Background: an optimization exercise with open tools, aiming at small area. Do not read the settings as production practice. At most, simulation tests tie the RTL to the original design; equivalence was not proved. Not every run is shown, and edits may drop behaviour that the tests do not exercise. The RTL of runs 2 and 4 to 12 was laid out without a check of its function.

### Power grid, run 1

The bar under the picture is 200 um long. Pins as bars on the die edge. Tap cells in gray.
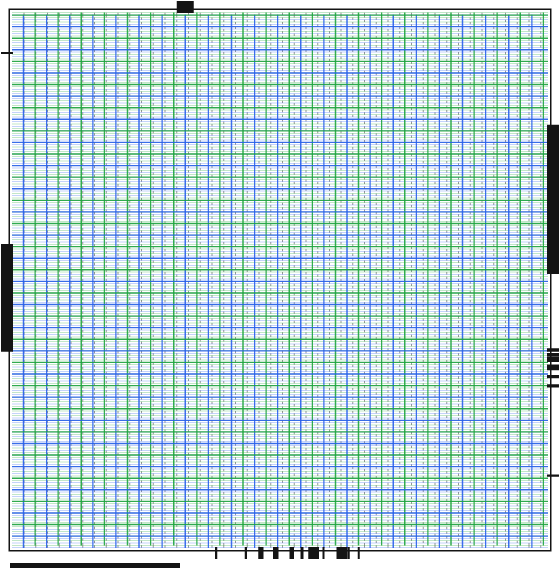
### Placed cells, one color a class, run 1

The bar under the picture is 200 um long.
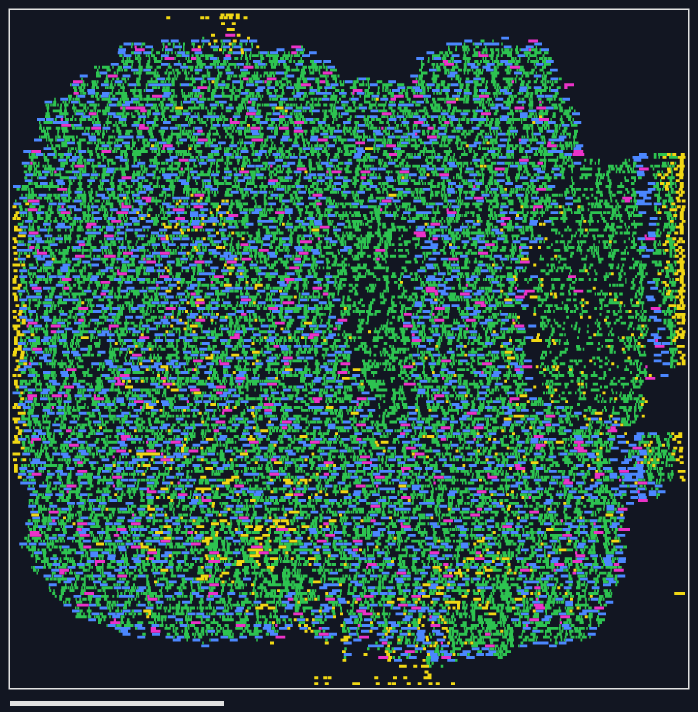
### Clock network drawn from the DEF, run 1

The bar under the picture is 200 um long.
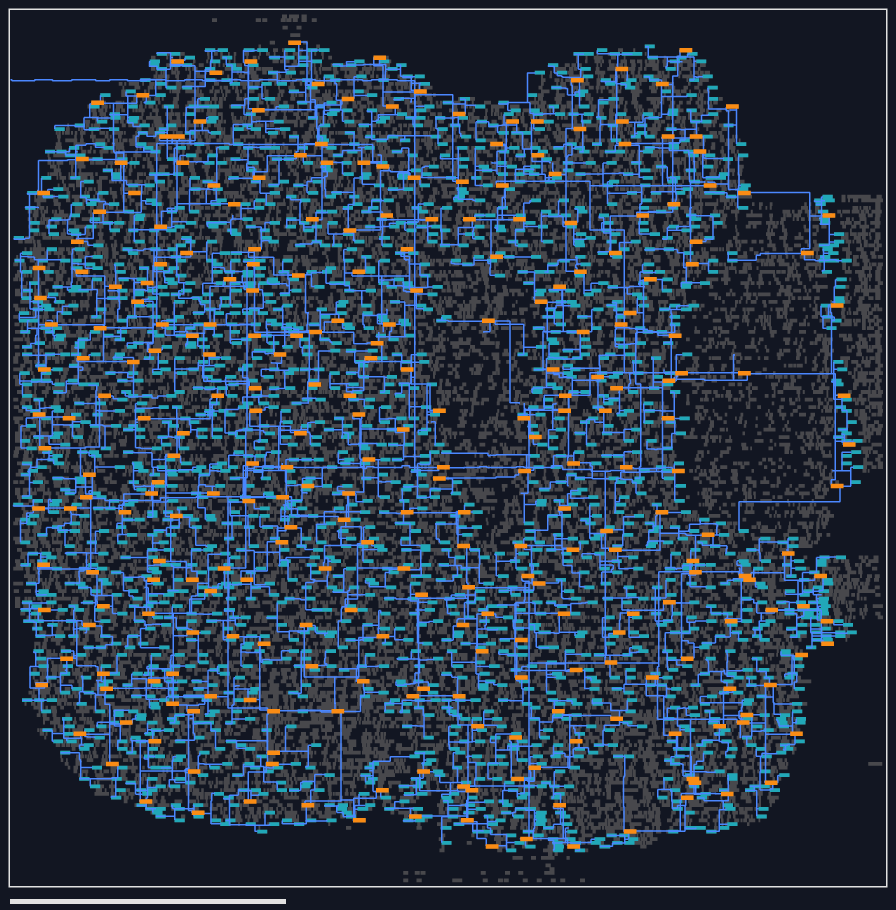
### Metal layers overlaid, run 1

The bar under the picture is 200 um long. Two of the layers only.
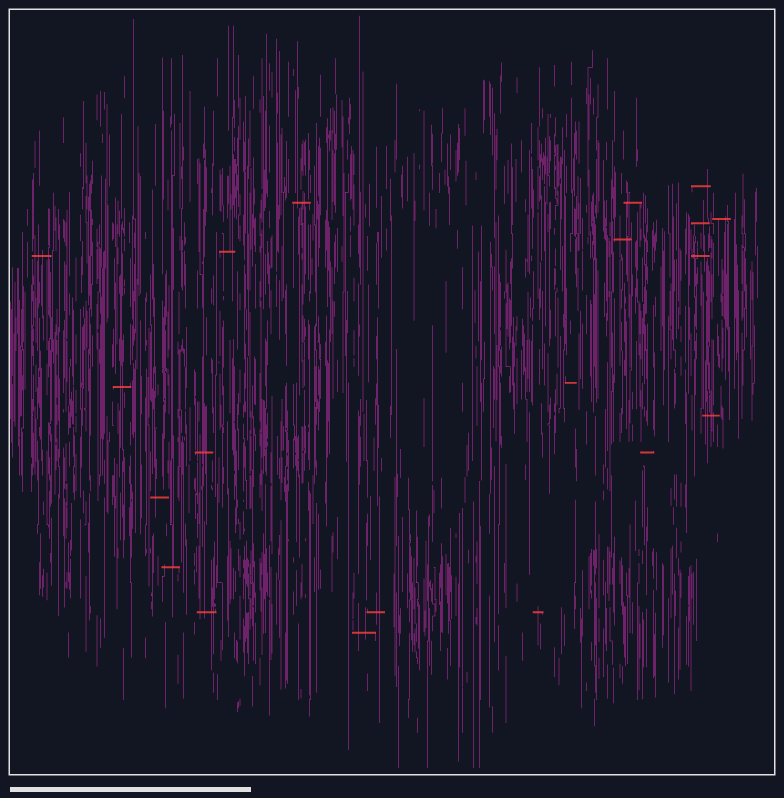
==> flow/design.v, too long to show whole: its modules and the start of the top module <==
// module adder: 1071 lines
// module alu_input_stage: 11 lines
// module alu_output_stage: 41 lines
// module holdreg: 37 lines
// module mux_out: 35 lines
// module priority_1: 439 lines
// module shifter: 2213 lines
// module calc2_top: 284 lines
module calc2_top ( out_data1, out_data2, out_data3, out_data4, out_resp1, out_resp2, out_resp3, out_resp4, out_tag1, out_tag2, out_tag3, out_tag4, c_clk, req1_cmd_in, req1_data_in, req1_tag_in, req2_cmd_in, req2_data_in, req2_tag_in, req3_cmd_in, req3_data_in, req3_tag_in, req4_cmd_in, req4_data_in, req4_tag_in, reset);
  // ...
==> flow/run.sh <==
#!/bin/bash
# synth_recipe.tcl (not shown) runs the flow's synth.tcl, then flattens the netlist and writes it again
# the make line also repeats each setting of config.mk as NAME=value (left out here)
make -C /OpenROAD-flow-scripts/flow DESIGN_CONFIG=/design/flow/config.mk WORK_HOME=/design/flow/orfs CLKGATE_MAP_FILE= SYNTH_SCRIPT=/design/flow/synth_recipe.tcl finish
==> flow/config.mk <==
export PLATFORM = sky130hd
export DESIGN_NAME = calc2_top
export DESIGN_NICKNAME = calc2_top
export VERILOG_FILES = /design/flow/design.v
export SDC_FILE = /design/flow/constraint.sdc
export NUM_CORES = 8
export LEC_CHECK = 0
export CAP_MARGIN = 20
export CORE_MARGIN = 2
export CORE_UTILIZATION = 40
export SLEW_MARGIN = 20
==> flow/constraint.sdc <==
create_clock -name core_clock -period 7.0 [get_ports {c_clk}]
set_input_delay 1.4000 -clock core_clock [delete_from_list [all_inputs] [get_ports {c_clk}]]
set_output_delay 1.4000 -clock core_clock [all_outputs]
set_load 0.01 [all_outputs]
==> run summary, run 1 <==
GPL Wtd Cong: 1.026
clock skew: 0.07201 ns
Crit. path cell count: 23
# fillers: 39,989
status: timing/DRC/antenna clean
Clk Tree Root Cell: clkbuf_16
drt wl/cell: 30.49 um
post-layout util: 0.4424
vias per cell: 6.775
area grow syn2layout: 10.16%
most frequent cells in the layout: nor2_1 (4,802), a21oi_1 (3,027), nand2_1 (2,339), dfxtp_1 (2,165), a211oi_1 (2,116)
Reg2Reg Depth: 23
NumNets Final: 21,586
Seq cells post-synth: 2,301
vias in the first global route: 165,024
Die Height: 634.3 um
I/O pin total: 298
TritonCTS Buffers: 288
max-slew violations: 0
comb_multi_in: 17,732
Synth top area share: 0.2899
Worst-Margin Slew: 1.333 ns
Die Footprint: 402,300 um2
Placement Setup Slack: 0.4276 ns
## Picture notes: 'Power grid'
[blue] VSS
[green] VDD
met4 straps: 46
rows: 231
tap cells: 5,242
met5 straps: 46

## Picture notes: 'Placed cells, one color a class'
[magenta] clock drivers and dummy loads | cells: 513
[green] combinational and other logic | cells: 17,820
[blue] sequential cells | cells: 2,301
[yellow] remaining buffers and delay cells | cells: 992
core area: 395,700 um2
fin area: 175,000 um2

## Picture notes: 'Clock network drawn from the DEF'
[orange] clock drivers | count: 288
[blue] clock wires | length: 37.0 mm
[cyan] flip-flops | count: 2,301
routed clock nets: 289
flops lie: spread over the die
clock latency (worst-skew pair): 1.00 ns

## Picture notes: 'Metal layers overlaid'
[red] metal 5 | wire length: 265 um
[magenta] metal 4 | wire length: 69.4 mm

### Congestion heat map, run 1

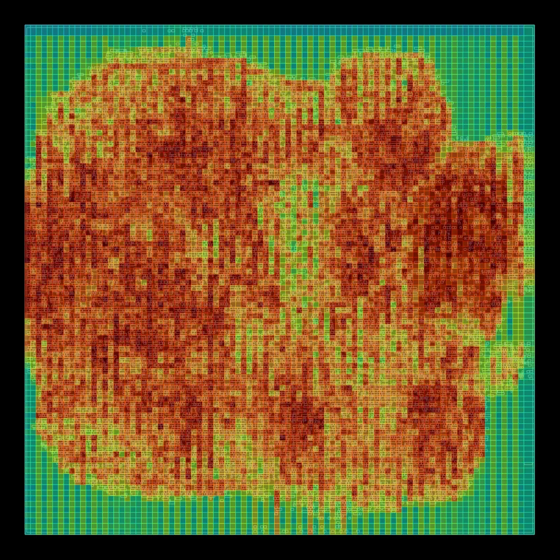

--- run 2 (changed files replaced; the others as in run 1) ---
==> flow/design.v <==
module calc2_port (
   input             clk,
   input             reset,
   input [3:0]       cmd_in,
   input [31:0]      data_in,
   input [1:0]       tag_in,
   output            q_add,       
   output            q_sh,        
   input [4:0]       pos_add,     
   input [4:0]       pos_sh,      
   output reg [1:0]  resp,
   output reg [31:0] data,
   output reg [1:0]  tag
   );
   reg [31:0] a;
   reg        c_add, c_sh, c_op, c_inv;
   reg [1:0]  c_tag;
   reg [1:0]  exp_tag;
   reg        i2_v, i3_v, inv_v;
   reg [1:0]  i2_tag, i3_tag, inv_tag;
   wire       cmd_nz  = |cmd_in;
   wire       tag_ok  = (tag_in == exp_tag) || (exp_tag == 2'd0);
   wire       is_add  = (cmd_in == 4'b0001) || (cmd_in == 4'b0010);
   wire       is_sh   = (cmd_in == 4'b0101) || (cmd_in == 4'b0110);
   always @(posedge clk) begin
      a     <= data_in;
      c_tag <= tag_in;
      c_op  <= cmd_in[1];         
      if (reset) begin
         c_add   <= 1'b0;
         c_sh    <= 1'b0;
         c_inv   <= 1'b0;
         exp_tag <= 2'd0;
      end else begin
         c_add <= is_add & tag_ok;
         c_sh  <= is_sh & tag_ok;
         c_inv <= cmd_nz & ~((is_add | is_sh) & tag_ok);
         if (cmd_nz) exp_tag <= tag_in + 2'd1;
      end
   end
   assign q_add = c_add;
   assign q_sh  = c_sh;
   wire [31:0] b = data_in;
   wire [32:0] sum = {1'b0, a} + {1'b0, c_op ? ~b : b} + {32'd0, c_op};
   wire        ovf = sum[32] ^ c_op;
   wire [4:0]  ramt = c_op ? b[4:0] : 5'd0 - b[4:0];
   wire [63:0] aa   = {a, a};
   wire [31:0] rot  = aa >> ramt;
   wire [31:0] mask = (c_op ? (32'hffffffff >> b[4:0]) : (32'hffffffff << b[4:0])) & {16'hffff, c_op, 15'h7fff};
   wire [31:0] res  = c_sh ? (rot & mask) : sum[31:0];
   wire [4:0]  pos = c_sh ? pos_sh : pos_add;
   reg [31:0] s_data [0:3];
   reg [4:0]  s_t    [0:3];     
   reg        s_ovf  [0:3];
   reg        s_add  [0:3];
   reg [1:0]  s_tag  [0:3];
   wire [3:0] fire, free;
   genvar k;
   generate for (k = 0; k < 4; k = k + 1) begin : g_slot
      assign fire[k] = (s_t[k] == 5'd1);
      assign free[k] = (s_t[k][4:1] == 4'd0);
   end endgenerate
   wire [3:0] sel = free[0] ? 4'b0001 : free[1] ? 4'b0010 : free[2] ? 4'b0100 : 4'b1000;
   wire       wr  = c_add | c_sh;
   generate for (k = 0; k < 4; k = k + 1) begin : g_slot_reg
      always @(posedge clk) begin
         if (wr & sel[k]) begin
            s_data[k] <= res;
            s_ovf[k]  <= c_add & ovf;
            s_add[k]  <= c_add;
            s_tag[k]  <= c_tag;
         end
         if (reset)
           s_t[k] <= 5'd0;
         else if (wr & sel[k])
           s_t[k] <= pos + 5'd2;
         else if (s_t[k] != 5'd0)
           s_t[k] <= s_t[k] - 5'd1;
      end
   end endgenerate
   integer j;
   reg        u_add, u_sh, r_hi, r_lo;
   reg [1:0]  t_add, t_sh;
   reg [31:0] d_or;
   always @* begin
      u_add = 1'b0; u_sh = 1'b0; r_hi = 1'b0; r_lo = 1'b0;
      t_add = 2'd0; t_sh = 2'd0; d_or = 32'd0;
      for (j = 0; j < 4; j = j + 1) begin
         if (fire[j]) begin
            d_or = d_or | s_data[j];
            r_hi = r_hi | s_ovf[j];
            r_lo = r_lo | ~s_ovf[j];
            if (s_add[j]) begin u_add = 1'b1; t_add = t_add | s_tag[j]; end
            else begin u_sh = 1'b1; t_sh = t_sh | s_tag[j]; end
         end
      end
   end
   wire unit = u_add | u_sh;
   always @* begin
      data = d_or;
      if (unit) begin
         resp = {r_hi, r_lo};
         tag  = u_add ? t_add : t_sh;
      end else begin
         resp = {inv_v, 1'b0};
         tag  = inv_tag;
      end
   end
   always @(posedge clk) begin
      i2_tag <= c_tag;
      i3_tag <= i2_tag;
      if (reset) begin
         i2_v  <= 1'b0;
         i3_v  <= 1'b0;
         inv_v <= 1'b0;
      end else begin
         i2_v <= c_inv;
         i3_v <= i2_v;
         if (i3_v && (!inv_v || !unit)) begin
            inv_v   <= 1'b1;
            inv_tag <= i3_tag;
         end else if (!unit)
           inv_v <= 1'b0;
      end
   end
endmodule
module calc2_top ( out_data1, out_data2, out_data3, out_data4, out_resp1, out_resp2, out_resp3, out_resp4, out_tag1, out_tag2, out_tag3, out_tag4, c_clk, req1_cmd_in, req1_data_in, req1_tag_in, req2_cmd_in, req2_data_in, req2_tag_in, req3_cmd_in, req3_data_in, req3_tag_in, req4_cmd_in, req4_data_in, req4_tag_in, reset);
   output [0:31] out_data1, out_data2, out_data3, out_data4;
   output [0:1]  out_resp1, out_resp2, out_resp3, out_resp4, out_tag1, out_tag2, out_tag3, out_tag4;
   input         c_clk, reset;
   input [0:3]   req1_cmd_in, req2_cmd_in, req3_cmd_in, req4_cmd_in;
   input [0:1]   req1_tag_in, req2_tag_in, req3_tag_in, req4_tag_in;
   input [0:31]  req1_data_in, req2_data_in, req3_data_in, req4_data_in;
   wire [3:0] q_add, q_sh;
   reg  [4:0] len_add, len_sh;     
   wire [4:0] base_add = (len_add == 5'd0) ? 5'd1 : len_add;
   wire [4:0] base_sh  = (len_sh == 5'd0) ? 5'd1 : len_sh;
   wire [4:0] pa1 = base_add;
   wire [4:0] pa2 = pa1 + q_add[0];
   wire [4:0] pa3 = pa2 + q_add[1];
   wire [4:0] pa4 = pa3 + q_add[2];
   wire [4:0] ps1 = base_sh;
   wire [4:0] ps2 = ps1 + q_sh[0];
   wire [4:0] ps3 = ps2 + q_sh[1];
   wire [4:0] ps4 = ps3 + q_sh[2];
   always @(posedge c_clk) begin
      if (reset) begin
         len_add <= 5'd0;
         len_sh  <= 5'd0;
      end else begin
         len_add <= len_add + q_add[0] + q_add[1] + q_add[2] + q_add[3] - (len_add != 5'd0);
         len_sh  <= len_sh + q_sh[0] + q_sh[1] + q_sh[2] + q_sh[3] - (len_sh != 5'd0);
      end
   end
   calc2_port p1 (.clk(c_clk), .reset(reset), .cmd_in(req1_cmd_in), .data_in(req1_data_in), .tag_in(req1_tag_in),
                  .q_add(q_add[0]), .q_sh(q_sh[0]), .pos_add(pa1), .pos_sh(ps1),
                  .resp(out_resp1), .data(out_data1), .tag(out_tag1));
   calc2_port p2 (.clk(c_clk), .reset(reset), .cmd_in(req2_cmd_in), .data_in(req2_data_in), .tag_in(req2_tag_in),
                  .q_add(q_add[1]), .q_sh(q_sh[1]), .pos_add(pa2), .pos_sh(ps2),
                  .resp(out_resp2), .data(out_data2), .tag(out_tag2));
   calc2_port p3 (.clk(c_clk), .reset(reset), .cmd_in(req3_cmd_in), .data_in(req3_data_in), .tag_in(req3_tag_in),
                  .q_add(q_add[2]), .q_sh(q_sh[2]), .pos_add(pa3), .pos_sh(ps3),
                  .resp(out_resp3), .data(out_data3), .tag(out_tag3));
   calc2_port p4 (.clk(c_clk), .reset(reset), .cmd_in(req4_cmd_in), .data_in(req4_data_in), .tag_in(req4_tag_in),
                  .q_add(q_add[3]), .q_sh(q_sh[3]), .pos_add(pa4), .pos_sh(ps4),
                  .resp(out_resp4), .data(out_data4), .tag(out_tag4));
endmodule
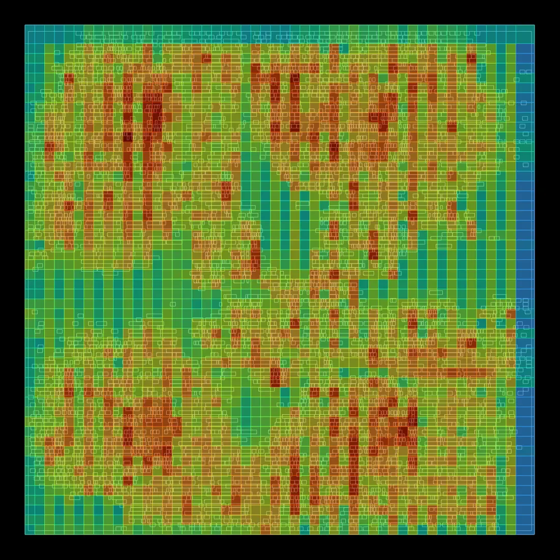
*Congestion heat map, run 2*
grt peak-use layer: met2
Tot GR Track Use: 0.2157
post-layout util: 0.4687

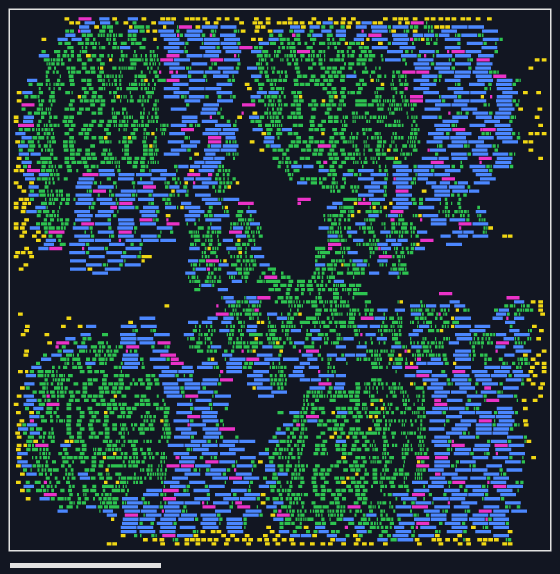
*Placed cells, one color a class, run 2*
The bar under the picture is 100 um long.
[green] combinational and other logic | cells: 3,696
[magenta] clock drivers and dummy loads | cells: 177
[blue] sequential cells | cells: 862
[yellow] remaining buffers and delay cells | cells: 390
Row Count: 129
fin area: 58,180 um2
core area: 124,100 um2
register share of the cell area: 0.3972

==> run 2 against run 1 <==
Net effect:
- global-route usage fell by 17 points
- register-to-register slack improved by 2.0 ns
- via count fell by 79%
- clock skew fell by 0.050 ns
- core utilization rose by 2.6 points
- die area fell by 68%
- synthesized area fell by 68%
- critical path depth fell by 15
- non-clock buffer count fell by 602
- sequential share of layout area rose by 13 points
- design area fell by 67%
==> run summary, run 2 <==
# fillers: 11,480
area grow syn2layout: 16.01%
comb_multi_in: 3,556
# clk buffers: 123
drt wl/cell: 21.02 um
register area: 23,110 um2
Reg2Reg Depth: 13
Cell Count, Final, Fillers Out: 6,764
NumNets Final: 5,432
most frequent cells in the layout: edfxtp_1 (584), mux2i_1 (555), nand2_1 (383), nor2_1 (357), clkdlybuf4s50_1 (296)
Die Height: 358.1 um
Max Cap Violations: 0
initial antenna violation count: 4
vias per cell: 5.614
DRC Markers: 0
Placed Area: 55,090 um2
status: timing/DRC/antenna clean
Clk Tree Root Cell: clkbuf_16
Die Footprint: 128,200 um2
Worst-Margin Slew: 1.151 ns
Synth top area share: 0.3497
Synth warnings: 7
vias in the first global route: 36,270
max-slew violations: 0
I/O pin total: 298
Hold Crit Depth: 0
CP max-delay cell: and2_1
Seq cells post-synth: 862
TritonCTS Buffers: 94
Initial Util: 0.4041
H-tree depth: 3
GPL Wtd Cong: 0.9228
Clock-cell share: 0.05295
ANT nets after route: 0
Worst Setup Start Kind: flop
Crit. path cell count: 8
Placement Setup Slack: 1.042 ns
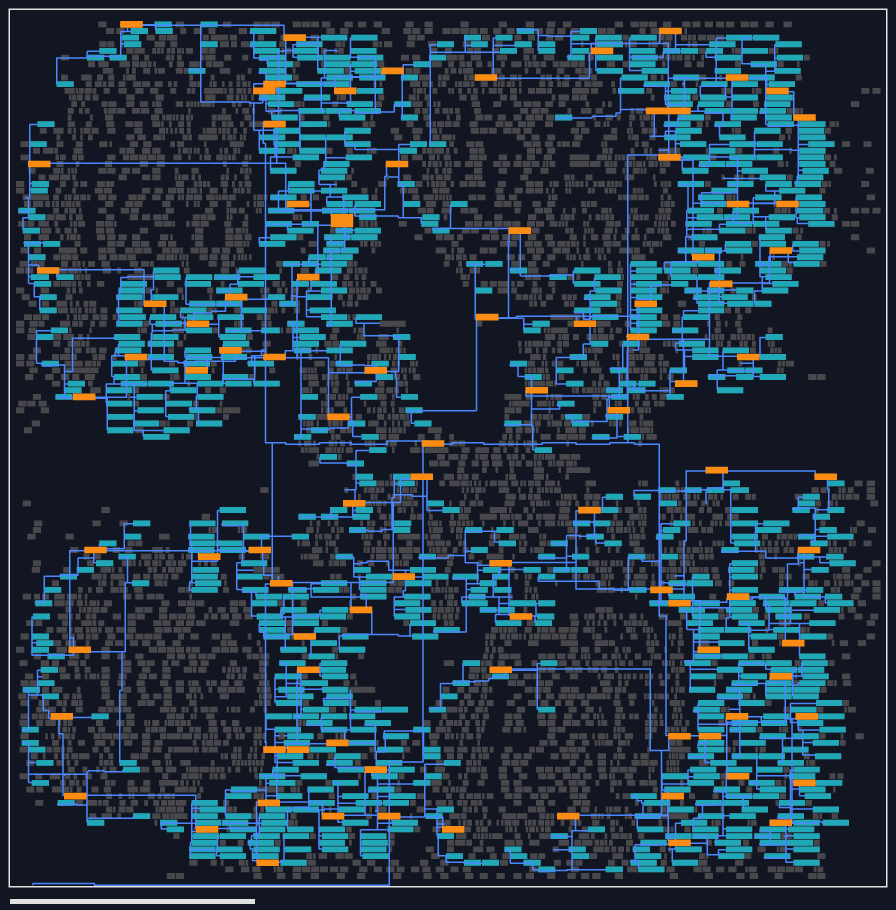
*Clock network drawn from the DEF, run 2*
The bar under the picture is 100 um long.
[orange] clock drivers | count: 94
[cyan] flip-flops | count: 862
[blue] clock wires | length: 11,200 um
flops lie: spread over the die
clock latency (worst-skew pair): 0.68 ns
clock skew: 0.02179 ns

### Placed standard cells, run 2

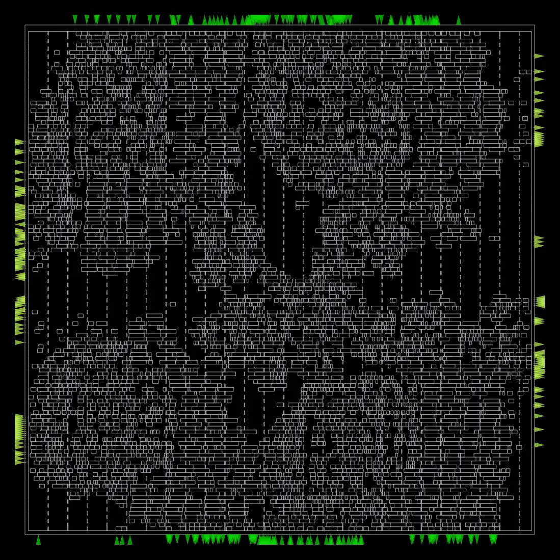

--- run 3 (diff from run 2) ---
--- a/flow/design.v
+++ b/flow/design.v
@@ -43,11 +43,9 @@
    wire [31:0] b = data_in;
    wire [32:0] sum = {1'b0, a} + {1'b0, c_op ? ~b : b} + {32'd0, c_op};
    wire        ovf = sum[32] ^ c_op;
-   wire [4:0]  ramt = c_op ? b[4:0] : 5'd0 - b[4:0];
-   wire [63:0] aa   = {a, a};
-   wire [31:0] rot  = aa >> ramt;
-   wire [31:0] mask = (c_op ? (32'hffffffff >> b[4:0]) : (32'hffffffff << b[4:0])) & {16'hffff, c_op, 15'h7fff};
-   wire [31:0] res  = c_sh ? (rot & mask) : sum[31:0];
+   wire [31:0] shl = (a << b[4:0]) & 32'hffff7fff;
+   wire [31:0] shr = a >> b[4:0];
+   wire [31:0] res = c_sh ? (c_op ? shr : shl) : sum[31:0];
    wire [4:0]  pos = c_sh ? pos_sh : pos_add;
    reg [31:0] s_data [0:3];
    reg [4:0]  s_t    [0:3];     
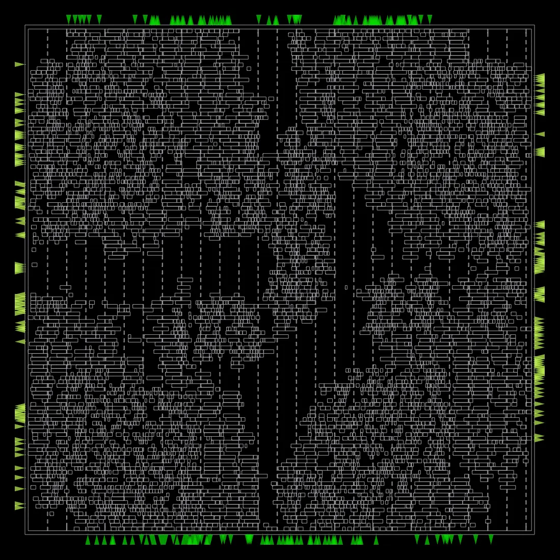
*Placed standard cells, run 3*
Row Count: 133
# fillers: 12,305

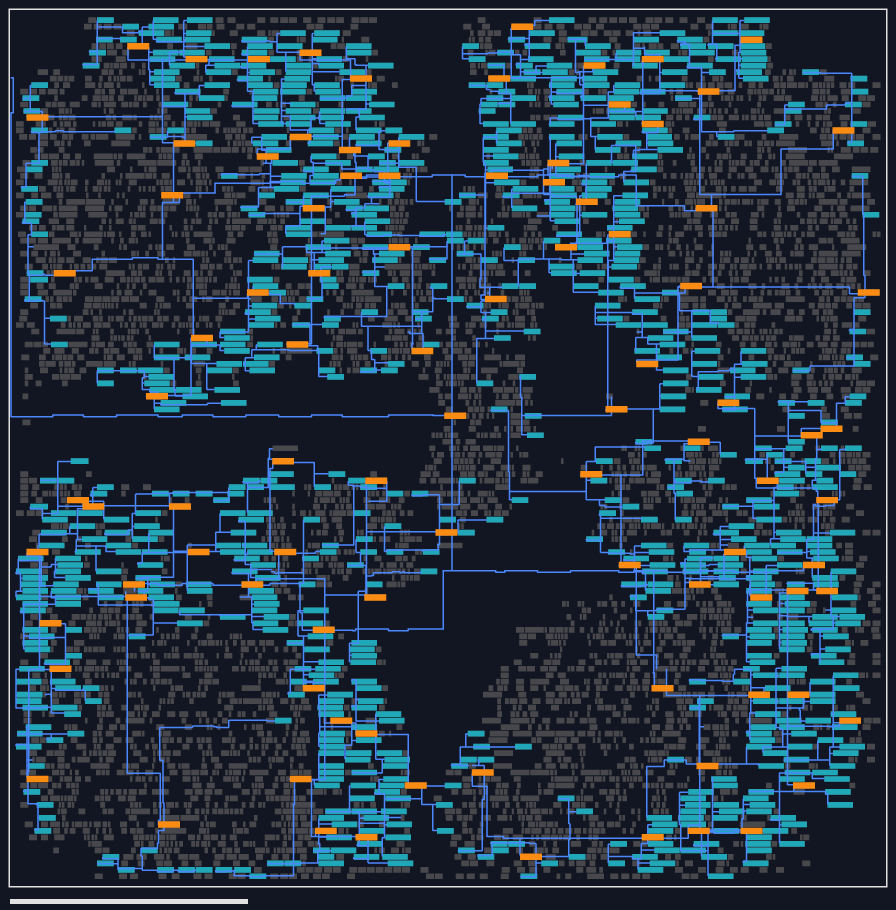
*Clock network drawn from the DEF, run 3*
The bar under the picture is 100 um long.
clock latency (worst-skew pair): 0.71 ns
clock skew: 0.02879 ns

==> run 3 against run 2 <==
Net effect:
- critical path type unchanged
- wire length grew 11%
- register-to-register slack gained 0.15 ns
- critical endpoint is now out_resp2[0]
- sequential share of layout area shrank 1.6 points
- setup slack gained 0.21 ns
- worst hold slack lost 0.0060 ns
==> run summary, run 3 <==
CP max-delay cell: and2_1
most frequent cells in the layout: edfxtp_1 (584), nor2_1 (494), nand2_1 (439), o21ai_0 (396), a21oi_1 (324)
NumNets Final: 5,855
grt peak-use layer: met2
Worst Setup Start Kind: flop
Seq cells post-synth: 862
GPL Wtd Cong: 0.9370
Hold Crit Depth: 0
Max Cap Violations: 0
TritonCTS Buffers: 95
status: timing/DRC/antenna clean
Synth warnings: 7
vias per cell: 5.827
max-slew violations: 0
Cell Count, Final, Fillers Out: 7,321
Worst-Margin Slew: 1.083 ns
I/O pin total: 298
Placement Setup Slack: 1.418 ns
Clk Tree Root Cell: clkbuf_16
ANT nets after route: 0
Synth top area share: 0.3320
Crit. path cell count: 9
vias in the first global route: 40,342
# clk buffers: 124
Placed Area: 57,310 um2
Die Footprint: 135,000 um2
comb_multi_in: 4,028
drt wl/cell: 21.51 um
Clock-cell share: 0.05371
Reg2Reg Depth: 12
DRC Markers: 0
fin area: 60,570 um2
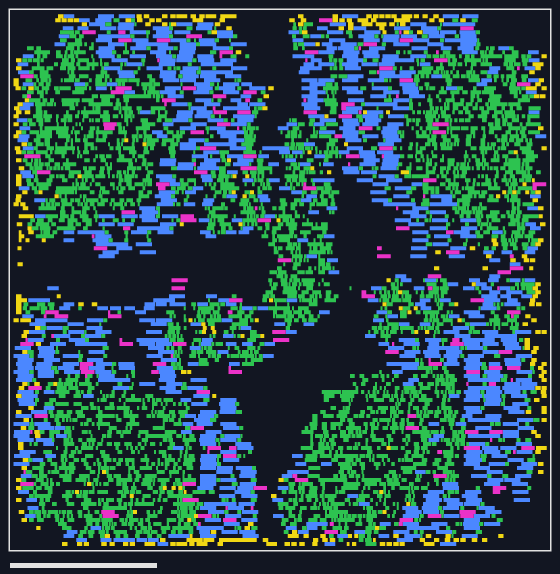
*Placed cells, one color a class, run 3*
The bar under the picture is 100 um long.
core area: 131,300 um2
register share of the cell area: 0.3816
post-layout util: 0.4613

### Congestion heat map, run 3

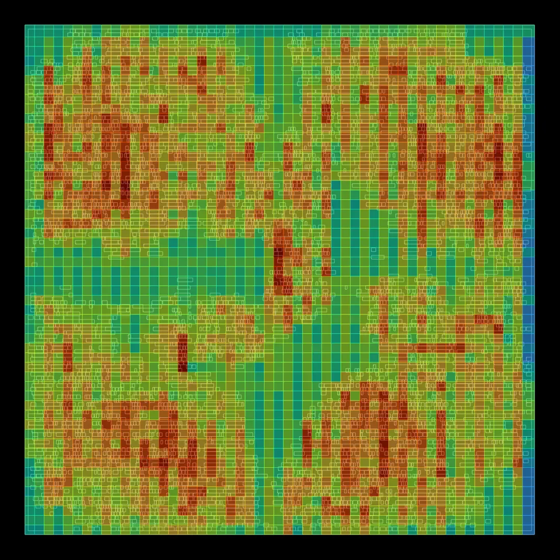

--- run 4 (changed files replaced; the others as in run 3) ---
==> flow/design.v <==
module calc2_port (
   input             clk,
   input             reset,
   input [3:0]       cmd_in,
   input [31:0]      data_in,
   input [1:0]       tag_in,
   output            q_add,       
   output            q_sh,        
   input [4:0]       pos_add,     
   input [4:0]       pos_sh,      
   input             busy,        
   output reg [31:0] a,           
   output reg [31:0] a2,          
   output reg        c_sh,        
   output reg        c_op,        
   output reg        d_v,         
   output reg        d_sh,
   output reg        d_op,
   input [31:0]      res,
   input             ovf,
   output reg [1:0]  resp,
   output reg [31:0] data,
   output reg [1:0]  tag
   );
   reg        c_add, c_inv;
   reg [1:0]  c_tag;
   reg [1:0]  exp_tag;
   reg [3:0]  d_slot;
   reg        i2_v, i3_v, inv_v;
   reg [1:0]  i2_tag, i3_tag, inv_tag;
   wire       cmd_nz  = |cmd_in;
   wire       tag_ok  = (tag_in == exp_tag) || (exp_tag == 2'd0);
   wire       is_add  = (cmd_in == 4'b0001) || (cmd_in == 4'b0010);
   wire       is_sh   = (cmd_in == 4'b0101) || (cmd_in == 4'b0110);
   always @(posedge clk) begin
      a     <= data_in;
      a2    <= a;
      c_tag <= tag_in;
      c_op  <= cmd_in[1];         
      if (reset) begin
         c_add   <= 1'b0;
         c_sh    <= 1'b0;
         c_inv   <= 1'b0;
         exp_tag <= 2'd0;
      end else begin
         c_add <= is_add & tag_ok;
         c_sh  <= is_sh & tag_ok;
         c_inv <= cmd_nz & ~((is_add | is_sh) & tag_ok);
         if (cmd_nz) exp_tag <= tag_in + 2'd1;
      end
   end
   wire       req = c_add | c_sh;
   assign q_add = c_add;
   assign q_sh  = c_sh;
   wire [4:0] pos = c_sh ? pos_sh : pos_add;
   reg [31:0] s_data [0:3];
   reg [4:0]  s_t    [0:3];     
   reg        s_ovf  [0:3];
   reg        s_add  [0:3];
   reg [1:0]  s_tag  [0:3];
   wire [3:0] fire, free;
   genvar k;
   generate for (k = 0; k < 4; k = k + 1) begin : g_slot
      assign fire[k] = (s_t[k] == 5'd1);
      assign free[k] = (s_t[k][4:1] == 4'd0);
   end endgenerate
   wire [3:0] sel = free[0] ? 4'b0001 : free[1] ? 4'b0010 : free[2] ? 4'b0100 : 4'b1000;
   wire [3:0] wr_data = d_v ? d_slot : (req & ~busy) ? sel : 4'b0000;
   always @(posedge clk) begin
      d_slot <= sel;
      d_sh   <= c_sh;
      d_op   <= c_op;
      if (reset) d_v <= 1'b0;
      else d_v <= req & busy;
   end
   generate for (k = 0; k < 4; k = k + 1) begin : g_slot_reg
      always @(posedge clk) begin
         if (wr_data[k]) begin
            s_data[k] <= res;
            s_ovf[k]  <= ovf;
         end
         if (req & sel[k]) begin
            s_add[k]  <= c_add;
            s_tag[k]  <= c_tag;
         end
         if (reset)
           s_t[k] <= 5'd0;
         else if (req & sel[k])
           s_t[k] <= pos + 5'd2;
         else if (s_t[k] != 5'd0)
           s_t[k] <= s_t[k] - 5'd1;
      end
   end endgenerate
   integer j;
   reg        u_add, u_sh, r_hi, r_lo;
   reg [1:0]  t_add, t_sh;
   reg [31:0] d_or;
   always @* begin
      u_add = 1'b0; u_sh = 1'b0; r_hi = 1'b0; r_lo = 1'b0;
      t_add = 2'd0; t_sh = 2'd0; d_or = 32'd0;
      for (j = 0; j < 4; j = j + 1) begin
         if (fire[j]) begin
            d_or = d_or | s_data[j];
            r_hi = r_hi | s_ovf[j];
            r_lo = r_lo | ~s_ovf[j];
            if (s_add[j]) begin u_add = 1'b1; t_add = t_add | s_tag[j]; end
            else begin u_sh = 1'b1; t_sh = t_sh | s_tag[j]; end
         end
      end
   end
   wire unit = u_add | u_sh;
   always @* begin
      data = d_or;
      if (unit) begin
         resp = {r_hi, r_lo};
         tag  = u_add ? t_add : t_sh;
      end else begin
         resp = {inv_v, 1'b0};
         tag  = inv_tag;
      end
   end
   always @(posedge clk) begin
      i2_tag <= c_tag;
      i3_tag <= i2_tag;
      if (reset) begin
         i2_v  <= 1'b0;
         i3_v  <= 1'b0;
         inv_v <= 1'b0;
      end else begin
         i2_v <= c_inv;
         i3_v <= i2_v;
         if (i3_v && (!inv_v || !unit)) begin
            inv_v   <= 1'b1;
            inv_tag <= i3_tag;
         end else if (!unit)
           inv_v <= 1'b0;
      end
   end
endmodule
module calc2_alu (
   input [31:0]  x,
   input [31:0]  y,
   input         sh,       
   input         op,       
   output [31:0] res,
   output        ovf       
   );
   wire [32:0] sum = {1'b0, x} + {1'b0, op ? ~y : y} + {32'd0, op};
   wire [4:0]  ramt = op ? y[4:0] : 5'd0 - y[4:0];
   wire [63:0] xx   = {x, x};
   wire [31:0] rot  = xx >> ramt;
   wire [31:0] mask = (op ? (32'hffffffff >> y[4:0]) : (32'hffffffff << y[4:0])) & {16'hffff, op, 15'h7fff};
   assign res = sh ? (rot & mask) : sum[31:0];
   assign ovf = ~sh & (sum[32] ^ op);
endmodule
module calc2_pair (
   input         clk,
   input         reset,
   input [3:0]   f_cmd_in, s_cmd_in,
   input [31:0]  f_data_in, s_data_in,
   input [1:0]   f_tag_in, s_tag_in,
   output        f_q_add, f_q_sh, s_q_add, s_q_sh,
   input [4:0]   f_pos_add, f_pos_sh, s_pos_add, s_pos_sh,
   output [1:0]  f_resp, s_resp,
   output [31:0] f_data, s_data,
   output [1:0]  f_tag, s_tag
   );
   wire [31:0] f_a, s_a, s_a2, res;
   wire        f_sh, f_op, s_sh, s_op, s_dv, s_dsh, s_dop, ovf;
   wire        f_req = f_q_add | f_q_sh;
   calc2_port pf (.clk(clk), .reset(reset), .cmd_in(f_cmd_in), .data_in(f_data_in), .tag_in(f_tag_in),
                  .q_add(f_q_add), .q_sh(f_q_sh), .pos_add(f_pos_add), .pos_sh(f_pos_sh),
                  .busy(1'b0), .a(f_a), .a2(), .c_sh(f_sh), .c_op(f_op), .d_v(), .d_sh(), .d_op(),
                  .res(res), .ovf(ovf), .resp(f_resp), .data(f_data), .tag(f_tag));
   calc2_port ps (.clk(clk), .reset(reset), .cmd_in(s_cmd_in), .data_in(s_data_in), .tag_in(s_tag_in),
                  .q_add(s_q_add), .q_sh(s_q_sh), .pos_add(s_pos_add), .pos_sh(s_pos_sh),
                  .busy(f_req), .a(s_a), .a2(s_a2), .c_sh(s_sh), .c_op(s_op), .d_v(s_dv), .d_sh(s_dsh), .d_op(s_dop),
                  .res(res), .ovf(ovf), .resp(s_resp), .data(s_data), .tag(s_tag));
   wire [31:0] x  = f_req ? f_a : s_dv ? s_a2 : s_a;
   wire [31:0] y  = f_req ? f_data_in : s_dv ? s_a : s_data_in;
   wire        sh = f_req ? f_sh : s_dv ? s_dsh : s_sh;
   wire        op = f_req ? f_op : s_dv ? s_dop : s_op;
   calc2_alu alu (.x(x), .y(y), .sh(sh), .op(op), .res(res), .ovf(ovf));
endmodule
module calc2_top ( out_data1, out_data2, out_data3, out_data4, out_resp1, out_resp2, out_resp3, out_resp4, out_tag1, out_tag2, out_tag3, out_tag4, c_clk, req1_cmd_in, req1_data_in, req1_tag_in, req2_cmd_in, req2_data_in, req2_tag_in, req3_cmd_in, req3_data_in, req3_tag_in, req4_cmd_in, req4_data_in, req4_tag_in, reset);
   output [0:31] out_data1, out_data2, out_data3, out_data4;
   output [0:1]  out_resp1, out_resp2, out_resp3, out_resp4, out_tag1, out_tag2, out_tag3, out_tag4;
   input         c_clk, reset;
   input [0:3]   req1_cmd_in, req2_cmd_in, req3_cmd_in, req4_cmd_in;
   input [0:1]   req1_tag_in, req2_tag_in, req3_tag_in, req4_tag_in;
   input [0:31]  req1_data_in, req2_data_in, req3_data_in, req4_data_in;
   wire [3:0] q_add, q_sh;
   reg  [4:0] len_add, len_sh;     
   wire [4:0] base_add = (len_add == 5'd0) ? 5'd1 : len_add;
   wire [4:0] base_sh  = (len_sh == 5'd0) ? 5'd1 : len_sh;
   wire [4:0] pa1 = base_add;
   wire [4:0] pa2 = pa1 + q_add[0];
   wire [4:0] pa3 = pa2 + q_add[1];
   wire [4:0] pa4 = pa3 + q_add[2];
   wire [4:0] ps1 = base_sh;
   wire [4:0] ps2 = ps1 + q_sh[0];
   wire [4:0] ps3 = ps2 + q_sh[1];
   wire [4:0] ps4 = ps3 + q_sh[2];
   always @(posedge c_clk) begin
      if (reset) begin
         len_add <= 5'd0;
         len_sh  <= 5'd0;
      end else begin
         len_add <= len_add + q_add[0] + q_add[1] + q_add[2] + q_add[3] - (len_add != 5'd0);
         len_sh  <= len_sh + q_sh[0] + q_sh[1] + q_sh[2] + q_sh[3] - (len_sh != 5'd0);
      end
   end
   calc2_pair p12 (.clk(c_clk), .reset(reset),
                   .f_cmd_in(req1_cmd_in), .f_data_in(req1_data_in), .f_tag_in(req1_tag_in),
                   .s_cmd_in(req2_cmd_in), .s_data_in(req2_data_in), .s_tag_in(req2_tag_in),
                   .f_q_add(q_add[0]), .f_q_sh(q_sh[0]), .s_q_add(q_add[1]), .s_q_sh(q_sh[1]),
                   .f_pos_add(pa1), .f_pos_sh(ps1), .s_pos_add(pa2), .s_pos_sh(ps2),
                   .f_resp(out_resp1), .s_resp(out_resp2), .f_data(out_data1), .s_data(out_data2),
                   .f_tag(out_tag1), .s_tag(out_tag2));
   calc2_pair p34 (.clk(c_clk), .reset(reset),
                   .f_cmd_in(req3_cmd_in), .f_data_in(req3_data_in), .f_tag_in(req3_tag_in),
                   .s_cmd_in(req4_cmd_in), .s_data_in(req4_data_in), .s_tag_in(req4_tag_in),
                   .f_q_add(q_add[2]), .f_q_sh(q_sh[2]), .s_q_add(q_add[3]), .s_q_sh(q_sh[3]),
                   .f_pos_add(pa3), .f_pos_sh(ps3), .s_pos_add(pa4), .s_pos_sh(ps4),
                   .f_resp(out_resp3), .s_resp(out_resp4), .f_data(out_data3), .s_data(out_data4),
                   .f_tag(out_tag3), .s_tag(out_tag4));
endmodule
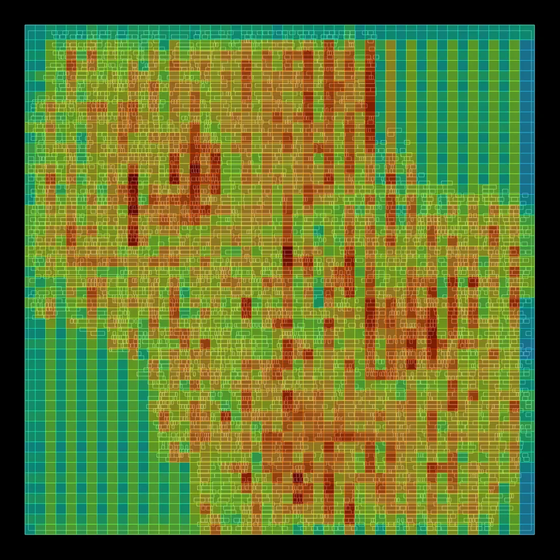
*Congestion heat map, run 4*
M1 GR Usage: 0.2940
met2 Usage GRT: 0.3548
drt wl/cell: 21.38 um
Tot GR Track Use: 0.2138

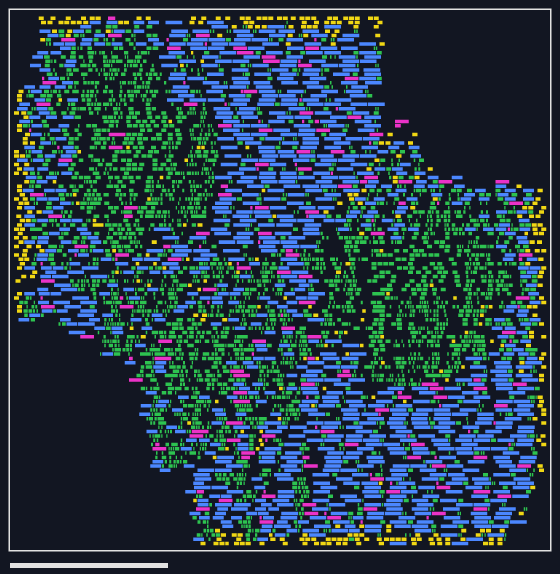
*Placed cells, one color a class, run 4*
The bar under the picture is 100 um long.
[yellow] remaining buffers and delay cells | cells: 382
[green] combinational and other logic | cells: 2,975
[magenta] clock drivers and dummy loads | cells: 183
[blue] sequential cells | cells: 940
core area: 112,700 um2
Row Count: 123

==> run 4 against run 3 <==
Net effect:
- still clean
- design area fell by 11%
- clock skew fell by 0.0032 ns
- global-route usage fell by 1.2 points
- via count fell by 22%
- critical path type is now flop to flop
- largest cell class is now flip-flops and latches
==> run summary, run 4 <==
vias per cell: 5.525
Crit. path cell count: 14
ANT nets after route: 0
antenna diode count: 8
CP max-delay cell: o21a_1
clock latency (worst-skew pair): 0.69 ns
register area: 24,670 um2
Max Cap Violations: 0
Clk Tree Root Cell: clkbuf_16
Worst Setup Start Kind: flop
most frequent cells in the layout: edfxtp_1 (584), nand2_1 (505), mux2i_1 (385), dfxtp_1 (354), nor2_1 (341)
Clock-cell share: 0.06109
grt peak-use layer: met2
Synth warnings: 7
largest net degree at the start of global routing: 75
I/O pin total: 298
layout cells sized above 1: 0.08393
Worst-Margin Slew: 1.212 ns
Synth top area share: 0.3858
H-tree depth: 3
# setup viols final: 0
Seq cells post-synth: 940
WP data arrival: 6.08 ns
vias in the first global route: 31,812
met2 WL: 61,150 um
Die Height: 341.1 um
Die Footprint: 116,400 um2
Placement Setup Slack: 0.6728 ns
comb_multi_in: 2,807
initial antenna violation count: 15
status: timing/DRC/antenna clean
# clk buffers: 139
area grow syn2layout: 17.96%
CP Capture Type: flop
Reg2Reg Depth: 14
fin area: 53,620 um2
Placed Area: 50,300 um2
NumNets Final: 4,704
DRC Markers: 0
clock skew: 0.02559 ns
Post-synth top cells: edfxtp_1 (584), nand2_1 (505), mux2i_1 (387), dfxtp_1 (356), nor2_1 (342)
TritonCTS Buffers: 98
Hold Crit Depth: 0
Initial Util: 0.4035
M3 GR Usage: 0.02863
max-slew violations: 0
GPL Wtd Cong: 0.9196
Synth area leader: edfxtp_1
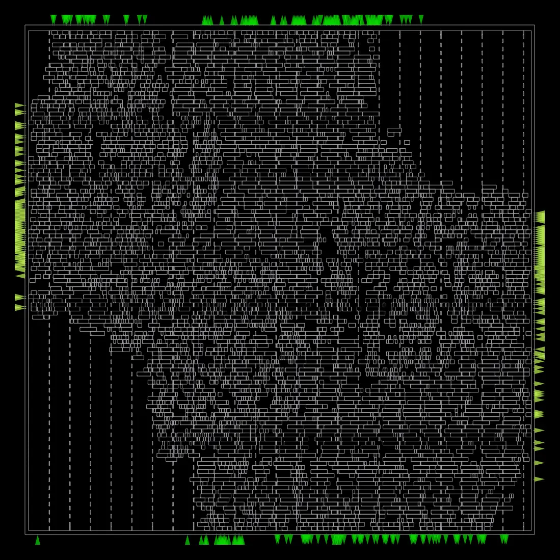
*Placed standard cells, run 4*
Cell Count, Final, Fillers Out: 5,988
# fillers: 10,327
n_taps: 1,500
post-layout util: 0.4760
register share of the cell area: 0.4601

### Metal layers overlaid, run 4

The bar under the picture is 100 um long. Two of the layers only.
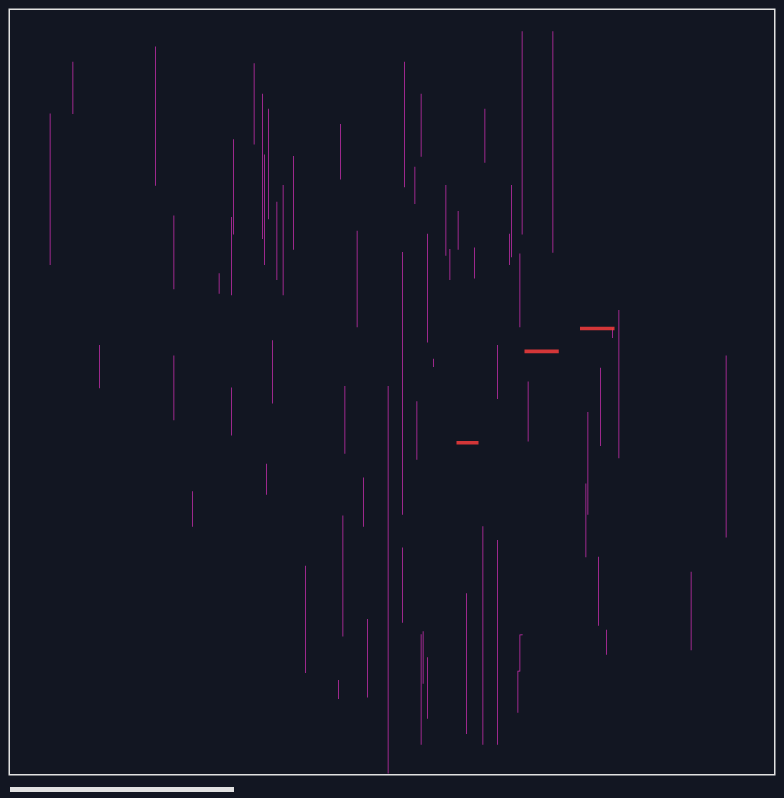

--- run 5 (diff from run 4) ---
--- a/flow/config.mk
+++ b/flow/config.mk
@@ -8,4 +8,5 @@
 export CAP_MARGIN = 20
 export CORE_MARGIN = 2
 export CORE_UTILIZATION = 40
+export CTS_BUF_LIST = sky130_fd_sc_hd__clkbuf_4 sky130_fd_sc_hd__clkbuf_8
 export SLEW_MARGIN = 20
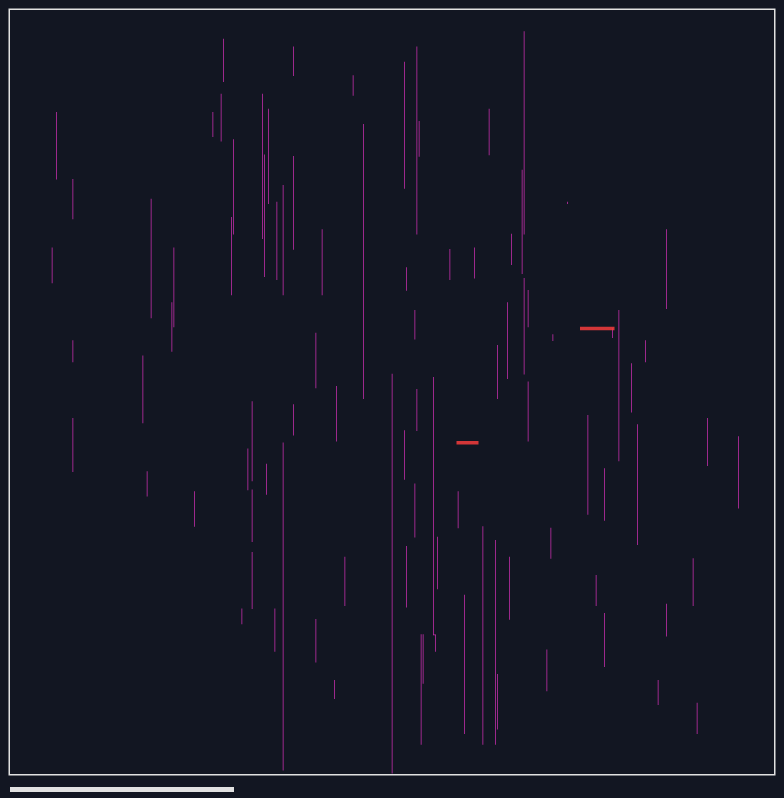
*Metal layers overlaid, run 5*
The bar under the picture is 100 um long. Two of the layers only.
[magenta] metal 4 | wire length: 3,020 um
[red] metal 5 | wire length: 22.1 um

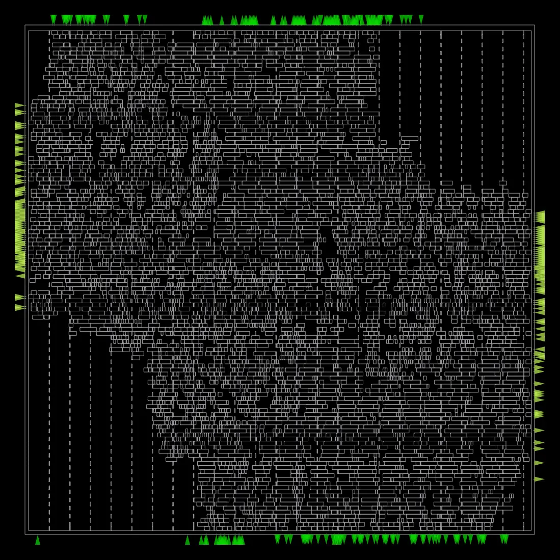
*Placed standard cells, run 5*
post-layout util: 0.4760
# fillers: 10,351
final sequential cell count: 940
register share of the cell area: 0.4601

==> run 5 against run 4 <==
Net effect:
- global-route usage grew 0.20 points
- largest cell class unchanged
- core utilization hardly changed
- first-iteration DRC count increased by 4.6%
- final cell count grew 1.6%
- synthesized cell count unchanged
- design area about the same
- register-to-register slack is essentially flat
- worst hold slack lost 0.022 ns
==> run summary, run 5 <==
status: timing/DRC/antenna clean
Synth top area share: 0.3858
Hold Crit Depth: 0
WP data arrival: 6.22 ns
CP Capture Type: flop
area grow syn2layout: 17.96%
Row Count: 123
clock skew: 0.04936 ns
fin area: 53,620 um2
Initial Util: 0.4035
initial antenna violation count: 15
NumNets Final: 4,761
layout cells sized above 1: 0.1064
Worst Setup Start Kind: flop
Tot GR Track Use: 0.2158
DRC Markers: 0
clock latency (worst-skew pair): 0.85 ns
n_taps: 1,500
# setup viols final: 0
Synth warnings: 7
comb_multi_in: 2,807
GPL Wtd Cong: 0.9196
H-tree depth: 4
# clk buffers: 228
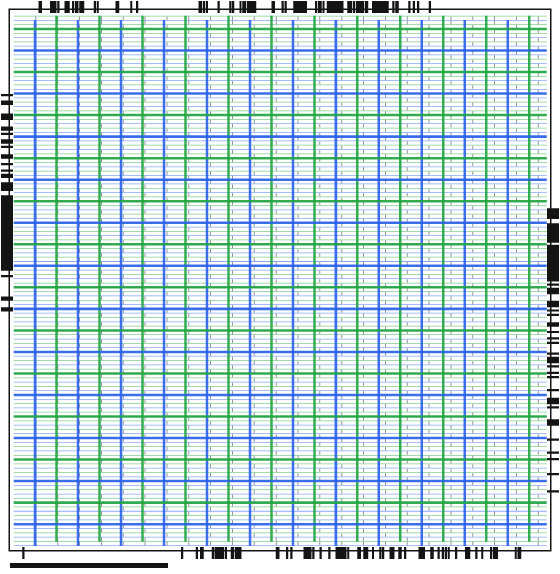
*Power grid, run 5*
The bar under the picture is 100 um long. Pins as bars on the die edge. Tap cells in gray.
[green] VDD
[blue] VSS
met1 rails: 124
tap cells: 1,500
signal pins: 298
met4 straps: 24

### Congestion heat map, run 5

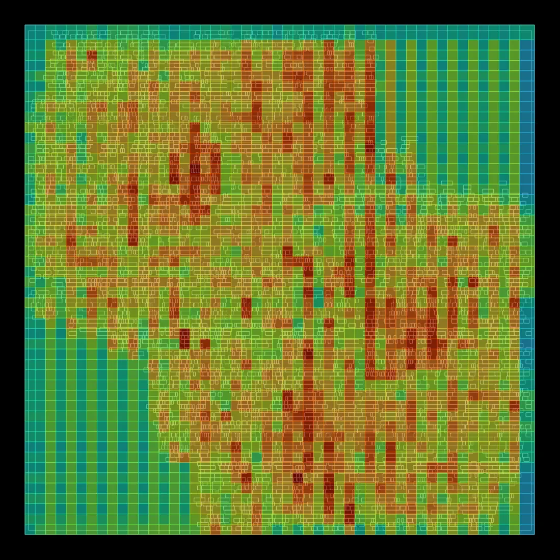

--- run 6 (diff from run 5) ---
--- a/flow/config.mk
+++ b/flow/config.mk
@@ -7,6 +7,5 @@
 export LEC_CHECK = 0
 export CAP_MARGIN = 20
 export CORE_MARGIN = 2
-export CORE_UTILIZATION = 40
-export CTS_BUF_LIST = sky130_fd_sc_hd__clkbuf_4 sky130_fd_sc_hd__clkbuf_8
+export CORE_UTILIZATION = 65
 export SLEW_MARGIN = 20
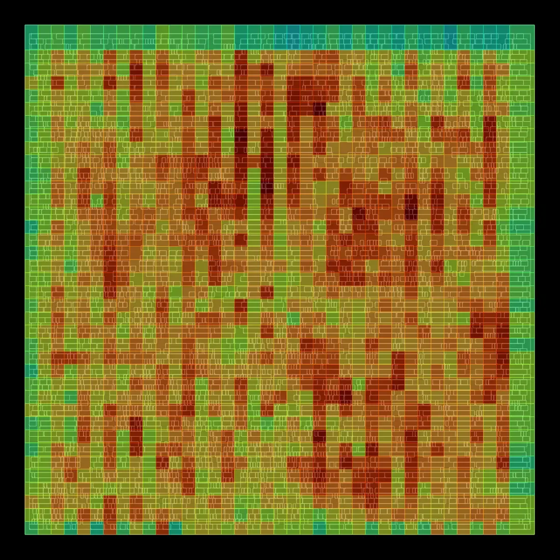
*Congestion heat map, run 6*
post-layout util: 0.7627
Tot GR Track Use: 0.3341
M3 GR Usage: 0.05233

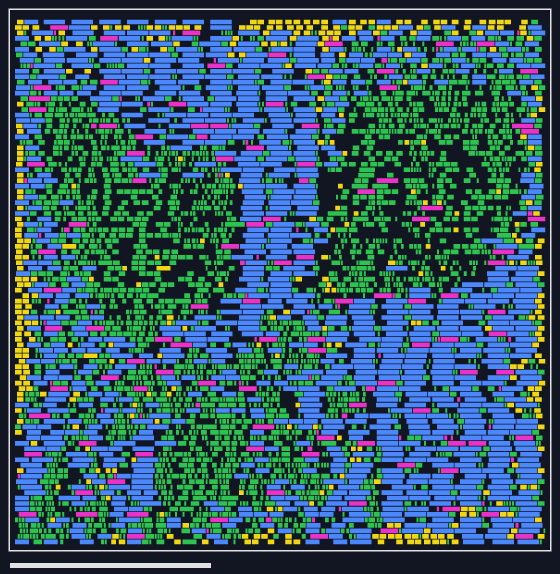
*Placed cells, one color a class, run 6*
The bar under the picture is 100 um long.
[green] combinational and other logic | cells: 2,975
[yellow] remaining buffers and delay cells | cells: 383
[magenta] clock drivers and dummy loads | cells: 166
[blue] sequential cells | cells: 940
core area: 68,950 um2
Row Count: 96

==> run 6 against run 5 <==
Net effect:
- non-clock buffer count is 1 higher
- final cell count fell by 11%
- synthesized area stayed put
- register-to-register slack worse by 0.06 ns
- critical endpoint is now p12.ps.s_data[3][30]
- maximum frequency shrank 3.5%
- wire length shrank 4.9%
- global-route usage up 12 points
- worst hold slack improved by 0.024 ns
- sequential cell count unchanged
- highest routed layer is now met4
==> run summary, run 6 <==
grt peak-use layer: met2
GPL Wtd Cong: 0.9759
met2 WL: 60,330 um
vias per cell: 6.253
Worst-Margin Slew: 1.210 ns
Post-synth top cells: edfxtp_1 (584), nand2_1 (505), mux2i_1 (387), dfxtp_1 (356), nor2_1 (342)
TritonCTS Buffers: 91
H-tree depth: 3
vias in the first global route: 32,315
Placement Setup Slack: 0.4569 ns
register area: 24,670 um2
Synth warnings: 7
WP data arrival: 6.25 ns
most frequent cells in the layout: edfxtp_1 (584), nand2_1 (505), mux2i_1 (385), dfxtp_1 (354), nor2_1 (341)
Synth top area share: 0.3858
CP max-delay cell: o21ai_0
final sequential cell count: 940
# fillers: 4,579
layout cells sized above 1: 0.07841
I/O pin total: 298
CP Capture Type: flop
drt wl/cell: 22.73 um
clock skew: 0.03517 ns
# clk buffers: 116
antenna diode count: 1
NumNets Final: 4,698
Cell Count, Final, Fillers Out: 5,396
Die Height: 268.5 um
status: timing/DRC/antenna clean
initial antenna violation count: 0
# setup viols final: 0
Clock-cell share: 0.05587
largest net degree at the start of global routing: 77
DRC Markers: 0
Initial Util: 0.6593
Max Cap Violations: 0
fin area: 52,590 um2
Synth area leader: edfxtp_1
Placed Area: 49,630 um2
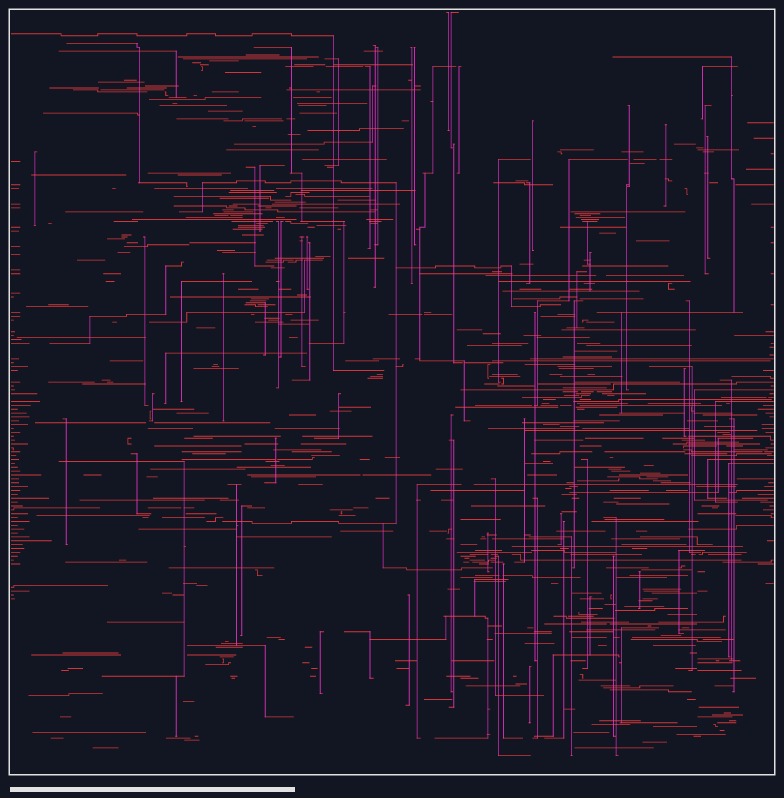
*Metal layers overlaid, run 6*
The bar under the picture is 100 um long. Two of the layers only.
[red] metal 3 | wire length: 9,590 um
[magenta] metal 4 | wire length: 4,850 um

### Clock network drawn from the DEF, run 6

The bar under the picture is 100 um long.
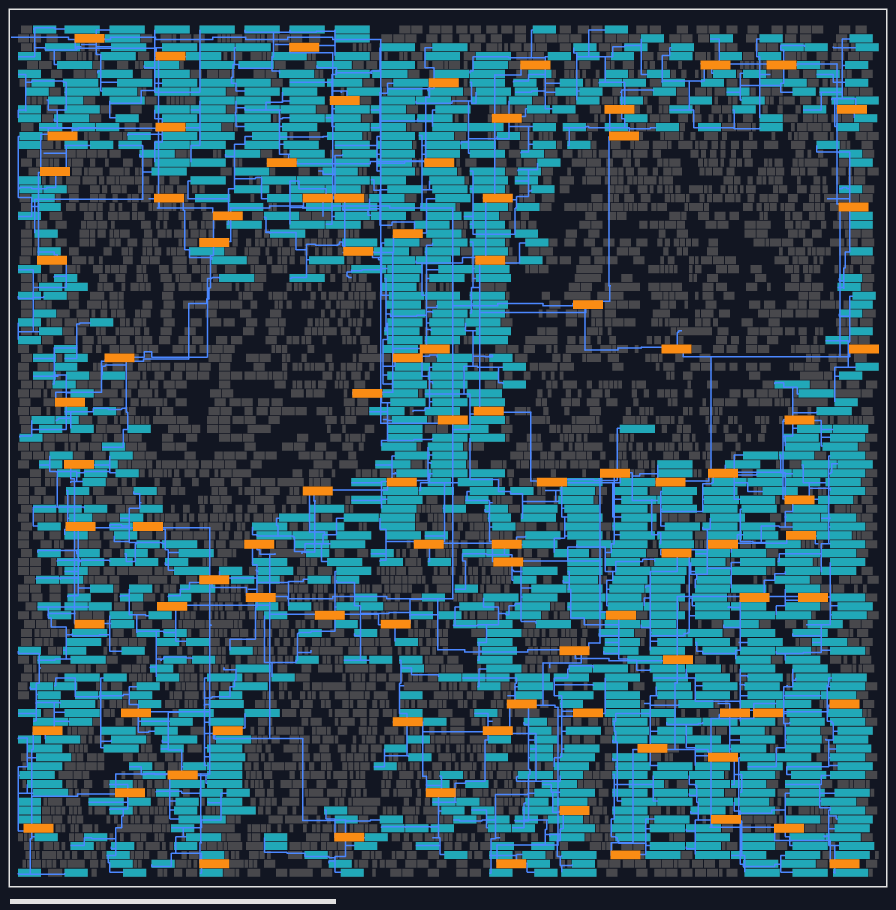

--- run 7 (diff from run 6) ---
--- a/flow/design.v
+++ b/flow/design.v
@@ -145,7 +145,16 @@
    output [31:0] res,
    output        ovf       
    );
-   wire [32:0] sum = {1'b0, x} + {1'b0, op ? ~y : y} + {32'd0, op};
+   wire [31:0] yy = y ^ {32{op}};
+   wire [32:0] cc;
+   wire [32:0] sum;
+   assign cc[0] = op;
+   genvar i;
+   generate for (i = 0; i < 32; i = i + 1) begin : g_fa
+      assign sum[i]  = x[i] ^ yy[i] ^ cc[i];
+      assign cc[i+1] = (x[i] & yy[i]) | (cc[i] & (x[i] ^ yy[i]));
+   end endgenerate
+   assign sum[32] = cc[32];
    wire [4:0]  ramt = op ? y[4:0] : 5'd0 - y[4:0];
    wire [63:0] xx   = {x, x};
    wire [31:0] rot  = xx >> ramt;
--- a/flow/config.mk
+++ b/flow/config.mk
@@ -7,5 +7,5 @@
 export LEC_CHECK = 0
 export CAP_MARGIN = 20
 export CORE_MARGIN = 2
-export CORE_UTILIZATION = 65
+export CORE_UTILIZATION = 40
 export SLEW_MARGIN = 20
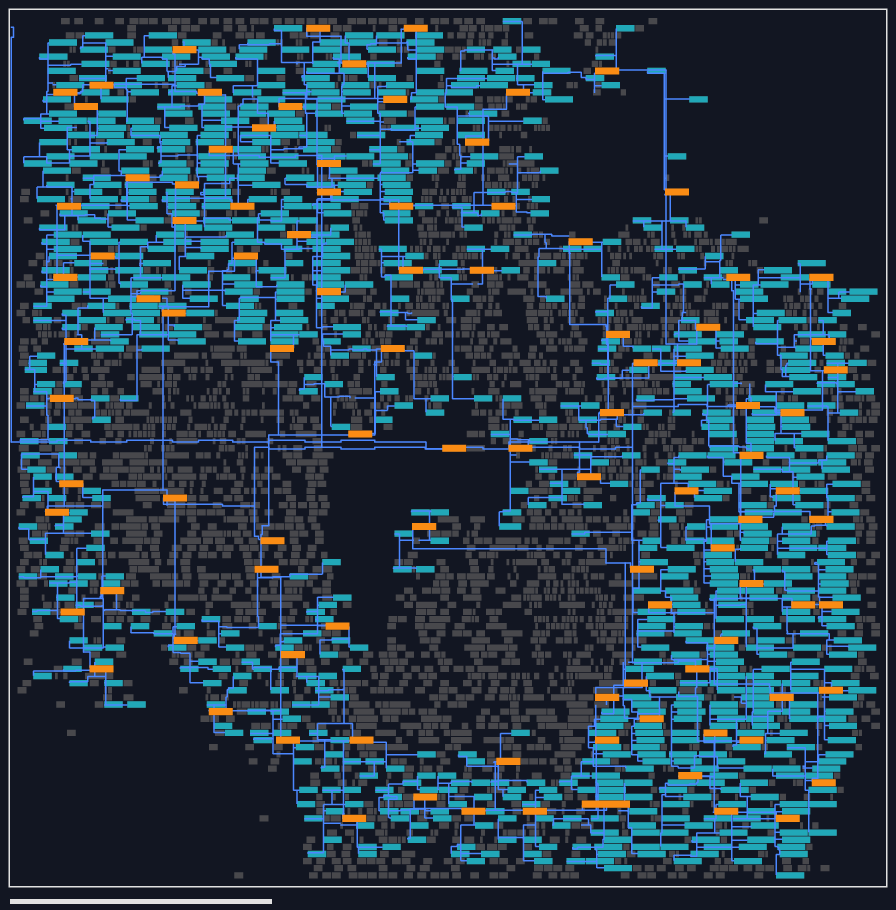
*Clock network drawn from the DEF, run 7*
The bar under the picture is 100 um long.
[cyan] flip-flops | count: 940
[orange] clock drivers | count: 101
[blue] clock wires | length: 11,200 um
routed clock nets: 102
clock skew: 0.03250 ns
clock latency (worst-skew pair): 0.69 ns

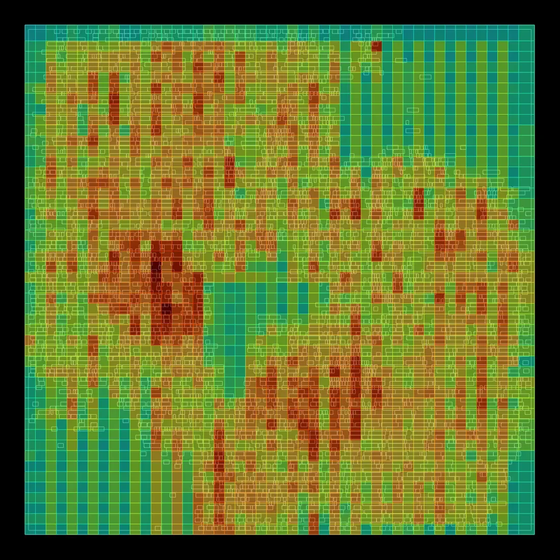
*Congestion heat map, run 7*
M1 GR Usage: 0.2905
M3 GR Usage: 0.02822
drt wl/cell: 22.57 um
Tot GR Track Use: 0.2200

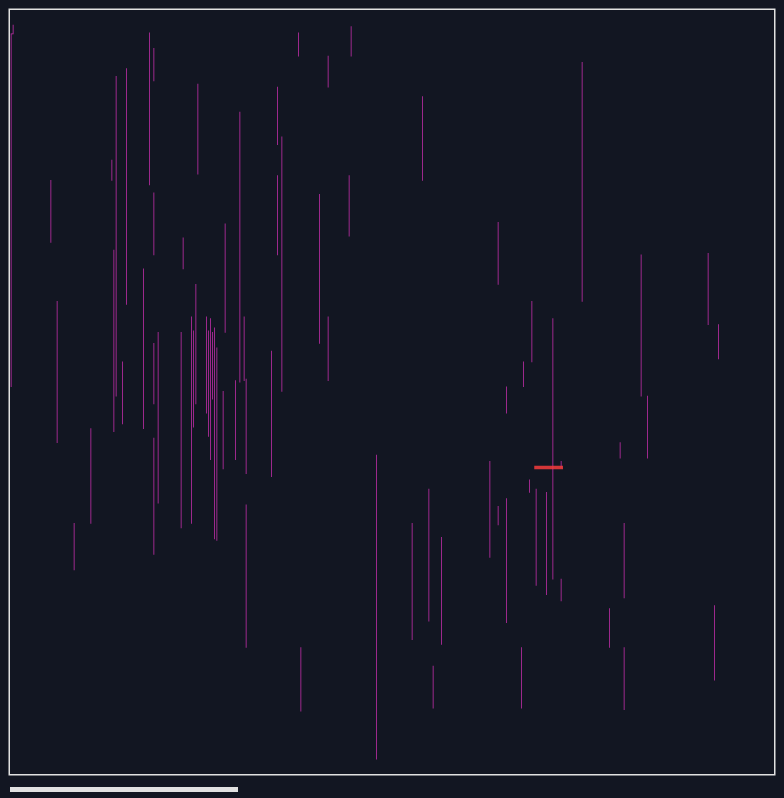
*Metal layers overlaid, run 7*
The bar under the picture is 100 um long. Two of the layers only.
[magenta] metal 4 | wire length: 3,580 um
[red] metal 5 | wire length: 11.0 um
WL final: 125,200 um
via count: 30,632

==> run 7 against run 6 <==
Net effect:
- the layout now fails its checks (negative setup slack)
- clock skew is 0.0027 ns lower
- global-route usage is 11 points lower
- synthesized area shrank 3.7%
==> run summary, run 7 <==
NumNets Final: 4,348
Cell Count, Final, Fillers Out: 5,547
register share of the cell area: 0.4606
grt peak-use layer: met2
fin worst setup slack: -6.840 ns
Crit. path cell count: 38
CP max-delay cell: fa_2
Post-synth top cells: edfxtp_1 (584), mux2i_1 (368), dfxtp_1 (356), nand2_1 (329), nor2_1 (297)
antenna diode count: 0
Initial Util: 0.4025
Die Footprint: 112,000 um2
Seq cells post-synth: 940
GPL Wtd Cong: 0.9238
Synth top area share: 0.4008
core area: 108,700 um2
vias per cell: 5.522
Synth warnings: 7
Violated Checks: negative setup slack
Clock-cell share: 0.06004
# setup viols final: 320
final sequential cell count: 940
layout cells sized above 1: 0.1597
Reg2Reg Depth: 37
WP data arrival: 14.20 ns
status: complete, but fails checks
Die Height: 334.7 um
TritonCTS Buffers: 101
most frequent cells in the layout: edfxtp_1 (584), mux2i_1 (363), dfxtp_1 (354), nand2_1 (327), nor2_1 (294)
Worst Setup Start Kind: input port
DRC Markers: 0
fin area: 53,560 um2
largest net degree at the start of global routing: 71
initial antenna violation count: 4
register area: 24,670 um2
vias in the first global route: 29,911
### Placed cells, one color a class, run 7

The bar under the picture is 100 um long.
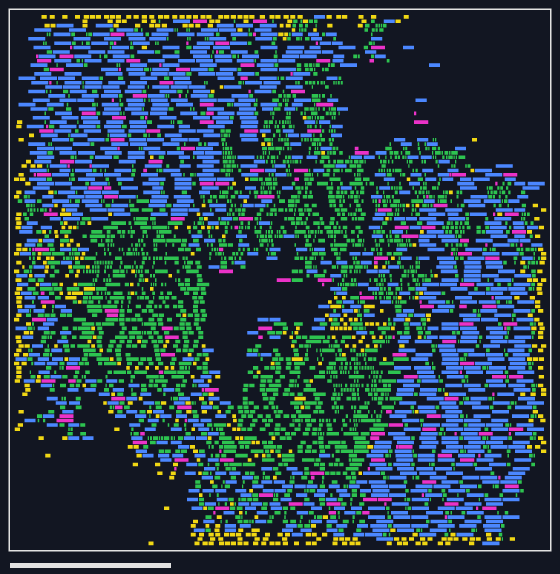

--- run 8 (diff from run 7) ---
--- a/flow/design.v
+++ b/flow/design.v
@@ -145,16 +145,7 @@
    output [31:0] res,
    output        ovf       
    );
-   wire [31:0] yy = y ^ {32{op}};
-   wire [32:0] cc;
-   wire [32:0] sum;
-   assign cc[0] = op;
-   genvar i;
-   generate for (i = 0; i < 32; i = i + 1) begin : g_fa
-      assign sum[i]  = x[i] ^ yy[i] ^ cc[i];
-      assign cc[i+1] = (x[i] & yy[i]) | (cc[i] & (x[i] ^ yy[i]));
-   end endgenerate
-   assign sum[32] = cc[32];
+   wire [32:0] sum = {1'b0, x} + {1'b0, op ? ~y : y} + {32'd0, op};
    wire [4:0]  ramt = op ? y[4:0] : 5'd0 - y[4:0];
    wire [63:0] xx   = {x, x};
    wire [31:0] rot  = xx >> ramt;
==> flow/flow/run.sh (new file) <==
#!/bin/bash
# Own layout flow: the standard flow (standard.sh, standard synthesis unchanged), with
# plain buf_1 port buffers and a clock tree built without dummy loads.
set -euo pipefail
export BUFFER_PORTS_ARGS="-buffer_cell sky130_fd_sc_hd__buf_1"
export CTS_ARGS="-sink_clustering_enable -repair_clock_nets -dont_use_dummy_load"
bash standard.sh > flow_make.log 2>&1
==> flow/standard.sh (new file) <==
#!/bin/bash
# synth_recipe.tcl (not shown) runs the flow's synth.tcl, then flattens the netlist and writes it again
# the make line also repeats each setting of config.mk as NAME=value (left out here)
make -C /OpenROAD-flow-scripts/flow DESIGN_CONFIG=/design/flow/config.mk WORK_HOME=/design/flow/orfs CLKGATE_MAP_FILE= SYNTH_SCRIPT=/design/flow/synth_recipe.tcl "${@:-finish}"
removed: flow/run.sh
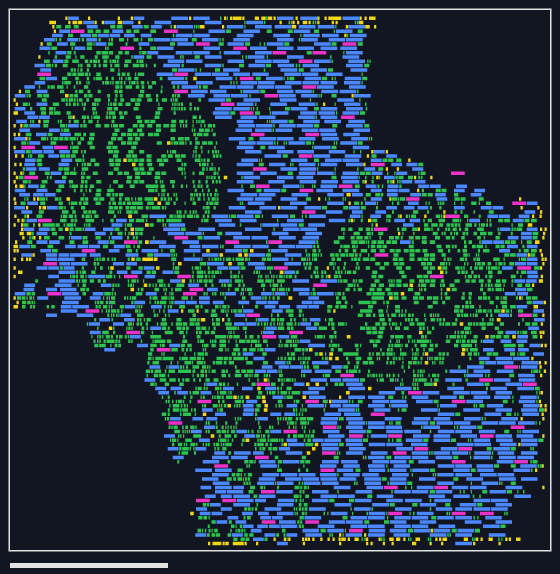
*Placed cells, one color a class, run 8*
The bar under the picture is 100 um long.
register share of the cell area: 0.4853
fin area: 50,840 um2

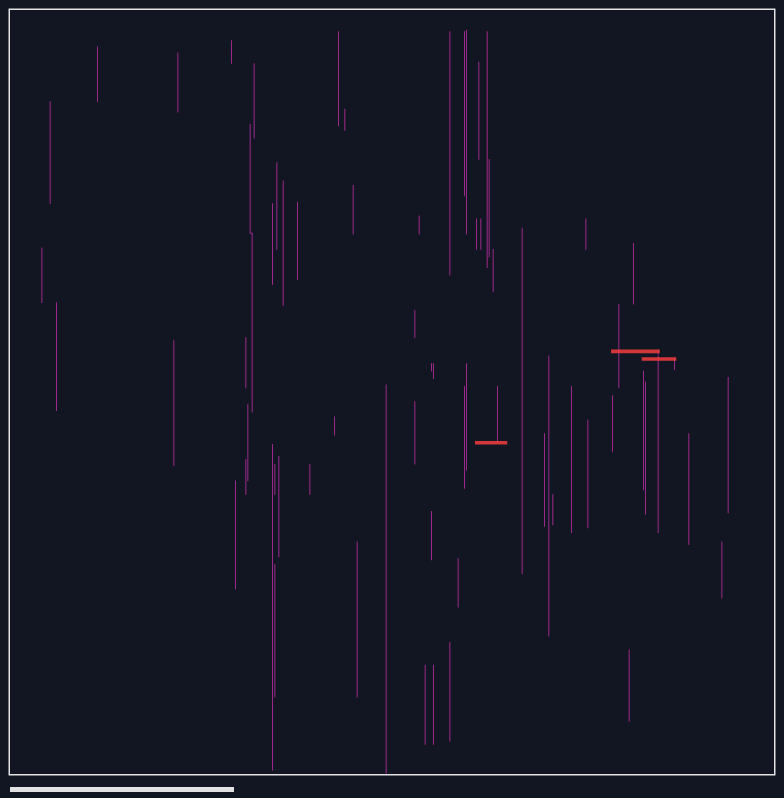
*Metal layers overlaid, run 8*
The bar under the picture is 100 um long. Two of the layers only.
[red] metal 5 | wire length: 46.9 um
[magenta] metal 4 | wire length: 3,050 um

==> run 8 against run 7 <==
Net effect:
- now clean on timing, DRC and antenna
- clock-buffer cell count shrank 37
- highest routed layer unchanged
- synthesized cell count rose by 13%
- design area down 5.1%
- register-to-register slack gained 7.9 ns
- first-iteration DRC count increased by 35%
- final cell count rose by 6.2%
- via count rose by 6.7%
- wire length up 1.2%
- sequential cell count unchanged
- global-route usage shrank 0.94 points
==> run summary, run 8 <==
Synth top area share: 0.3858
met2 WL: 60,150 um
most frequent cells in the layout: edfxtp_1 (584), nand2_1 (505), mux2i_1 (385), dfxtp_1 (354), nor2_1 (341)
Placed Area: 48,420 um2
via count: 32,693
final sequential cell count: 940
clock skew: 0.09095 ns
Cell Count, Final, Fillers Out: 5,893
comb_multi_in: 2,807
layout cells sized above 1: 0.07179
clock latency (worst-skew pair): 0.69 ns
M1 GR Usage: 0.2916
n_taps: 1,500
Reg2Reg Depth: 17
TritonCTS Buffers: 96
fin worst setup slack: 1.348 ns
Synth area leader: edfxtp_1
Hold Crit Depth: 0
CP Capture Type: flop
Clock-cell share: 0.04725
GPL Wtd Cong: 0.9401
vias in the first global route: 30,926
ANT nets after route: 0
H-tree depth: 3
Clk Tree Root Cell: clkbuf_16
Worst-Margin Slew: 1.107 ns
M3 GR Usage: 0.02668
Seq cells post-synth: 940
Post-synth top cells: edfxtp_1 (584), nand2_1 (505), mux2i_1 (387), dfxtp_1 (356), nor2_1 (342)
area grow syn2layout: 11.84%
NumNets Final: 4,697
Max Cap Violations: 0
max-slew violations: 0
Tot GR Track Use: 0.2106
status: timing/DRC/antenna clean
# clk buffers: 96
Worst Setup Start Kind: flop
drt wl/cell: 21.50 um
CP max-delay cell: o21ai_0
Crit. path cell count: 17
DRC Markers: 0
WP data arrival: 5.97 ns
largest net degree at the start of global routing: 72
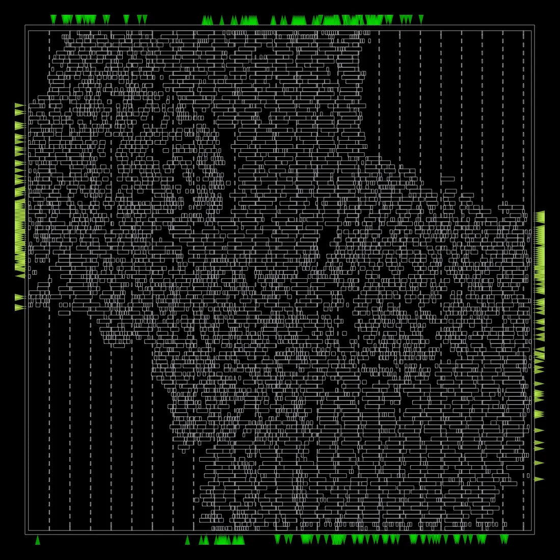
*Placed standard cells, run 8*
core area: 112,700 um2
# fillers: 10,563
post-layout util: 0.4513
Row Count: 123

### Clock network drawn from the DEF, run 8

The bar under the picture is 100 um long.
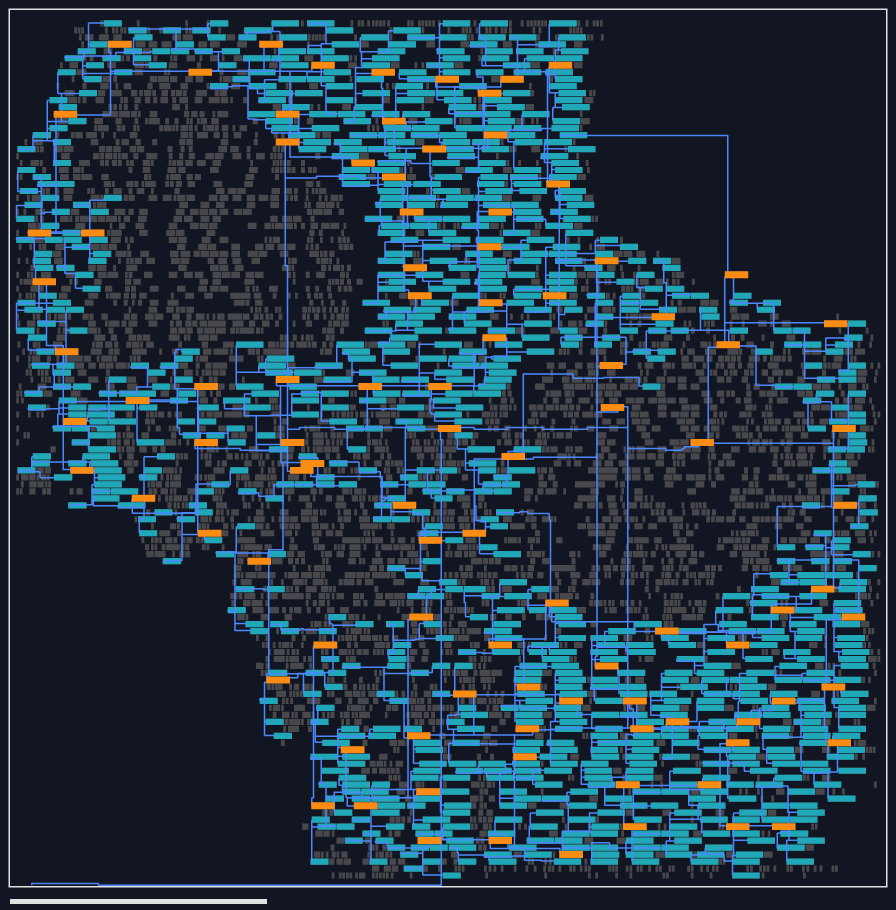

--- run 9 (diff from run 8) ---
==> flow/flow/run.sh (replaced) <==
#!/bin/bash
set -euo pipefail
export BUFFER_PORTS_ARGS="-buffer_cell sky130_fd_sc_hd__buf_1"
export CTS_ARGS="-sink_clustering_enable -repair_clock_nets -dont_use_dummy_load -buf_list {sky130_fd_sc_hd__clkbuf_4 sky130_fd_sc_hd__clkbuf_8}"
bash standard.sh > flow_make.log 2>&1
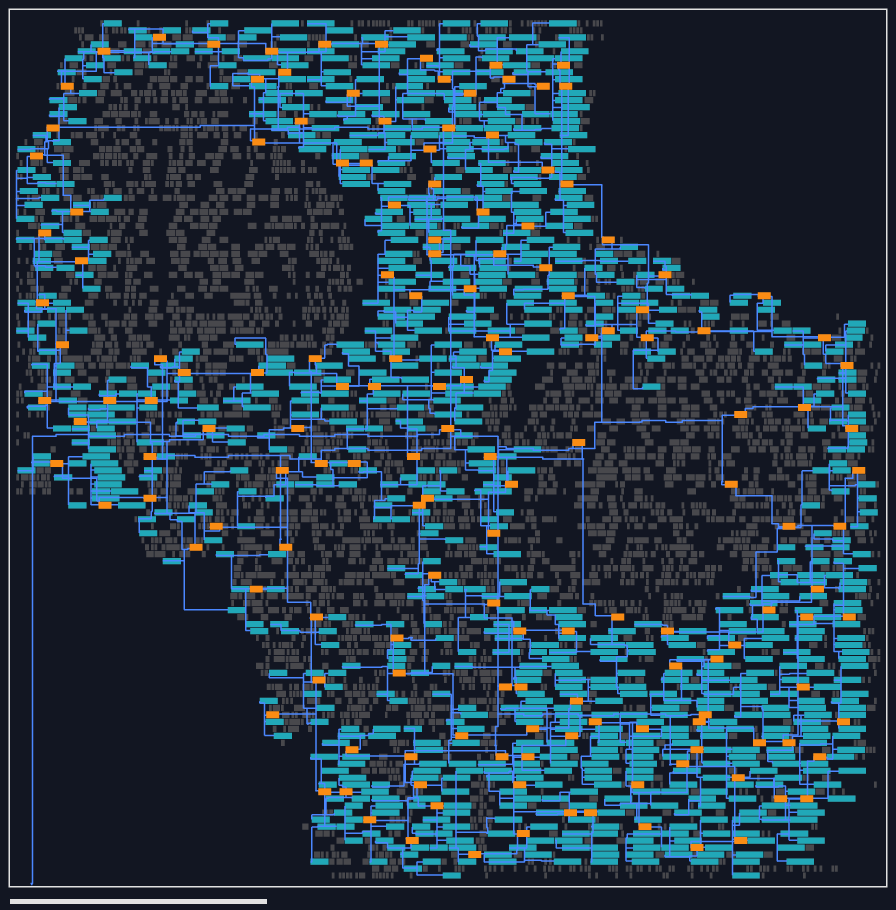
*Clock network drawn from the DEF, run 9*
The bar under the picture is 100 um long.
[cyan] flip-flops | count: 940
[blue] clock wires | length: 11,700 um
[orange] clock drivers | count: 157
routed clock nets: 158
flops lie: spread over the die

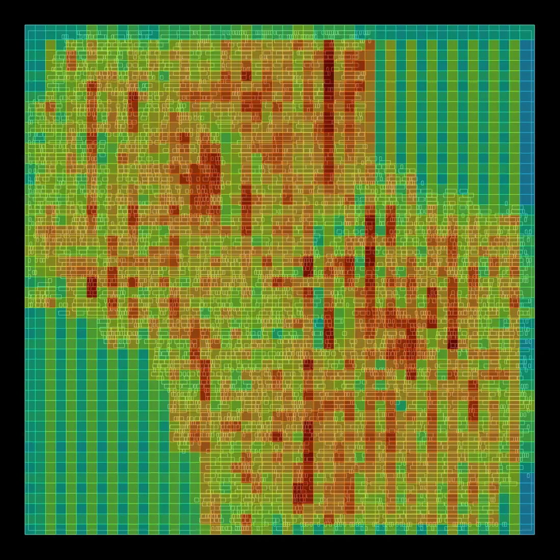
*Congestion heat map, run 9*
M1 GR Usage: 0.2893
met2 Usage GRT: 0.3497
Tot GR Track Use: 0.2128
M3 GR Usage: 0.03320
drt wl/cell: 21.49 um

==> run 9 against run 8 <==
Net effect:
- still clean
- synthesized cell count unchanged
- sequential share of layout area increased by 0.23 points
- final cell count increased by 1.1%
- non-clock buffer count stayed put
- first-iteration DRC count down 1.5%
- die area stayed put
- critical path type unchanged
- largest cell class unchanged
==> run summary, run 9 <==
register share of the cell area: 0.4876
global-route wire length before repair: 190,400 um
NumNets Final: 4,758
Placement Setup Slack: 1.318 ns
comb_multi_in: 2,807
Max Cap Violations: 0
I/O pin total: 298
# setup viols final: 0
antenna diode count: 7
vias per cell: 5.552
status: timing/DRC/antenna clean
WP data arrival: 6.14 ns
fin area: 50,600 um2
GPL Wtd Cong: 0.9401
Die Footprint: 116,400 um2
Placed Area: 48,420 um2
ANT nets after route: 0
Synth area leader: edfxtp_1
Initial Util: 0.4035
CP Capture Type: flop
n_taps: 1,500
Reg2Reg Depth: 17
most frequent cells in the layout: edfxtp_1 (584), nand2_1 (505), mux2i_1 (385), dfxtp_1 (354), nor2_1 (341)
# clk buffers: 157
Crit. path cell count: 17
Post-synth top cells: edfxtp_1 (584), nand2_1 (505), mux2i_1 (387), dfxtp_1 (356), nor2_1 (342)
CP max-delay cell: o21ai_0
post-layout util: 0.4492
Synth top area share: 0.3858
Clk Tree Root Cell: clkbuf_8
grt peak-use layer: met2
Worst-Margin Slew: 1.119 ns
final sequential cell count: 940
# fillers: 10,661
fin worst setup slack: 1.296 ns
Cell Count, Final, Fillers Out: 5,956
via count: 33,070
Synth warnings: 7
Seq cells post-synth: 940
met2 WL: 60,600 um
vias in the first global route: 31,443
largest net degree at the start of global routing: 72
clock skew: 0.09084 ns
area grow syn2layout: 11.32%
layout cells sized above 1: 0.08451
gr ovfl total: 0
H-tree depth: 4
Worst Setup Start Kind: flop
core area: 112,700 um2
Hold Crit Depth: 0
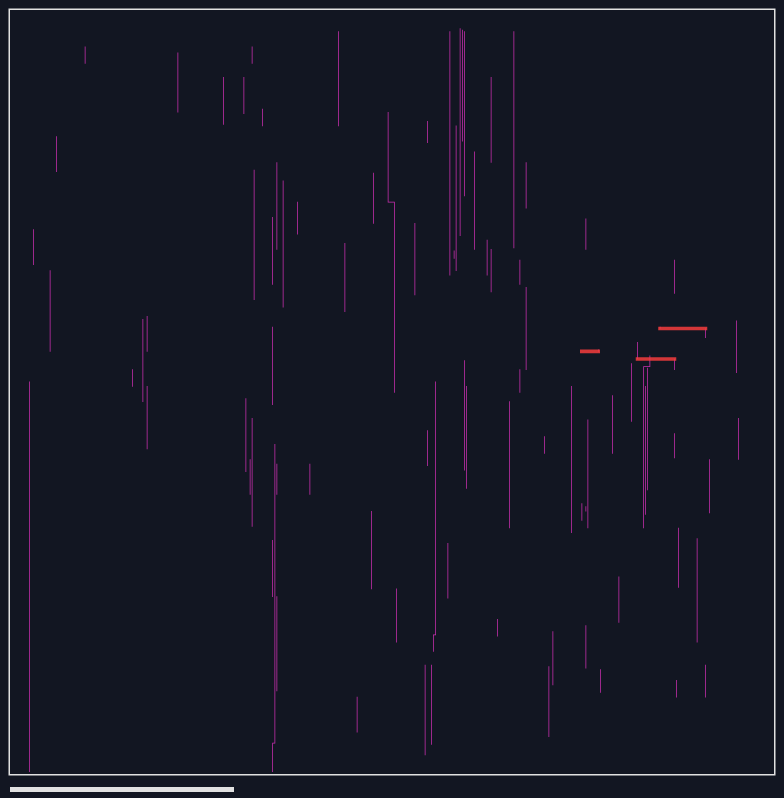
*Metal layers overlaid, run 9*
The bar under the picture is 100 um long. Two of the layers only.
[red] metal 5 | wire length: 44.2 um
[magenta] metal 4 | wire length: 3,100 um

### Placed standard cells, run 9

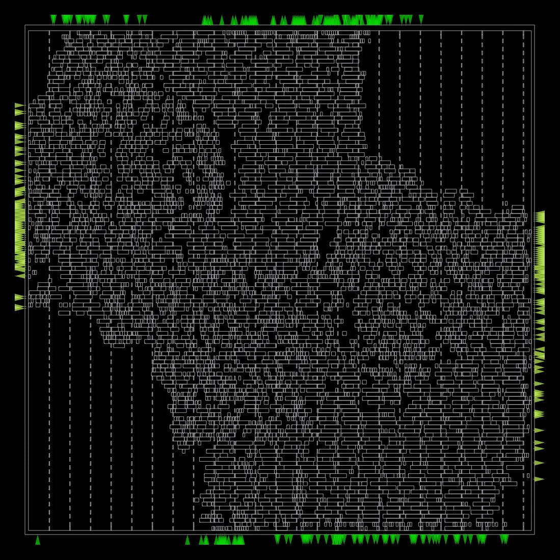

--- run 10 (diff from run 9) ---
==> flow/flow/run.sh (replaced) <==
#!/bin/bash
set -euo pipefail
export BUFFER_PORTS_ARGS="-buffer_cell sky130_fd_sc_hd__buf_1"
export CTS_ARGS="-sink_clustering_enable -repair_clock_nets -dont_use_dummy_load -sink_clustering_size 30 -sink_clustering_max_diameter 120"
bash standard.sh > flow_make.log 2>&1
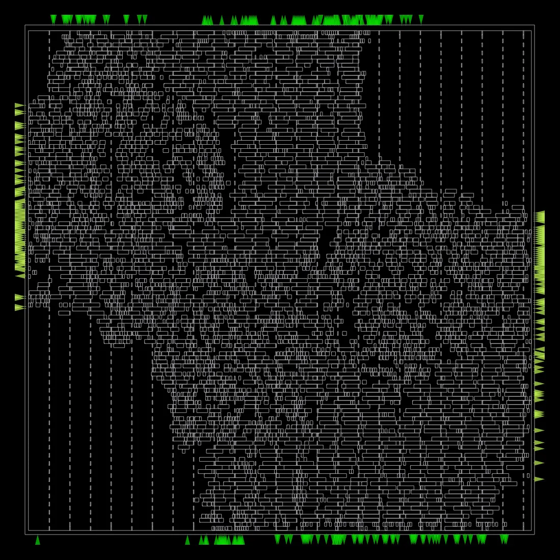
*Placed standard cells, run 10*
# fillers: 10,719
Cell Count, Final, Fillers Out: 5,841

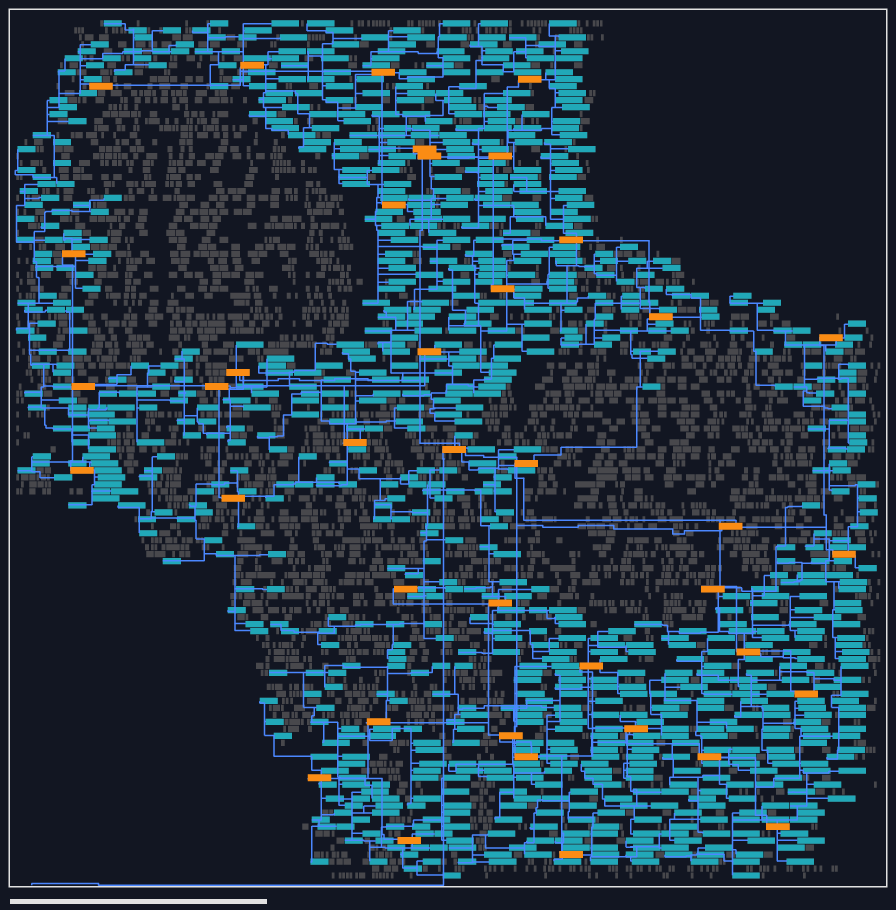
*Clock network drawn from the DEF, run 10*
The bar under the picture is 100 um long.
[orange] clock drivers | count: 39
[blue] clock wires | length: 9,850 um
[cyan] flip-flops | count: 940
flops lie: spread over the die
routed clock nets: 40

==> run 10 against run 9 <==
Net effect:
- register-to-register slack improved by 0.05 ns
- final cell count fell by 1.9%
- largest cell class unchanged
- clock-buffer cell count fell by 118
- worst hold slack improved by 0.0017 ns
- sequential cell count did not move
- highest routed layer unchanged
- design area fell by 2.3%
- maximum frequency rose by 0.93%
- wire length fell by 1.8%
- critical path type unchanged
- core utilization fell by 1.0 points
- synthesized area did not move
- still clean
- critical path depth did not move
==> run summary, run 10 <==
status: timing/DRC/antenna clean
ANT nets after route: 0
gr ovfl total: 0
Placed Area: 48,420 um2
Die Footprint: 116,400 um2
Synth warnings: 7
fin area: 49,420 um2
WP data arrival: 5.98 ns
# clk buffers: 39
vias per cell: 5.550
WL final: 125,700 um
layout cells sized above 1: 0.05957
Row Count: 123
max-slew violations: 0
GPL Wtd Cong: 0.9401
I/O pin total: 298
comb_multi_in: 2,807
CP Capture Type: flop
Die Height: 341.1 um
global-route wire length before repair: 186,300 um
grt peak-use layer: met2
clock latency (worst-skew pair): 0.67 ns
Post-synth top cells: edfxtp_1 (584), nand2_1 (505), mux2i_1 (387), dfxtp_1 (356), nor2_1 (342)
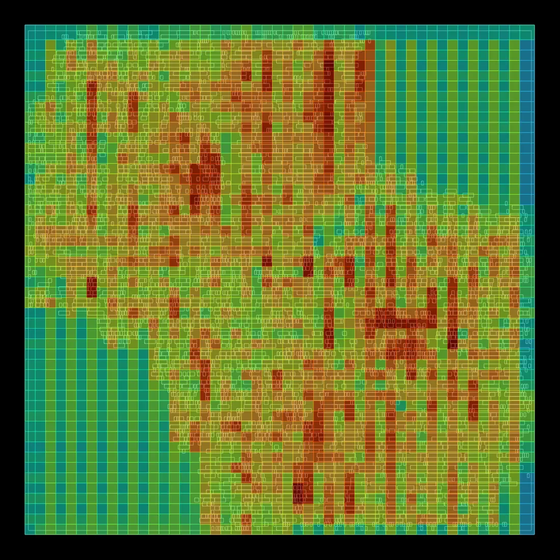
*Congestion heat map, run 10*
M1 GR Usage: 0.2870
met2 Usage GRT: 0.3415
M3 GR Usage: 0.02668
drt wl/cell: 21.52 um
Tot GR Track Use: 0.2077

### Metal layers overlaid, run 10

The bar under the picture is 100 um long. Two of the layers only.
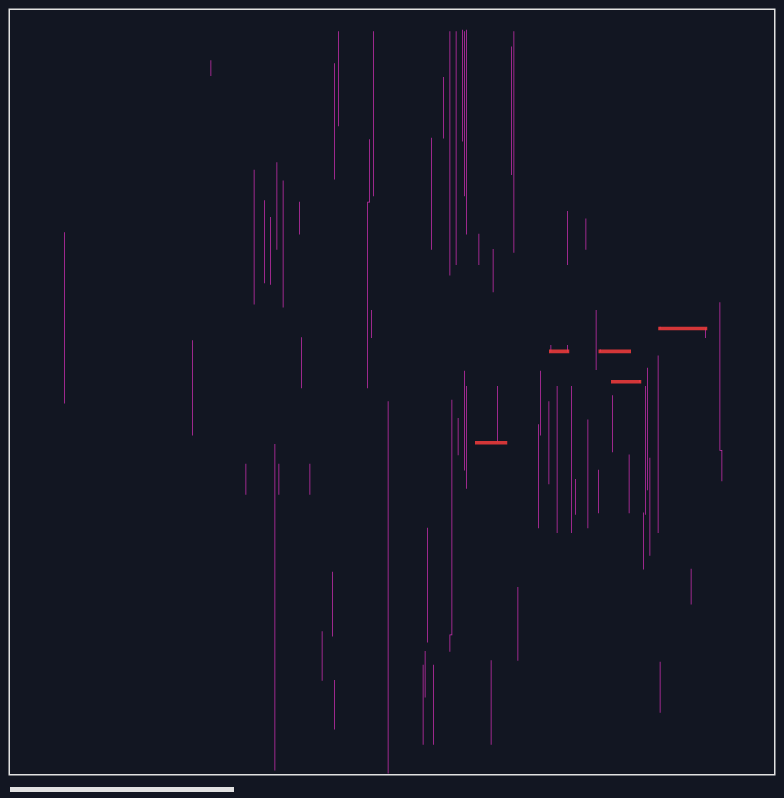

--- run 11 (diff from run 10) ---
--- a/flow/design.v
+++ b/flow/design.v
@@ -145,7 +145,27 @@
    output [31:0] res,
    output        ovf       
    );
-   wire [32:0] sum = {1'b0, x} + {1'b0, op ? ~y : y} + {32'd0, op};
+   wire [31:0] yy = y ^ {32{op}};
+   wire [31:0] p0 = x ^ yy;
+   wire [31:0] g0 = x & yy;
+   reg  [31:0] gg, pp;
+   integer i, l;
+   always @* begin
+      gg = g0; pp = p0;
+      gg[0] = g0[0] | (p0[0] & op);
+      for (l = 1; l <= 5; l = l + 1)
+        for (i = (1 << l) - 1; i < 32; i = i + (1 << l)) begin
+           gg[i] = gg[i] | (pp[i] & gg[i - (1 << (l - 1))]);
+           pp[i] = pp[i] & pp[i - (1 << (l - 1))];
+        end
+      for (l = 4; l >= 1; l = l - 1)
+        for (i = (1 << l) + (1 << (l - 1)) - 1; i < 32; i = i + (1 << l)) begin
+           gg[i] = gg[i] | (pp[i] & gg[i - (1 << (l - 1))]);
+           pp[i] = pp[i] & pp[i - (1 << (l - 1))];
+        end
+   end
+   wire [32:0] cy  = {gg, op};             
+   wire [32:0] sum = {cy[32], p0 ^ cy[31:0]};
    wire [4:0]  ramt = op ? y[4:0] : 5'd0 - y[4:0];
    wire [63:0] xx   = {x, x};
    wire [31:0] rot  = xx >> ramt;
==> flow/flow/run.sh (replaced) <==
#!/bin/bash
set -euo pipefail
export BUFFER_PORTS_ARGS="-buffer_cell sky130_fd_sc_hd__buf_1"
export CTS_ARGS="-sink_clustering_enable -repair_clock_nets -dont_use_dummy_load -sink_clustering_size 24 -sink_clustering_max_diameter 100"
bash standard.sh > flow_make.log 2>&1
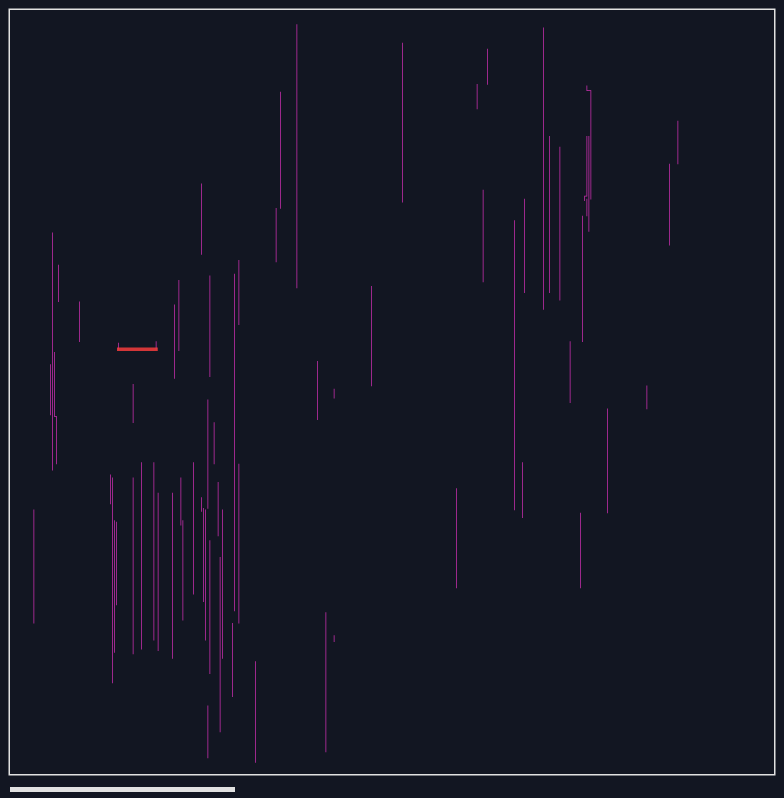
*Metal layers overlaid, run 11*
The bar under the picture is 100 um long. Two of the layers only.
via count: 31,392
drt wl/cell: 22.03 um

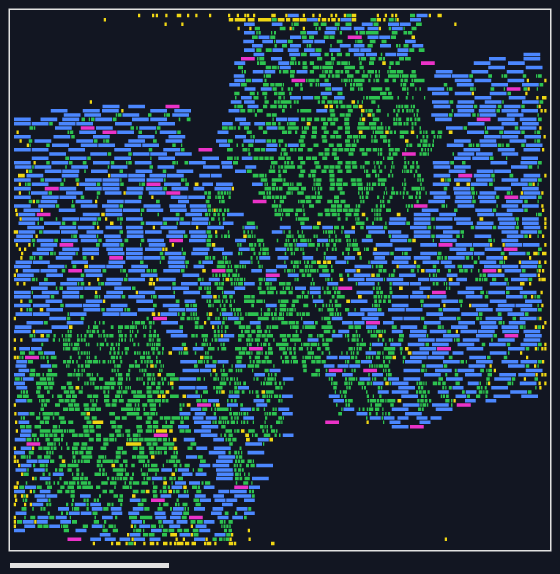
*Placed cells, one color a class, run 11*
The bar under the picture is 100 um long.
[magenta] clock drivers | cells: 48
[yellow] remaining buffers and delay cells | cells: 394
[green] combinational and other logic | cells: 2,827
[blue] sequential cells | cells: 940
register share of the cell area: 0.5003
core area: 112,000 um2

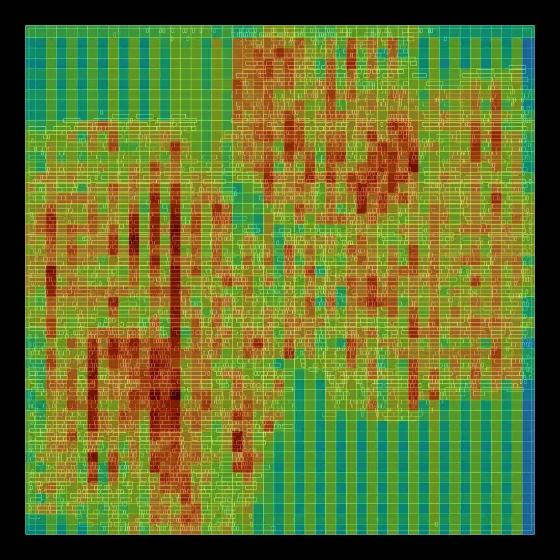
*Congestion heat map, run 11*
met2 Usage GRT: 0.3623
M3 GR Usage: 0.03192
post-layout util: 0.4401

==> run 11 against run 10 <==
Net effect:
- critical path depth is 3 lower
- worst hold slack worse by 0.010 ns
- first-iteration DRC count is 21% lower
- via count is 3.2% lower
- sequential share of layout area is 0.11 points higher
- sequential cell count stayed put
- global-route usage is 0.45 points higher
- synthesized area is 1.0% lower
- design area is 0.23% lower
- critical endpoint is now p12.ps.s_data[2][31]
- largest cell class unchanged
- highest routed layer unchanged
==> run summary, run 11 <==
status: timing/DRC/antenna clean
Tot GR Track Use: 0.2122
CP max-delay cell: nor2_4
Clk Tree Root Cell: clkbuf_16
fin worst setup slack: 0.8073 ns
Die Height: 339.4 um
Post-synth top cells: edfxtp_1 (584), mux2i_1 (375), nor2_1 (367), dfxtp_1 (356), nand2_1 (322)
most frequent cells in the layout: edfxtp_1 (584), mux2i_1 (374), nor2_1 (366), dfxtp_1 (354), nand2_1 (322)
area grow syn2layout: 9.600%
Cell Count, Final, Fillers Out: 5,713
H-tree depth: 2
Max Cap Violations: 0
vias per cell: 5.495
Hold Crit Depth: 0
max-slew violations: 0
comb_multi_in: 2,665
Reg2Reg Depth: 14
DRC Markers: 0
WP data arrival: 6.53 ns
clock latency (worst-skew pair): 0.67 ns
largest net degree at the start of global routing: 63
global-route wire length before repair: 189,300 um
Synth top area share: 0.3898
met2 WL: 61,080 um
register area: 24,670 um2
### Placed standard cells, run 11

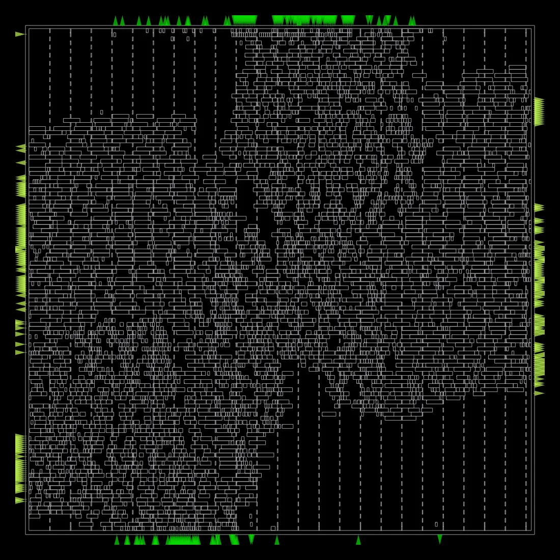

--- run 12 (diff from run 11) ---
==> flow/flow/run.sh (replaced) <==
#!/bin/bash
set -euo pipefail
export BUFFER_PORTS_ARGS="-buffer_cell sky130_fd_sc_hd__buf_1"
export CTS_ARGS="-sink_clustering_enable -repair_clock_nets -dont_use_dummy_load -sink_clustering_size 24 -sink_clustering_max_diameter 100"
export RECOVER_POWER=100
bash standard.sh > flow_make.log 2>&1
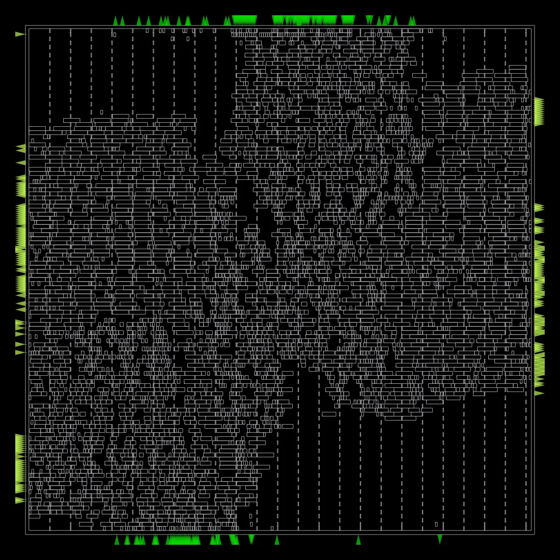
*Placed standard cells, run 12*
register share of the cell area: 0.5032
post-layout util: 0.4376

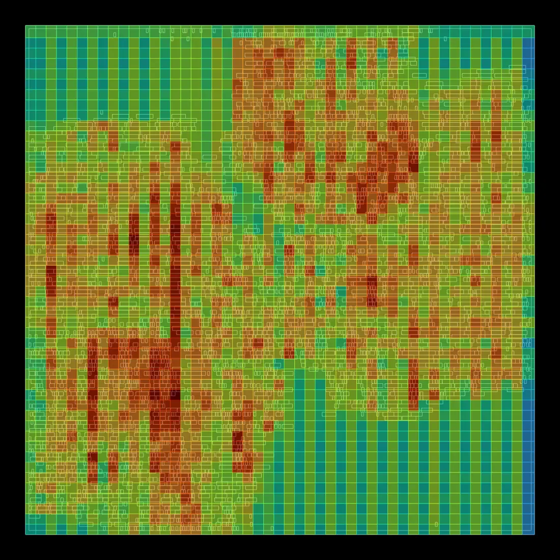
*Congestion heat map, run 12*
Tot GR Track Use: 0.2122
M1 GR Usage: 0.2798

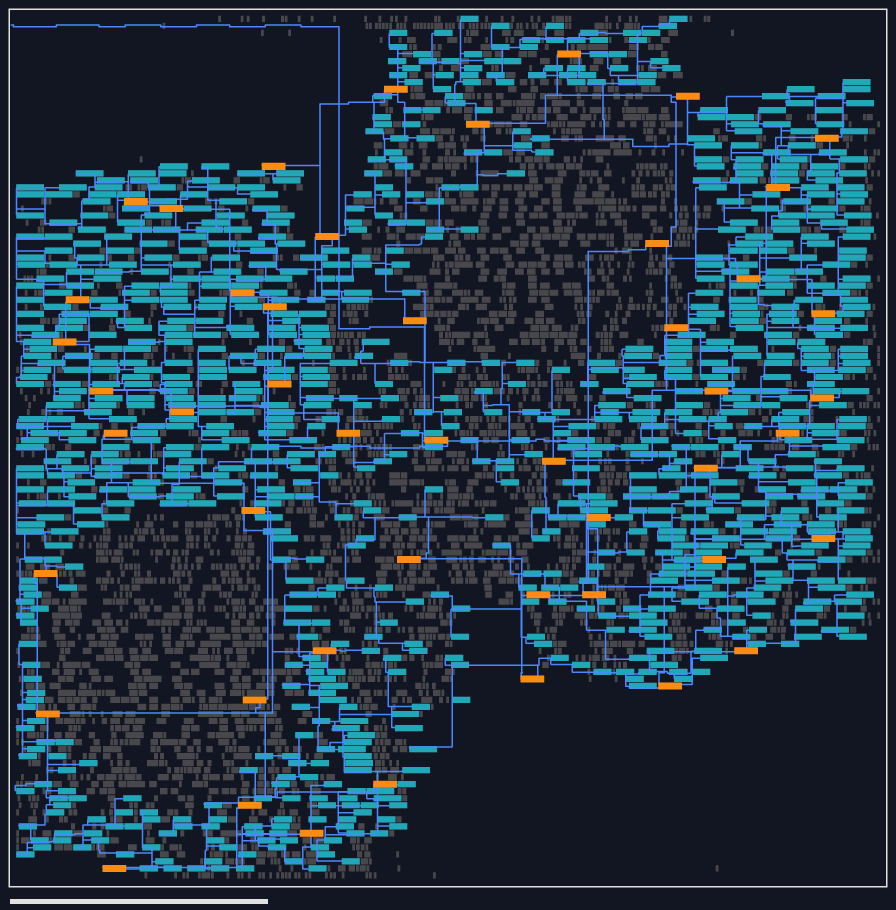
*Clock network drawn from the DEF, run 12*
The bar under the picture is 100 um long.
[orange] clock drivers | count: 48
[blue] clock wires | length: 10,500 um
[cyan] flip-flops | count: 940
routed clock nets: 49
flops lie: spread over the die
clock latency (worst-skew pair): 0.67 ns
clock skew: 0.07684 ns

==> run 12 against run 11 <==
Net effect:
- highest routed layer unchanged
- critical path type unchanged
- via count hardly changed
- largest cell class unchanged
- now fails the layout checks on max-capacitance violations, max-slew violations
==> run summary, run 12 <==
I/O pin total: 298
DRC Markers: 0
gr ovfl total: 0
largest net degree at the start of global routing: 63
WL final: 126,000 um
Cell Count, Final, Fillers Out: 5,712
n_taps: 1,500
fin worst setup slack: 0.6758 ns
Max Cap Violations: 24
core area: 112,000 um2
final sequential cell count: 940
CP Capture Type: flop
status: complete, but fails checks
fin area: 49,020 um2
Violated Checks: max-capacitance violations, max-slew violations
Synth top area share: 0.3898
TritonCTS Buffers: 48
CP max-delay cell: o31ai_1
vias in the first global route: 30,459
drt wl/cell: 22.06 um
Clock-cell share: 0.02450
initial antenna violation count: 5
met2 WL: 61,220 um
M3 GR Usage: 0.03192
register area: 24,670 um2
WP data arrival: 6.63 ns
# clk buffers: 48
Initial Util: 0.4016
# setup viols final: 0
GPL Wtd Cong: 0.9453
Hold Crit Depth: 0
grt peak-use layer: met2
area grow syn2layout: 8.963%
H-tree depth: 2
Worst-Margin Slew: 3.117 ns
antenna diode count: 3
max-slew violations: 909
global-route wire length before repair: 189,300 um
via count: 31,390
Row Count: 123
Placed Area: 48,040 um2
Die Height: 339.4 um
comb_multi_in: 2,665
Synth area leader: edfxtp_1
Clk Tree Root Cell: clkbuf_16
Synth warnings: 8
### Placed cells, one color a class, run 12

The bar under the picture is 100 um long.
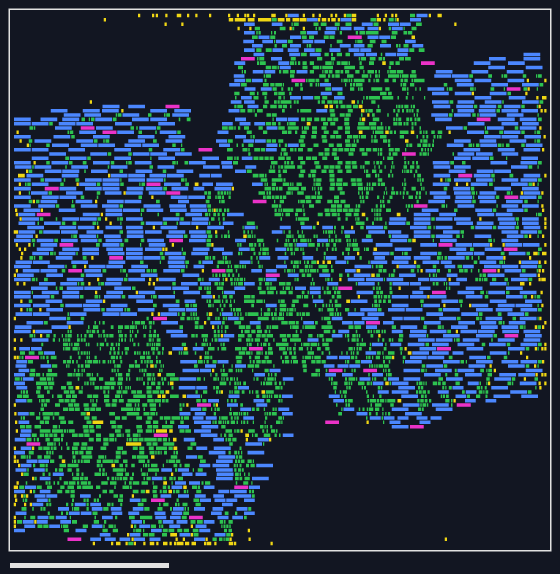

--- run 13: outline of the changes from run 12 ---
flow/design.v: 247 -> 249 lines; modules unchanged: 1
  calc2_port: edited, 139 -> 139 lines
  calc2_pair: edited, 29 -> 29 lines
  calc2_top: edited, 43 -> 45 lines
==> module calc2_pair as of run 13 <==
module calc2_pair (
   input         clk,
   input         reset,
   input [3:0]   f_cmd_in, s_cmd_in,
   input [31:0]  f_data_in, s_data_in,
   input [1:0]   f_tag_in, s_tag_in,
   output        f_q_add, f_q_sh, s_q_add, s_q_sh,
   input [4:0]   f_t_add, f_t_sh, s_t_add, s_t_sh,
   output [1:0]  f_resp, s_resp,
   output [31:0] f_data, s_data,
   output [1:0]  f_tag, s_tag
   );
   wire [31:0] f_a, s_a, s_a2, res;
   wire        f_sh, f_op, s_sh, s_op, s_dv, s_dsh, s_dop, ovf;
   wire        f_req = f_q_add | f_q_sh;
   calc2_port pf (.clk(clk), .reset(reset), .cmd_in(f_cmd_in), .data_in(f_data_in), .tag_in(f_tag_in),
                  .q_add(f_q_add), .q_sh(f_q_sh), .st_add(f_t_add), .st_sh(f_t_sh),
                  .busy(1'b0), .a(f_a), .a2(), .c_sh(f_sh), .c_op(f_op), .d_v(), .d_sh(), .d_op(),
                  .res(res), .ovf(ovf), .resp(f_resp), .data(f_data), .tag(f_tag));
   calc2_port ps (.clk(clk), .reset(reset), .cmd_in(s_cmd_in), .data_in(s_data_in), .tag_in(s_tag_in),
                  .q_add(s_q_add), .q_sh(s_q_sh), .st_add(s_t_add), .st_sh(s_t_sh),
                  .busy(f_req), .a(s_a), .a2(s_a2), .c_sh(s_sh), .c_op(s_op), .d_v(s_dv), .d_sh(s_dsh), .d_op(s_dop),
                  .res(res), .ovf(ovf), .resp(s_resp), .data(s_data), .tag(s_tag));
   wire [31:0] x  = f_req ? f_a : s_dv ? s_a2 : s_a;
   wire [31:0] y  = f_req ? f_data_in : s_dv ? s_a : s_data_in;
   wire        sh = f_req ? f_sh : s_dv ? s_dsh : s_sh;
   wire        op = f_req ? f_op : s_dv ? s_dop : s_op;
   calc2_alu alu (.x(x), .y(y), .sh(sh), .op(op), .res(res), .ovf(ovf));
endmodule
==> flow/flow/run.sh (replaced) <==
#!/bin/bash
# Layout flow: the standard flow (standard.sh, with the standard synthesis unchanged),
# with two changes: ports get plain buf_1 buffers, and the clock tree is built from larger
# sink clusters without dummy loads. make's output goes to flow_make.log; each step's own
# log is under orfs/logs/.
set -euo pipefail
export BUFFER_PORTS_ARGS="-buffer_cell sky130_fd_sc_hd__buf_1"
export CTS_ARGS="-sink_clustering_enable -repair_clock_nets -dont_use_dummy_load -sink_clustering_size 24 -sink_clustering_max_diameter 100"
bash standard.sh > flow_make.log 2>&1
--- a/flow/config.mk
+++ b/flow/config.mk
@@ -8,4 +8,4 @@
 export CAP_MARGIN = 20
 export CORE_MARGIN = 2
-export CORE_UTILIZATION = 40
+export CORE_UTILIZATION = 65
 export SLEW_MARGIN = 20
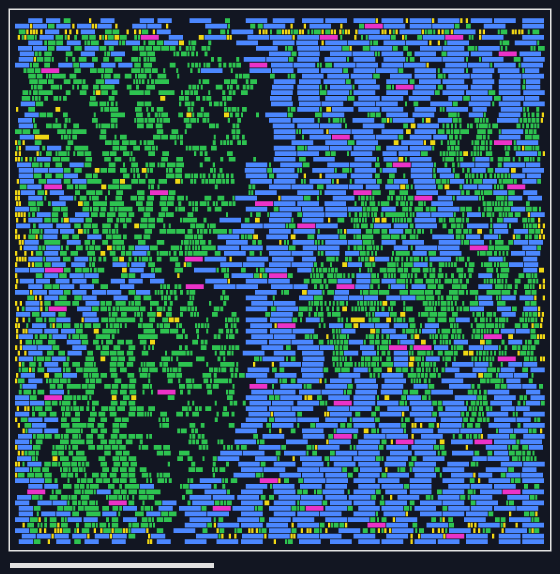
*Placed cells, one color a class, run 13*
The bar under the picture is 100 um long.
[yellow] remaining buffers and delay cells | cells: 371
[magenta] clock drivers | cells: 45
[green] combinational and other logic | cells: 2,732
[blue] sequential cells | cells: 940

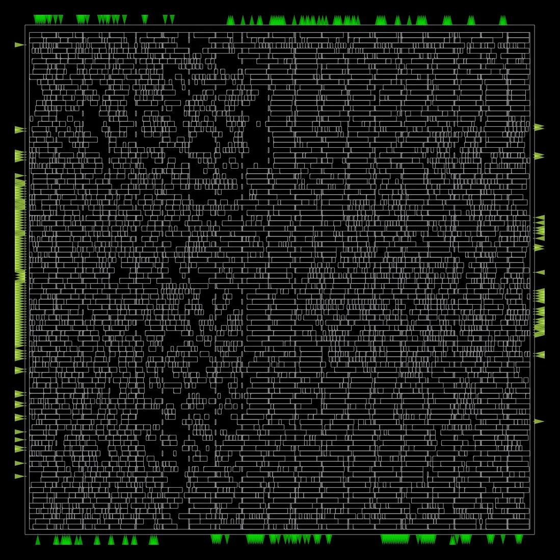
*Placed standard cells, run 13*
post-layout util: 0.7067
Cell Count, Final, Fillers Out: 4,962
n_taps: 873
Row Count: 95
# fillers: 4,691

==> run 13 against run 12 <==
Net effect:
- the run now finishes clean
- worst hold slack better by 0.062 ns
- maximum frequency rose by 3.6%
- non-clock buffer count decreased by 23
- sequential share of layout area up 1.6 points
- design area down 3.0%
- critical path type unchanged
- critical endpoint is now p34.pf.s_data[0][26]
==> run summary, run 13 <==
Synth warnings: 8
M1 GR Usage: 0.4862
Post-synth top cells: edfxtp_1 (584), mux2i_1 (361), dfxtp_1 (356), nand2_1 (341), nor2_1 (341)
grt peak-use layer: met2
ANT nets after route: 0
fin worst setup slack: 0.8955 ns
Hold Crit Depth: 0
Placed Area: 46,400 um2
CP Capture Type: flop
Worst Setup Start Kind: flop
I/O pin total: 298
CP max-delay cell: dfxtp_4
layout cells sized above 1: 0.06311
antenna diode count: 1
Die Footprint: 70,230 um2
global-route wire length before repair: 181,200 um
register share of the cell area: 0.5189
Max Cap Violations: 0
TritonCTS Buffers: 45
Clk Tree Root Cell: clkbuf_16
max-slew violations: 0
GPL Wtd Cong: 0.9861
NumNets Final: 4,408
Die Height: 265.0 um
status: timing/DRC/antenna clean
H-tree depth: 2
final sequential cell count: 940
Worst-Margin Slew: 1.120 ns
Synth area leader: edfxtp_1
gr ovfl total: 0
Initial Util: 0.6582
Crit. path cell count: 14
largest net degree at the start of global routing: 83
clock skew: 0.06250 ns
met2 WL: 55,340 um
Placement Setup Slack: 1.023 ns
vias in the first global route: 30,770
Synth top area share: 0.3960
WP data arrival: 6.41 ns
Reg2Reg Depth: 14
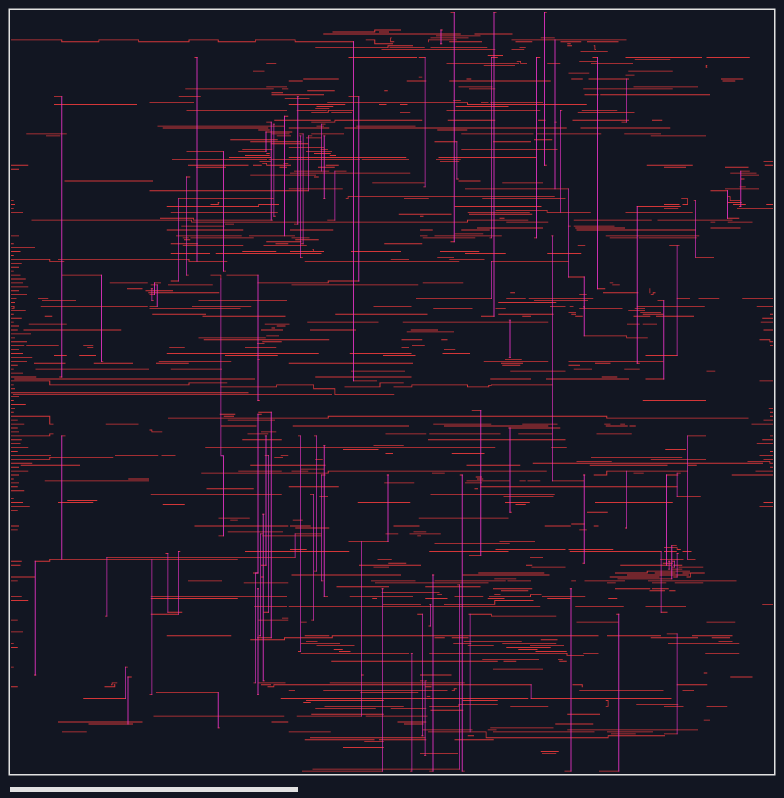
*Metal layers overlaid, run 13*
The bar under the picture is 100 um long. Two of the layers only.
[red] metal 3 | wire length: 11,600 um
[magenta] metal 4 | wire length: 3,720 um
via count: 32,166
drt wl/cell: 24.35 um
Tot GR Track Use: 0.3364
WL final: 120,800 um


==> screenshots <==
Placed standard cells.
(a)
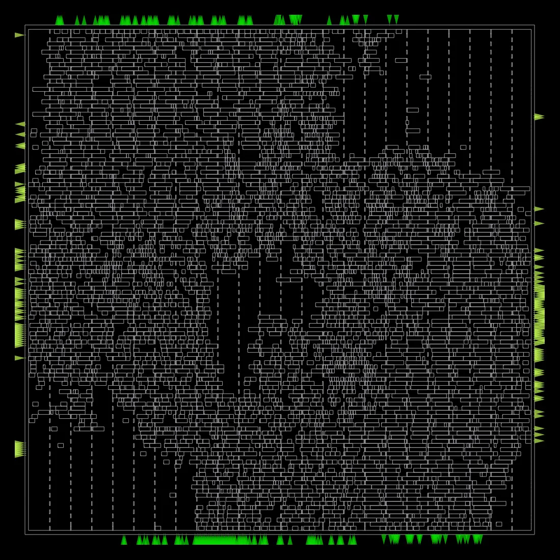
(b)
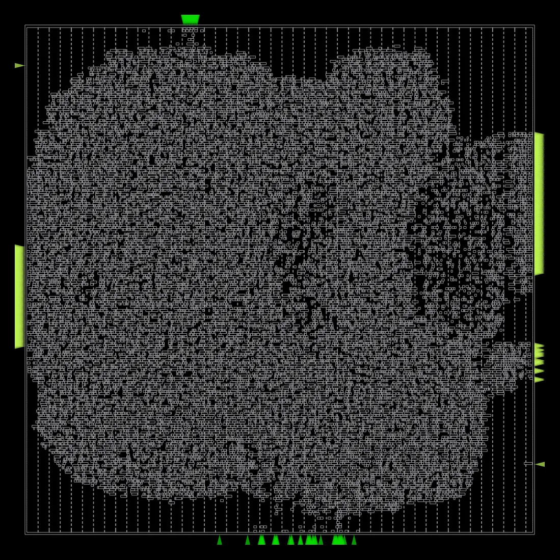
(c)
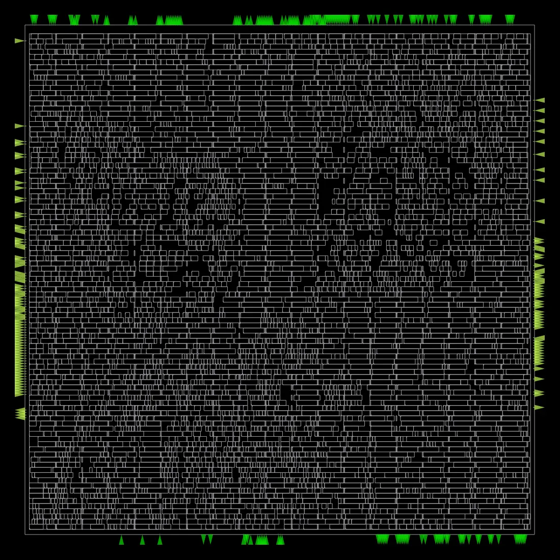
- most sequential cells: (b)
- most cells: (b)
For run 1, see (b).
For run 6, see (c).
For run 7, see (a).


## Gallery

Metal layers overlaid.
The bar under the picture is 100 um long. Two of the layers only.
image #1
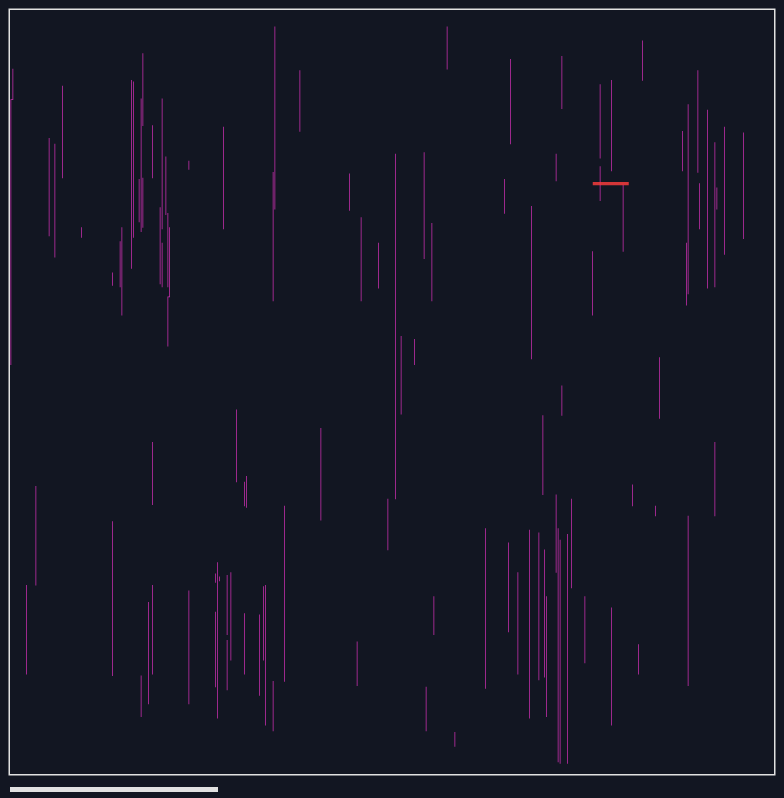
image #2
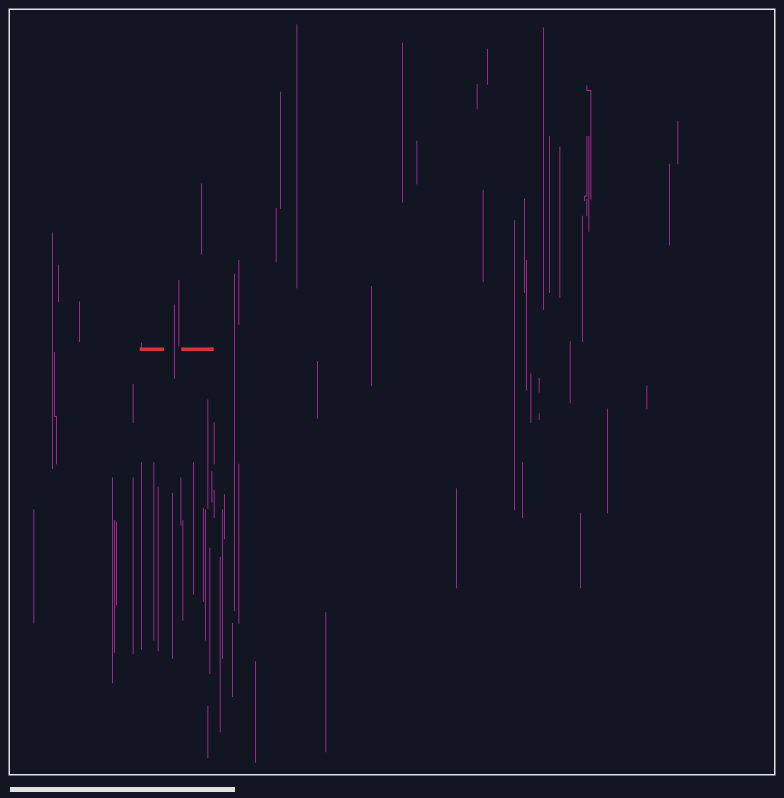
Run 12 is image #2.
Run 3 is image #1.
Of these, largest die: image #1
Of these, most wire: image #1

port drivers added, routing unchanged:
No port has a modelled driver above. Below, the same layouts with a new extraction and two added sets of constraints.
Step 1, drivers: a clkbuf_16 drives c_clk and a buf_2 each remaining input, both assumed.
Step 2 adds t to the input delays and takes it off the output delays; t is the mean of the earliest and latest rising clock arrival at the registers after step 1. Input paths then give back, and output paths get back, about the clock's delay inside the block.
a / b / c = ideal / step 1 / step 2; a / b = the first two.
run | shift t [ns] | setup slack, ns | clock arrival spread, ns | worst register clock-pin slew, ns | worst data-port slew with drivers (ns)
run 1 | 1.098 | 0.338 / 0.338 / 0.338 | 0.079 / 0.079 | 0.07 / 0.07 | 0.26
run 2 | 0.738 | 1.683 / 1.616 / 1.046 | 0.023 / 0.023 | 0.07 / 0.07 | 0.16
run 3 | 0.760 | 1.895 / 1.832 / 1.321 | 0.029 / 0.029 | 0.07 / 0.07 | 0.08
run 4 | 0.746 | 1.267 / 1.267 / 0.635 | 0.028 / 0.029 | 0.07 / 0.07 | 0.15
run 5 | 0.892 | 1.276 / 1.276 / 0.559 | 0.050 / 0.050 | 0.08 / 0.08 | 0.14
run 6 | 0.720 | 1.067 / 1.113 / 0.393 | 0.035 / 0.035 | 0.07 / 0.07 | 0.12
run 7 | 0.742 | -6.840 / -6.866 / -7.608 | 0.033 / 0.032 | 0.07 / 0.07 | 0.12
run 8 | 0.712 | 1.348 / 1.348 / 1.204 | 0.091 / 0.091 | 0.07 / 0.07 | 0.15
run 9 | 0.863 | 1.296 / 1.296 / 1.209 | 0.100 / 0.099 | 0.06 / 0.06 | 0.15
run 10 | 0.683 | 1.349 / 1.349 / 1.259 | 0.108 / 0.107 | 0.12 / 0.12 | 0.15
run 11 | 0.698 | 0.807 / 0.807 / 0.807 | 0.085 / 0.086 | 0.10 / 0.10 | 0.20
run 12 | 0.699 | 0.676 / 0.676 / 0.676 | 0.086 / 0.087 | 0.10 / 0.10 | 0.21
run 13 | 0.671 | 0.896 / 0.896 / 0.896 | 0.064 / 0.064 | 0.10 / 0.10 | 0.07
The setup slack of run 7, which loses most, moves by -0.026 ns with the drivers and by -0.768 ns with both steps.
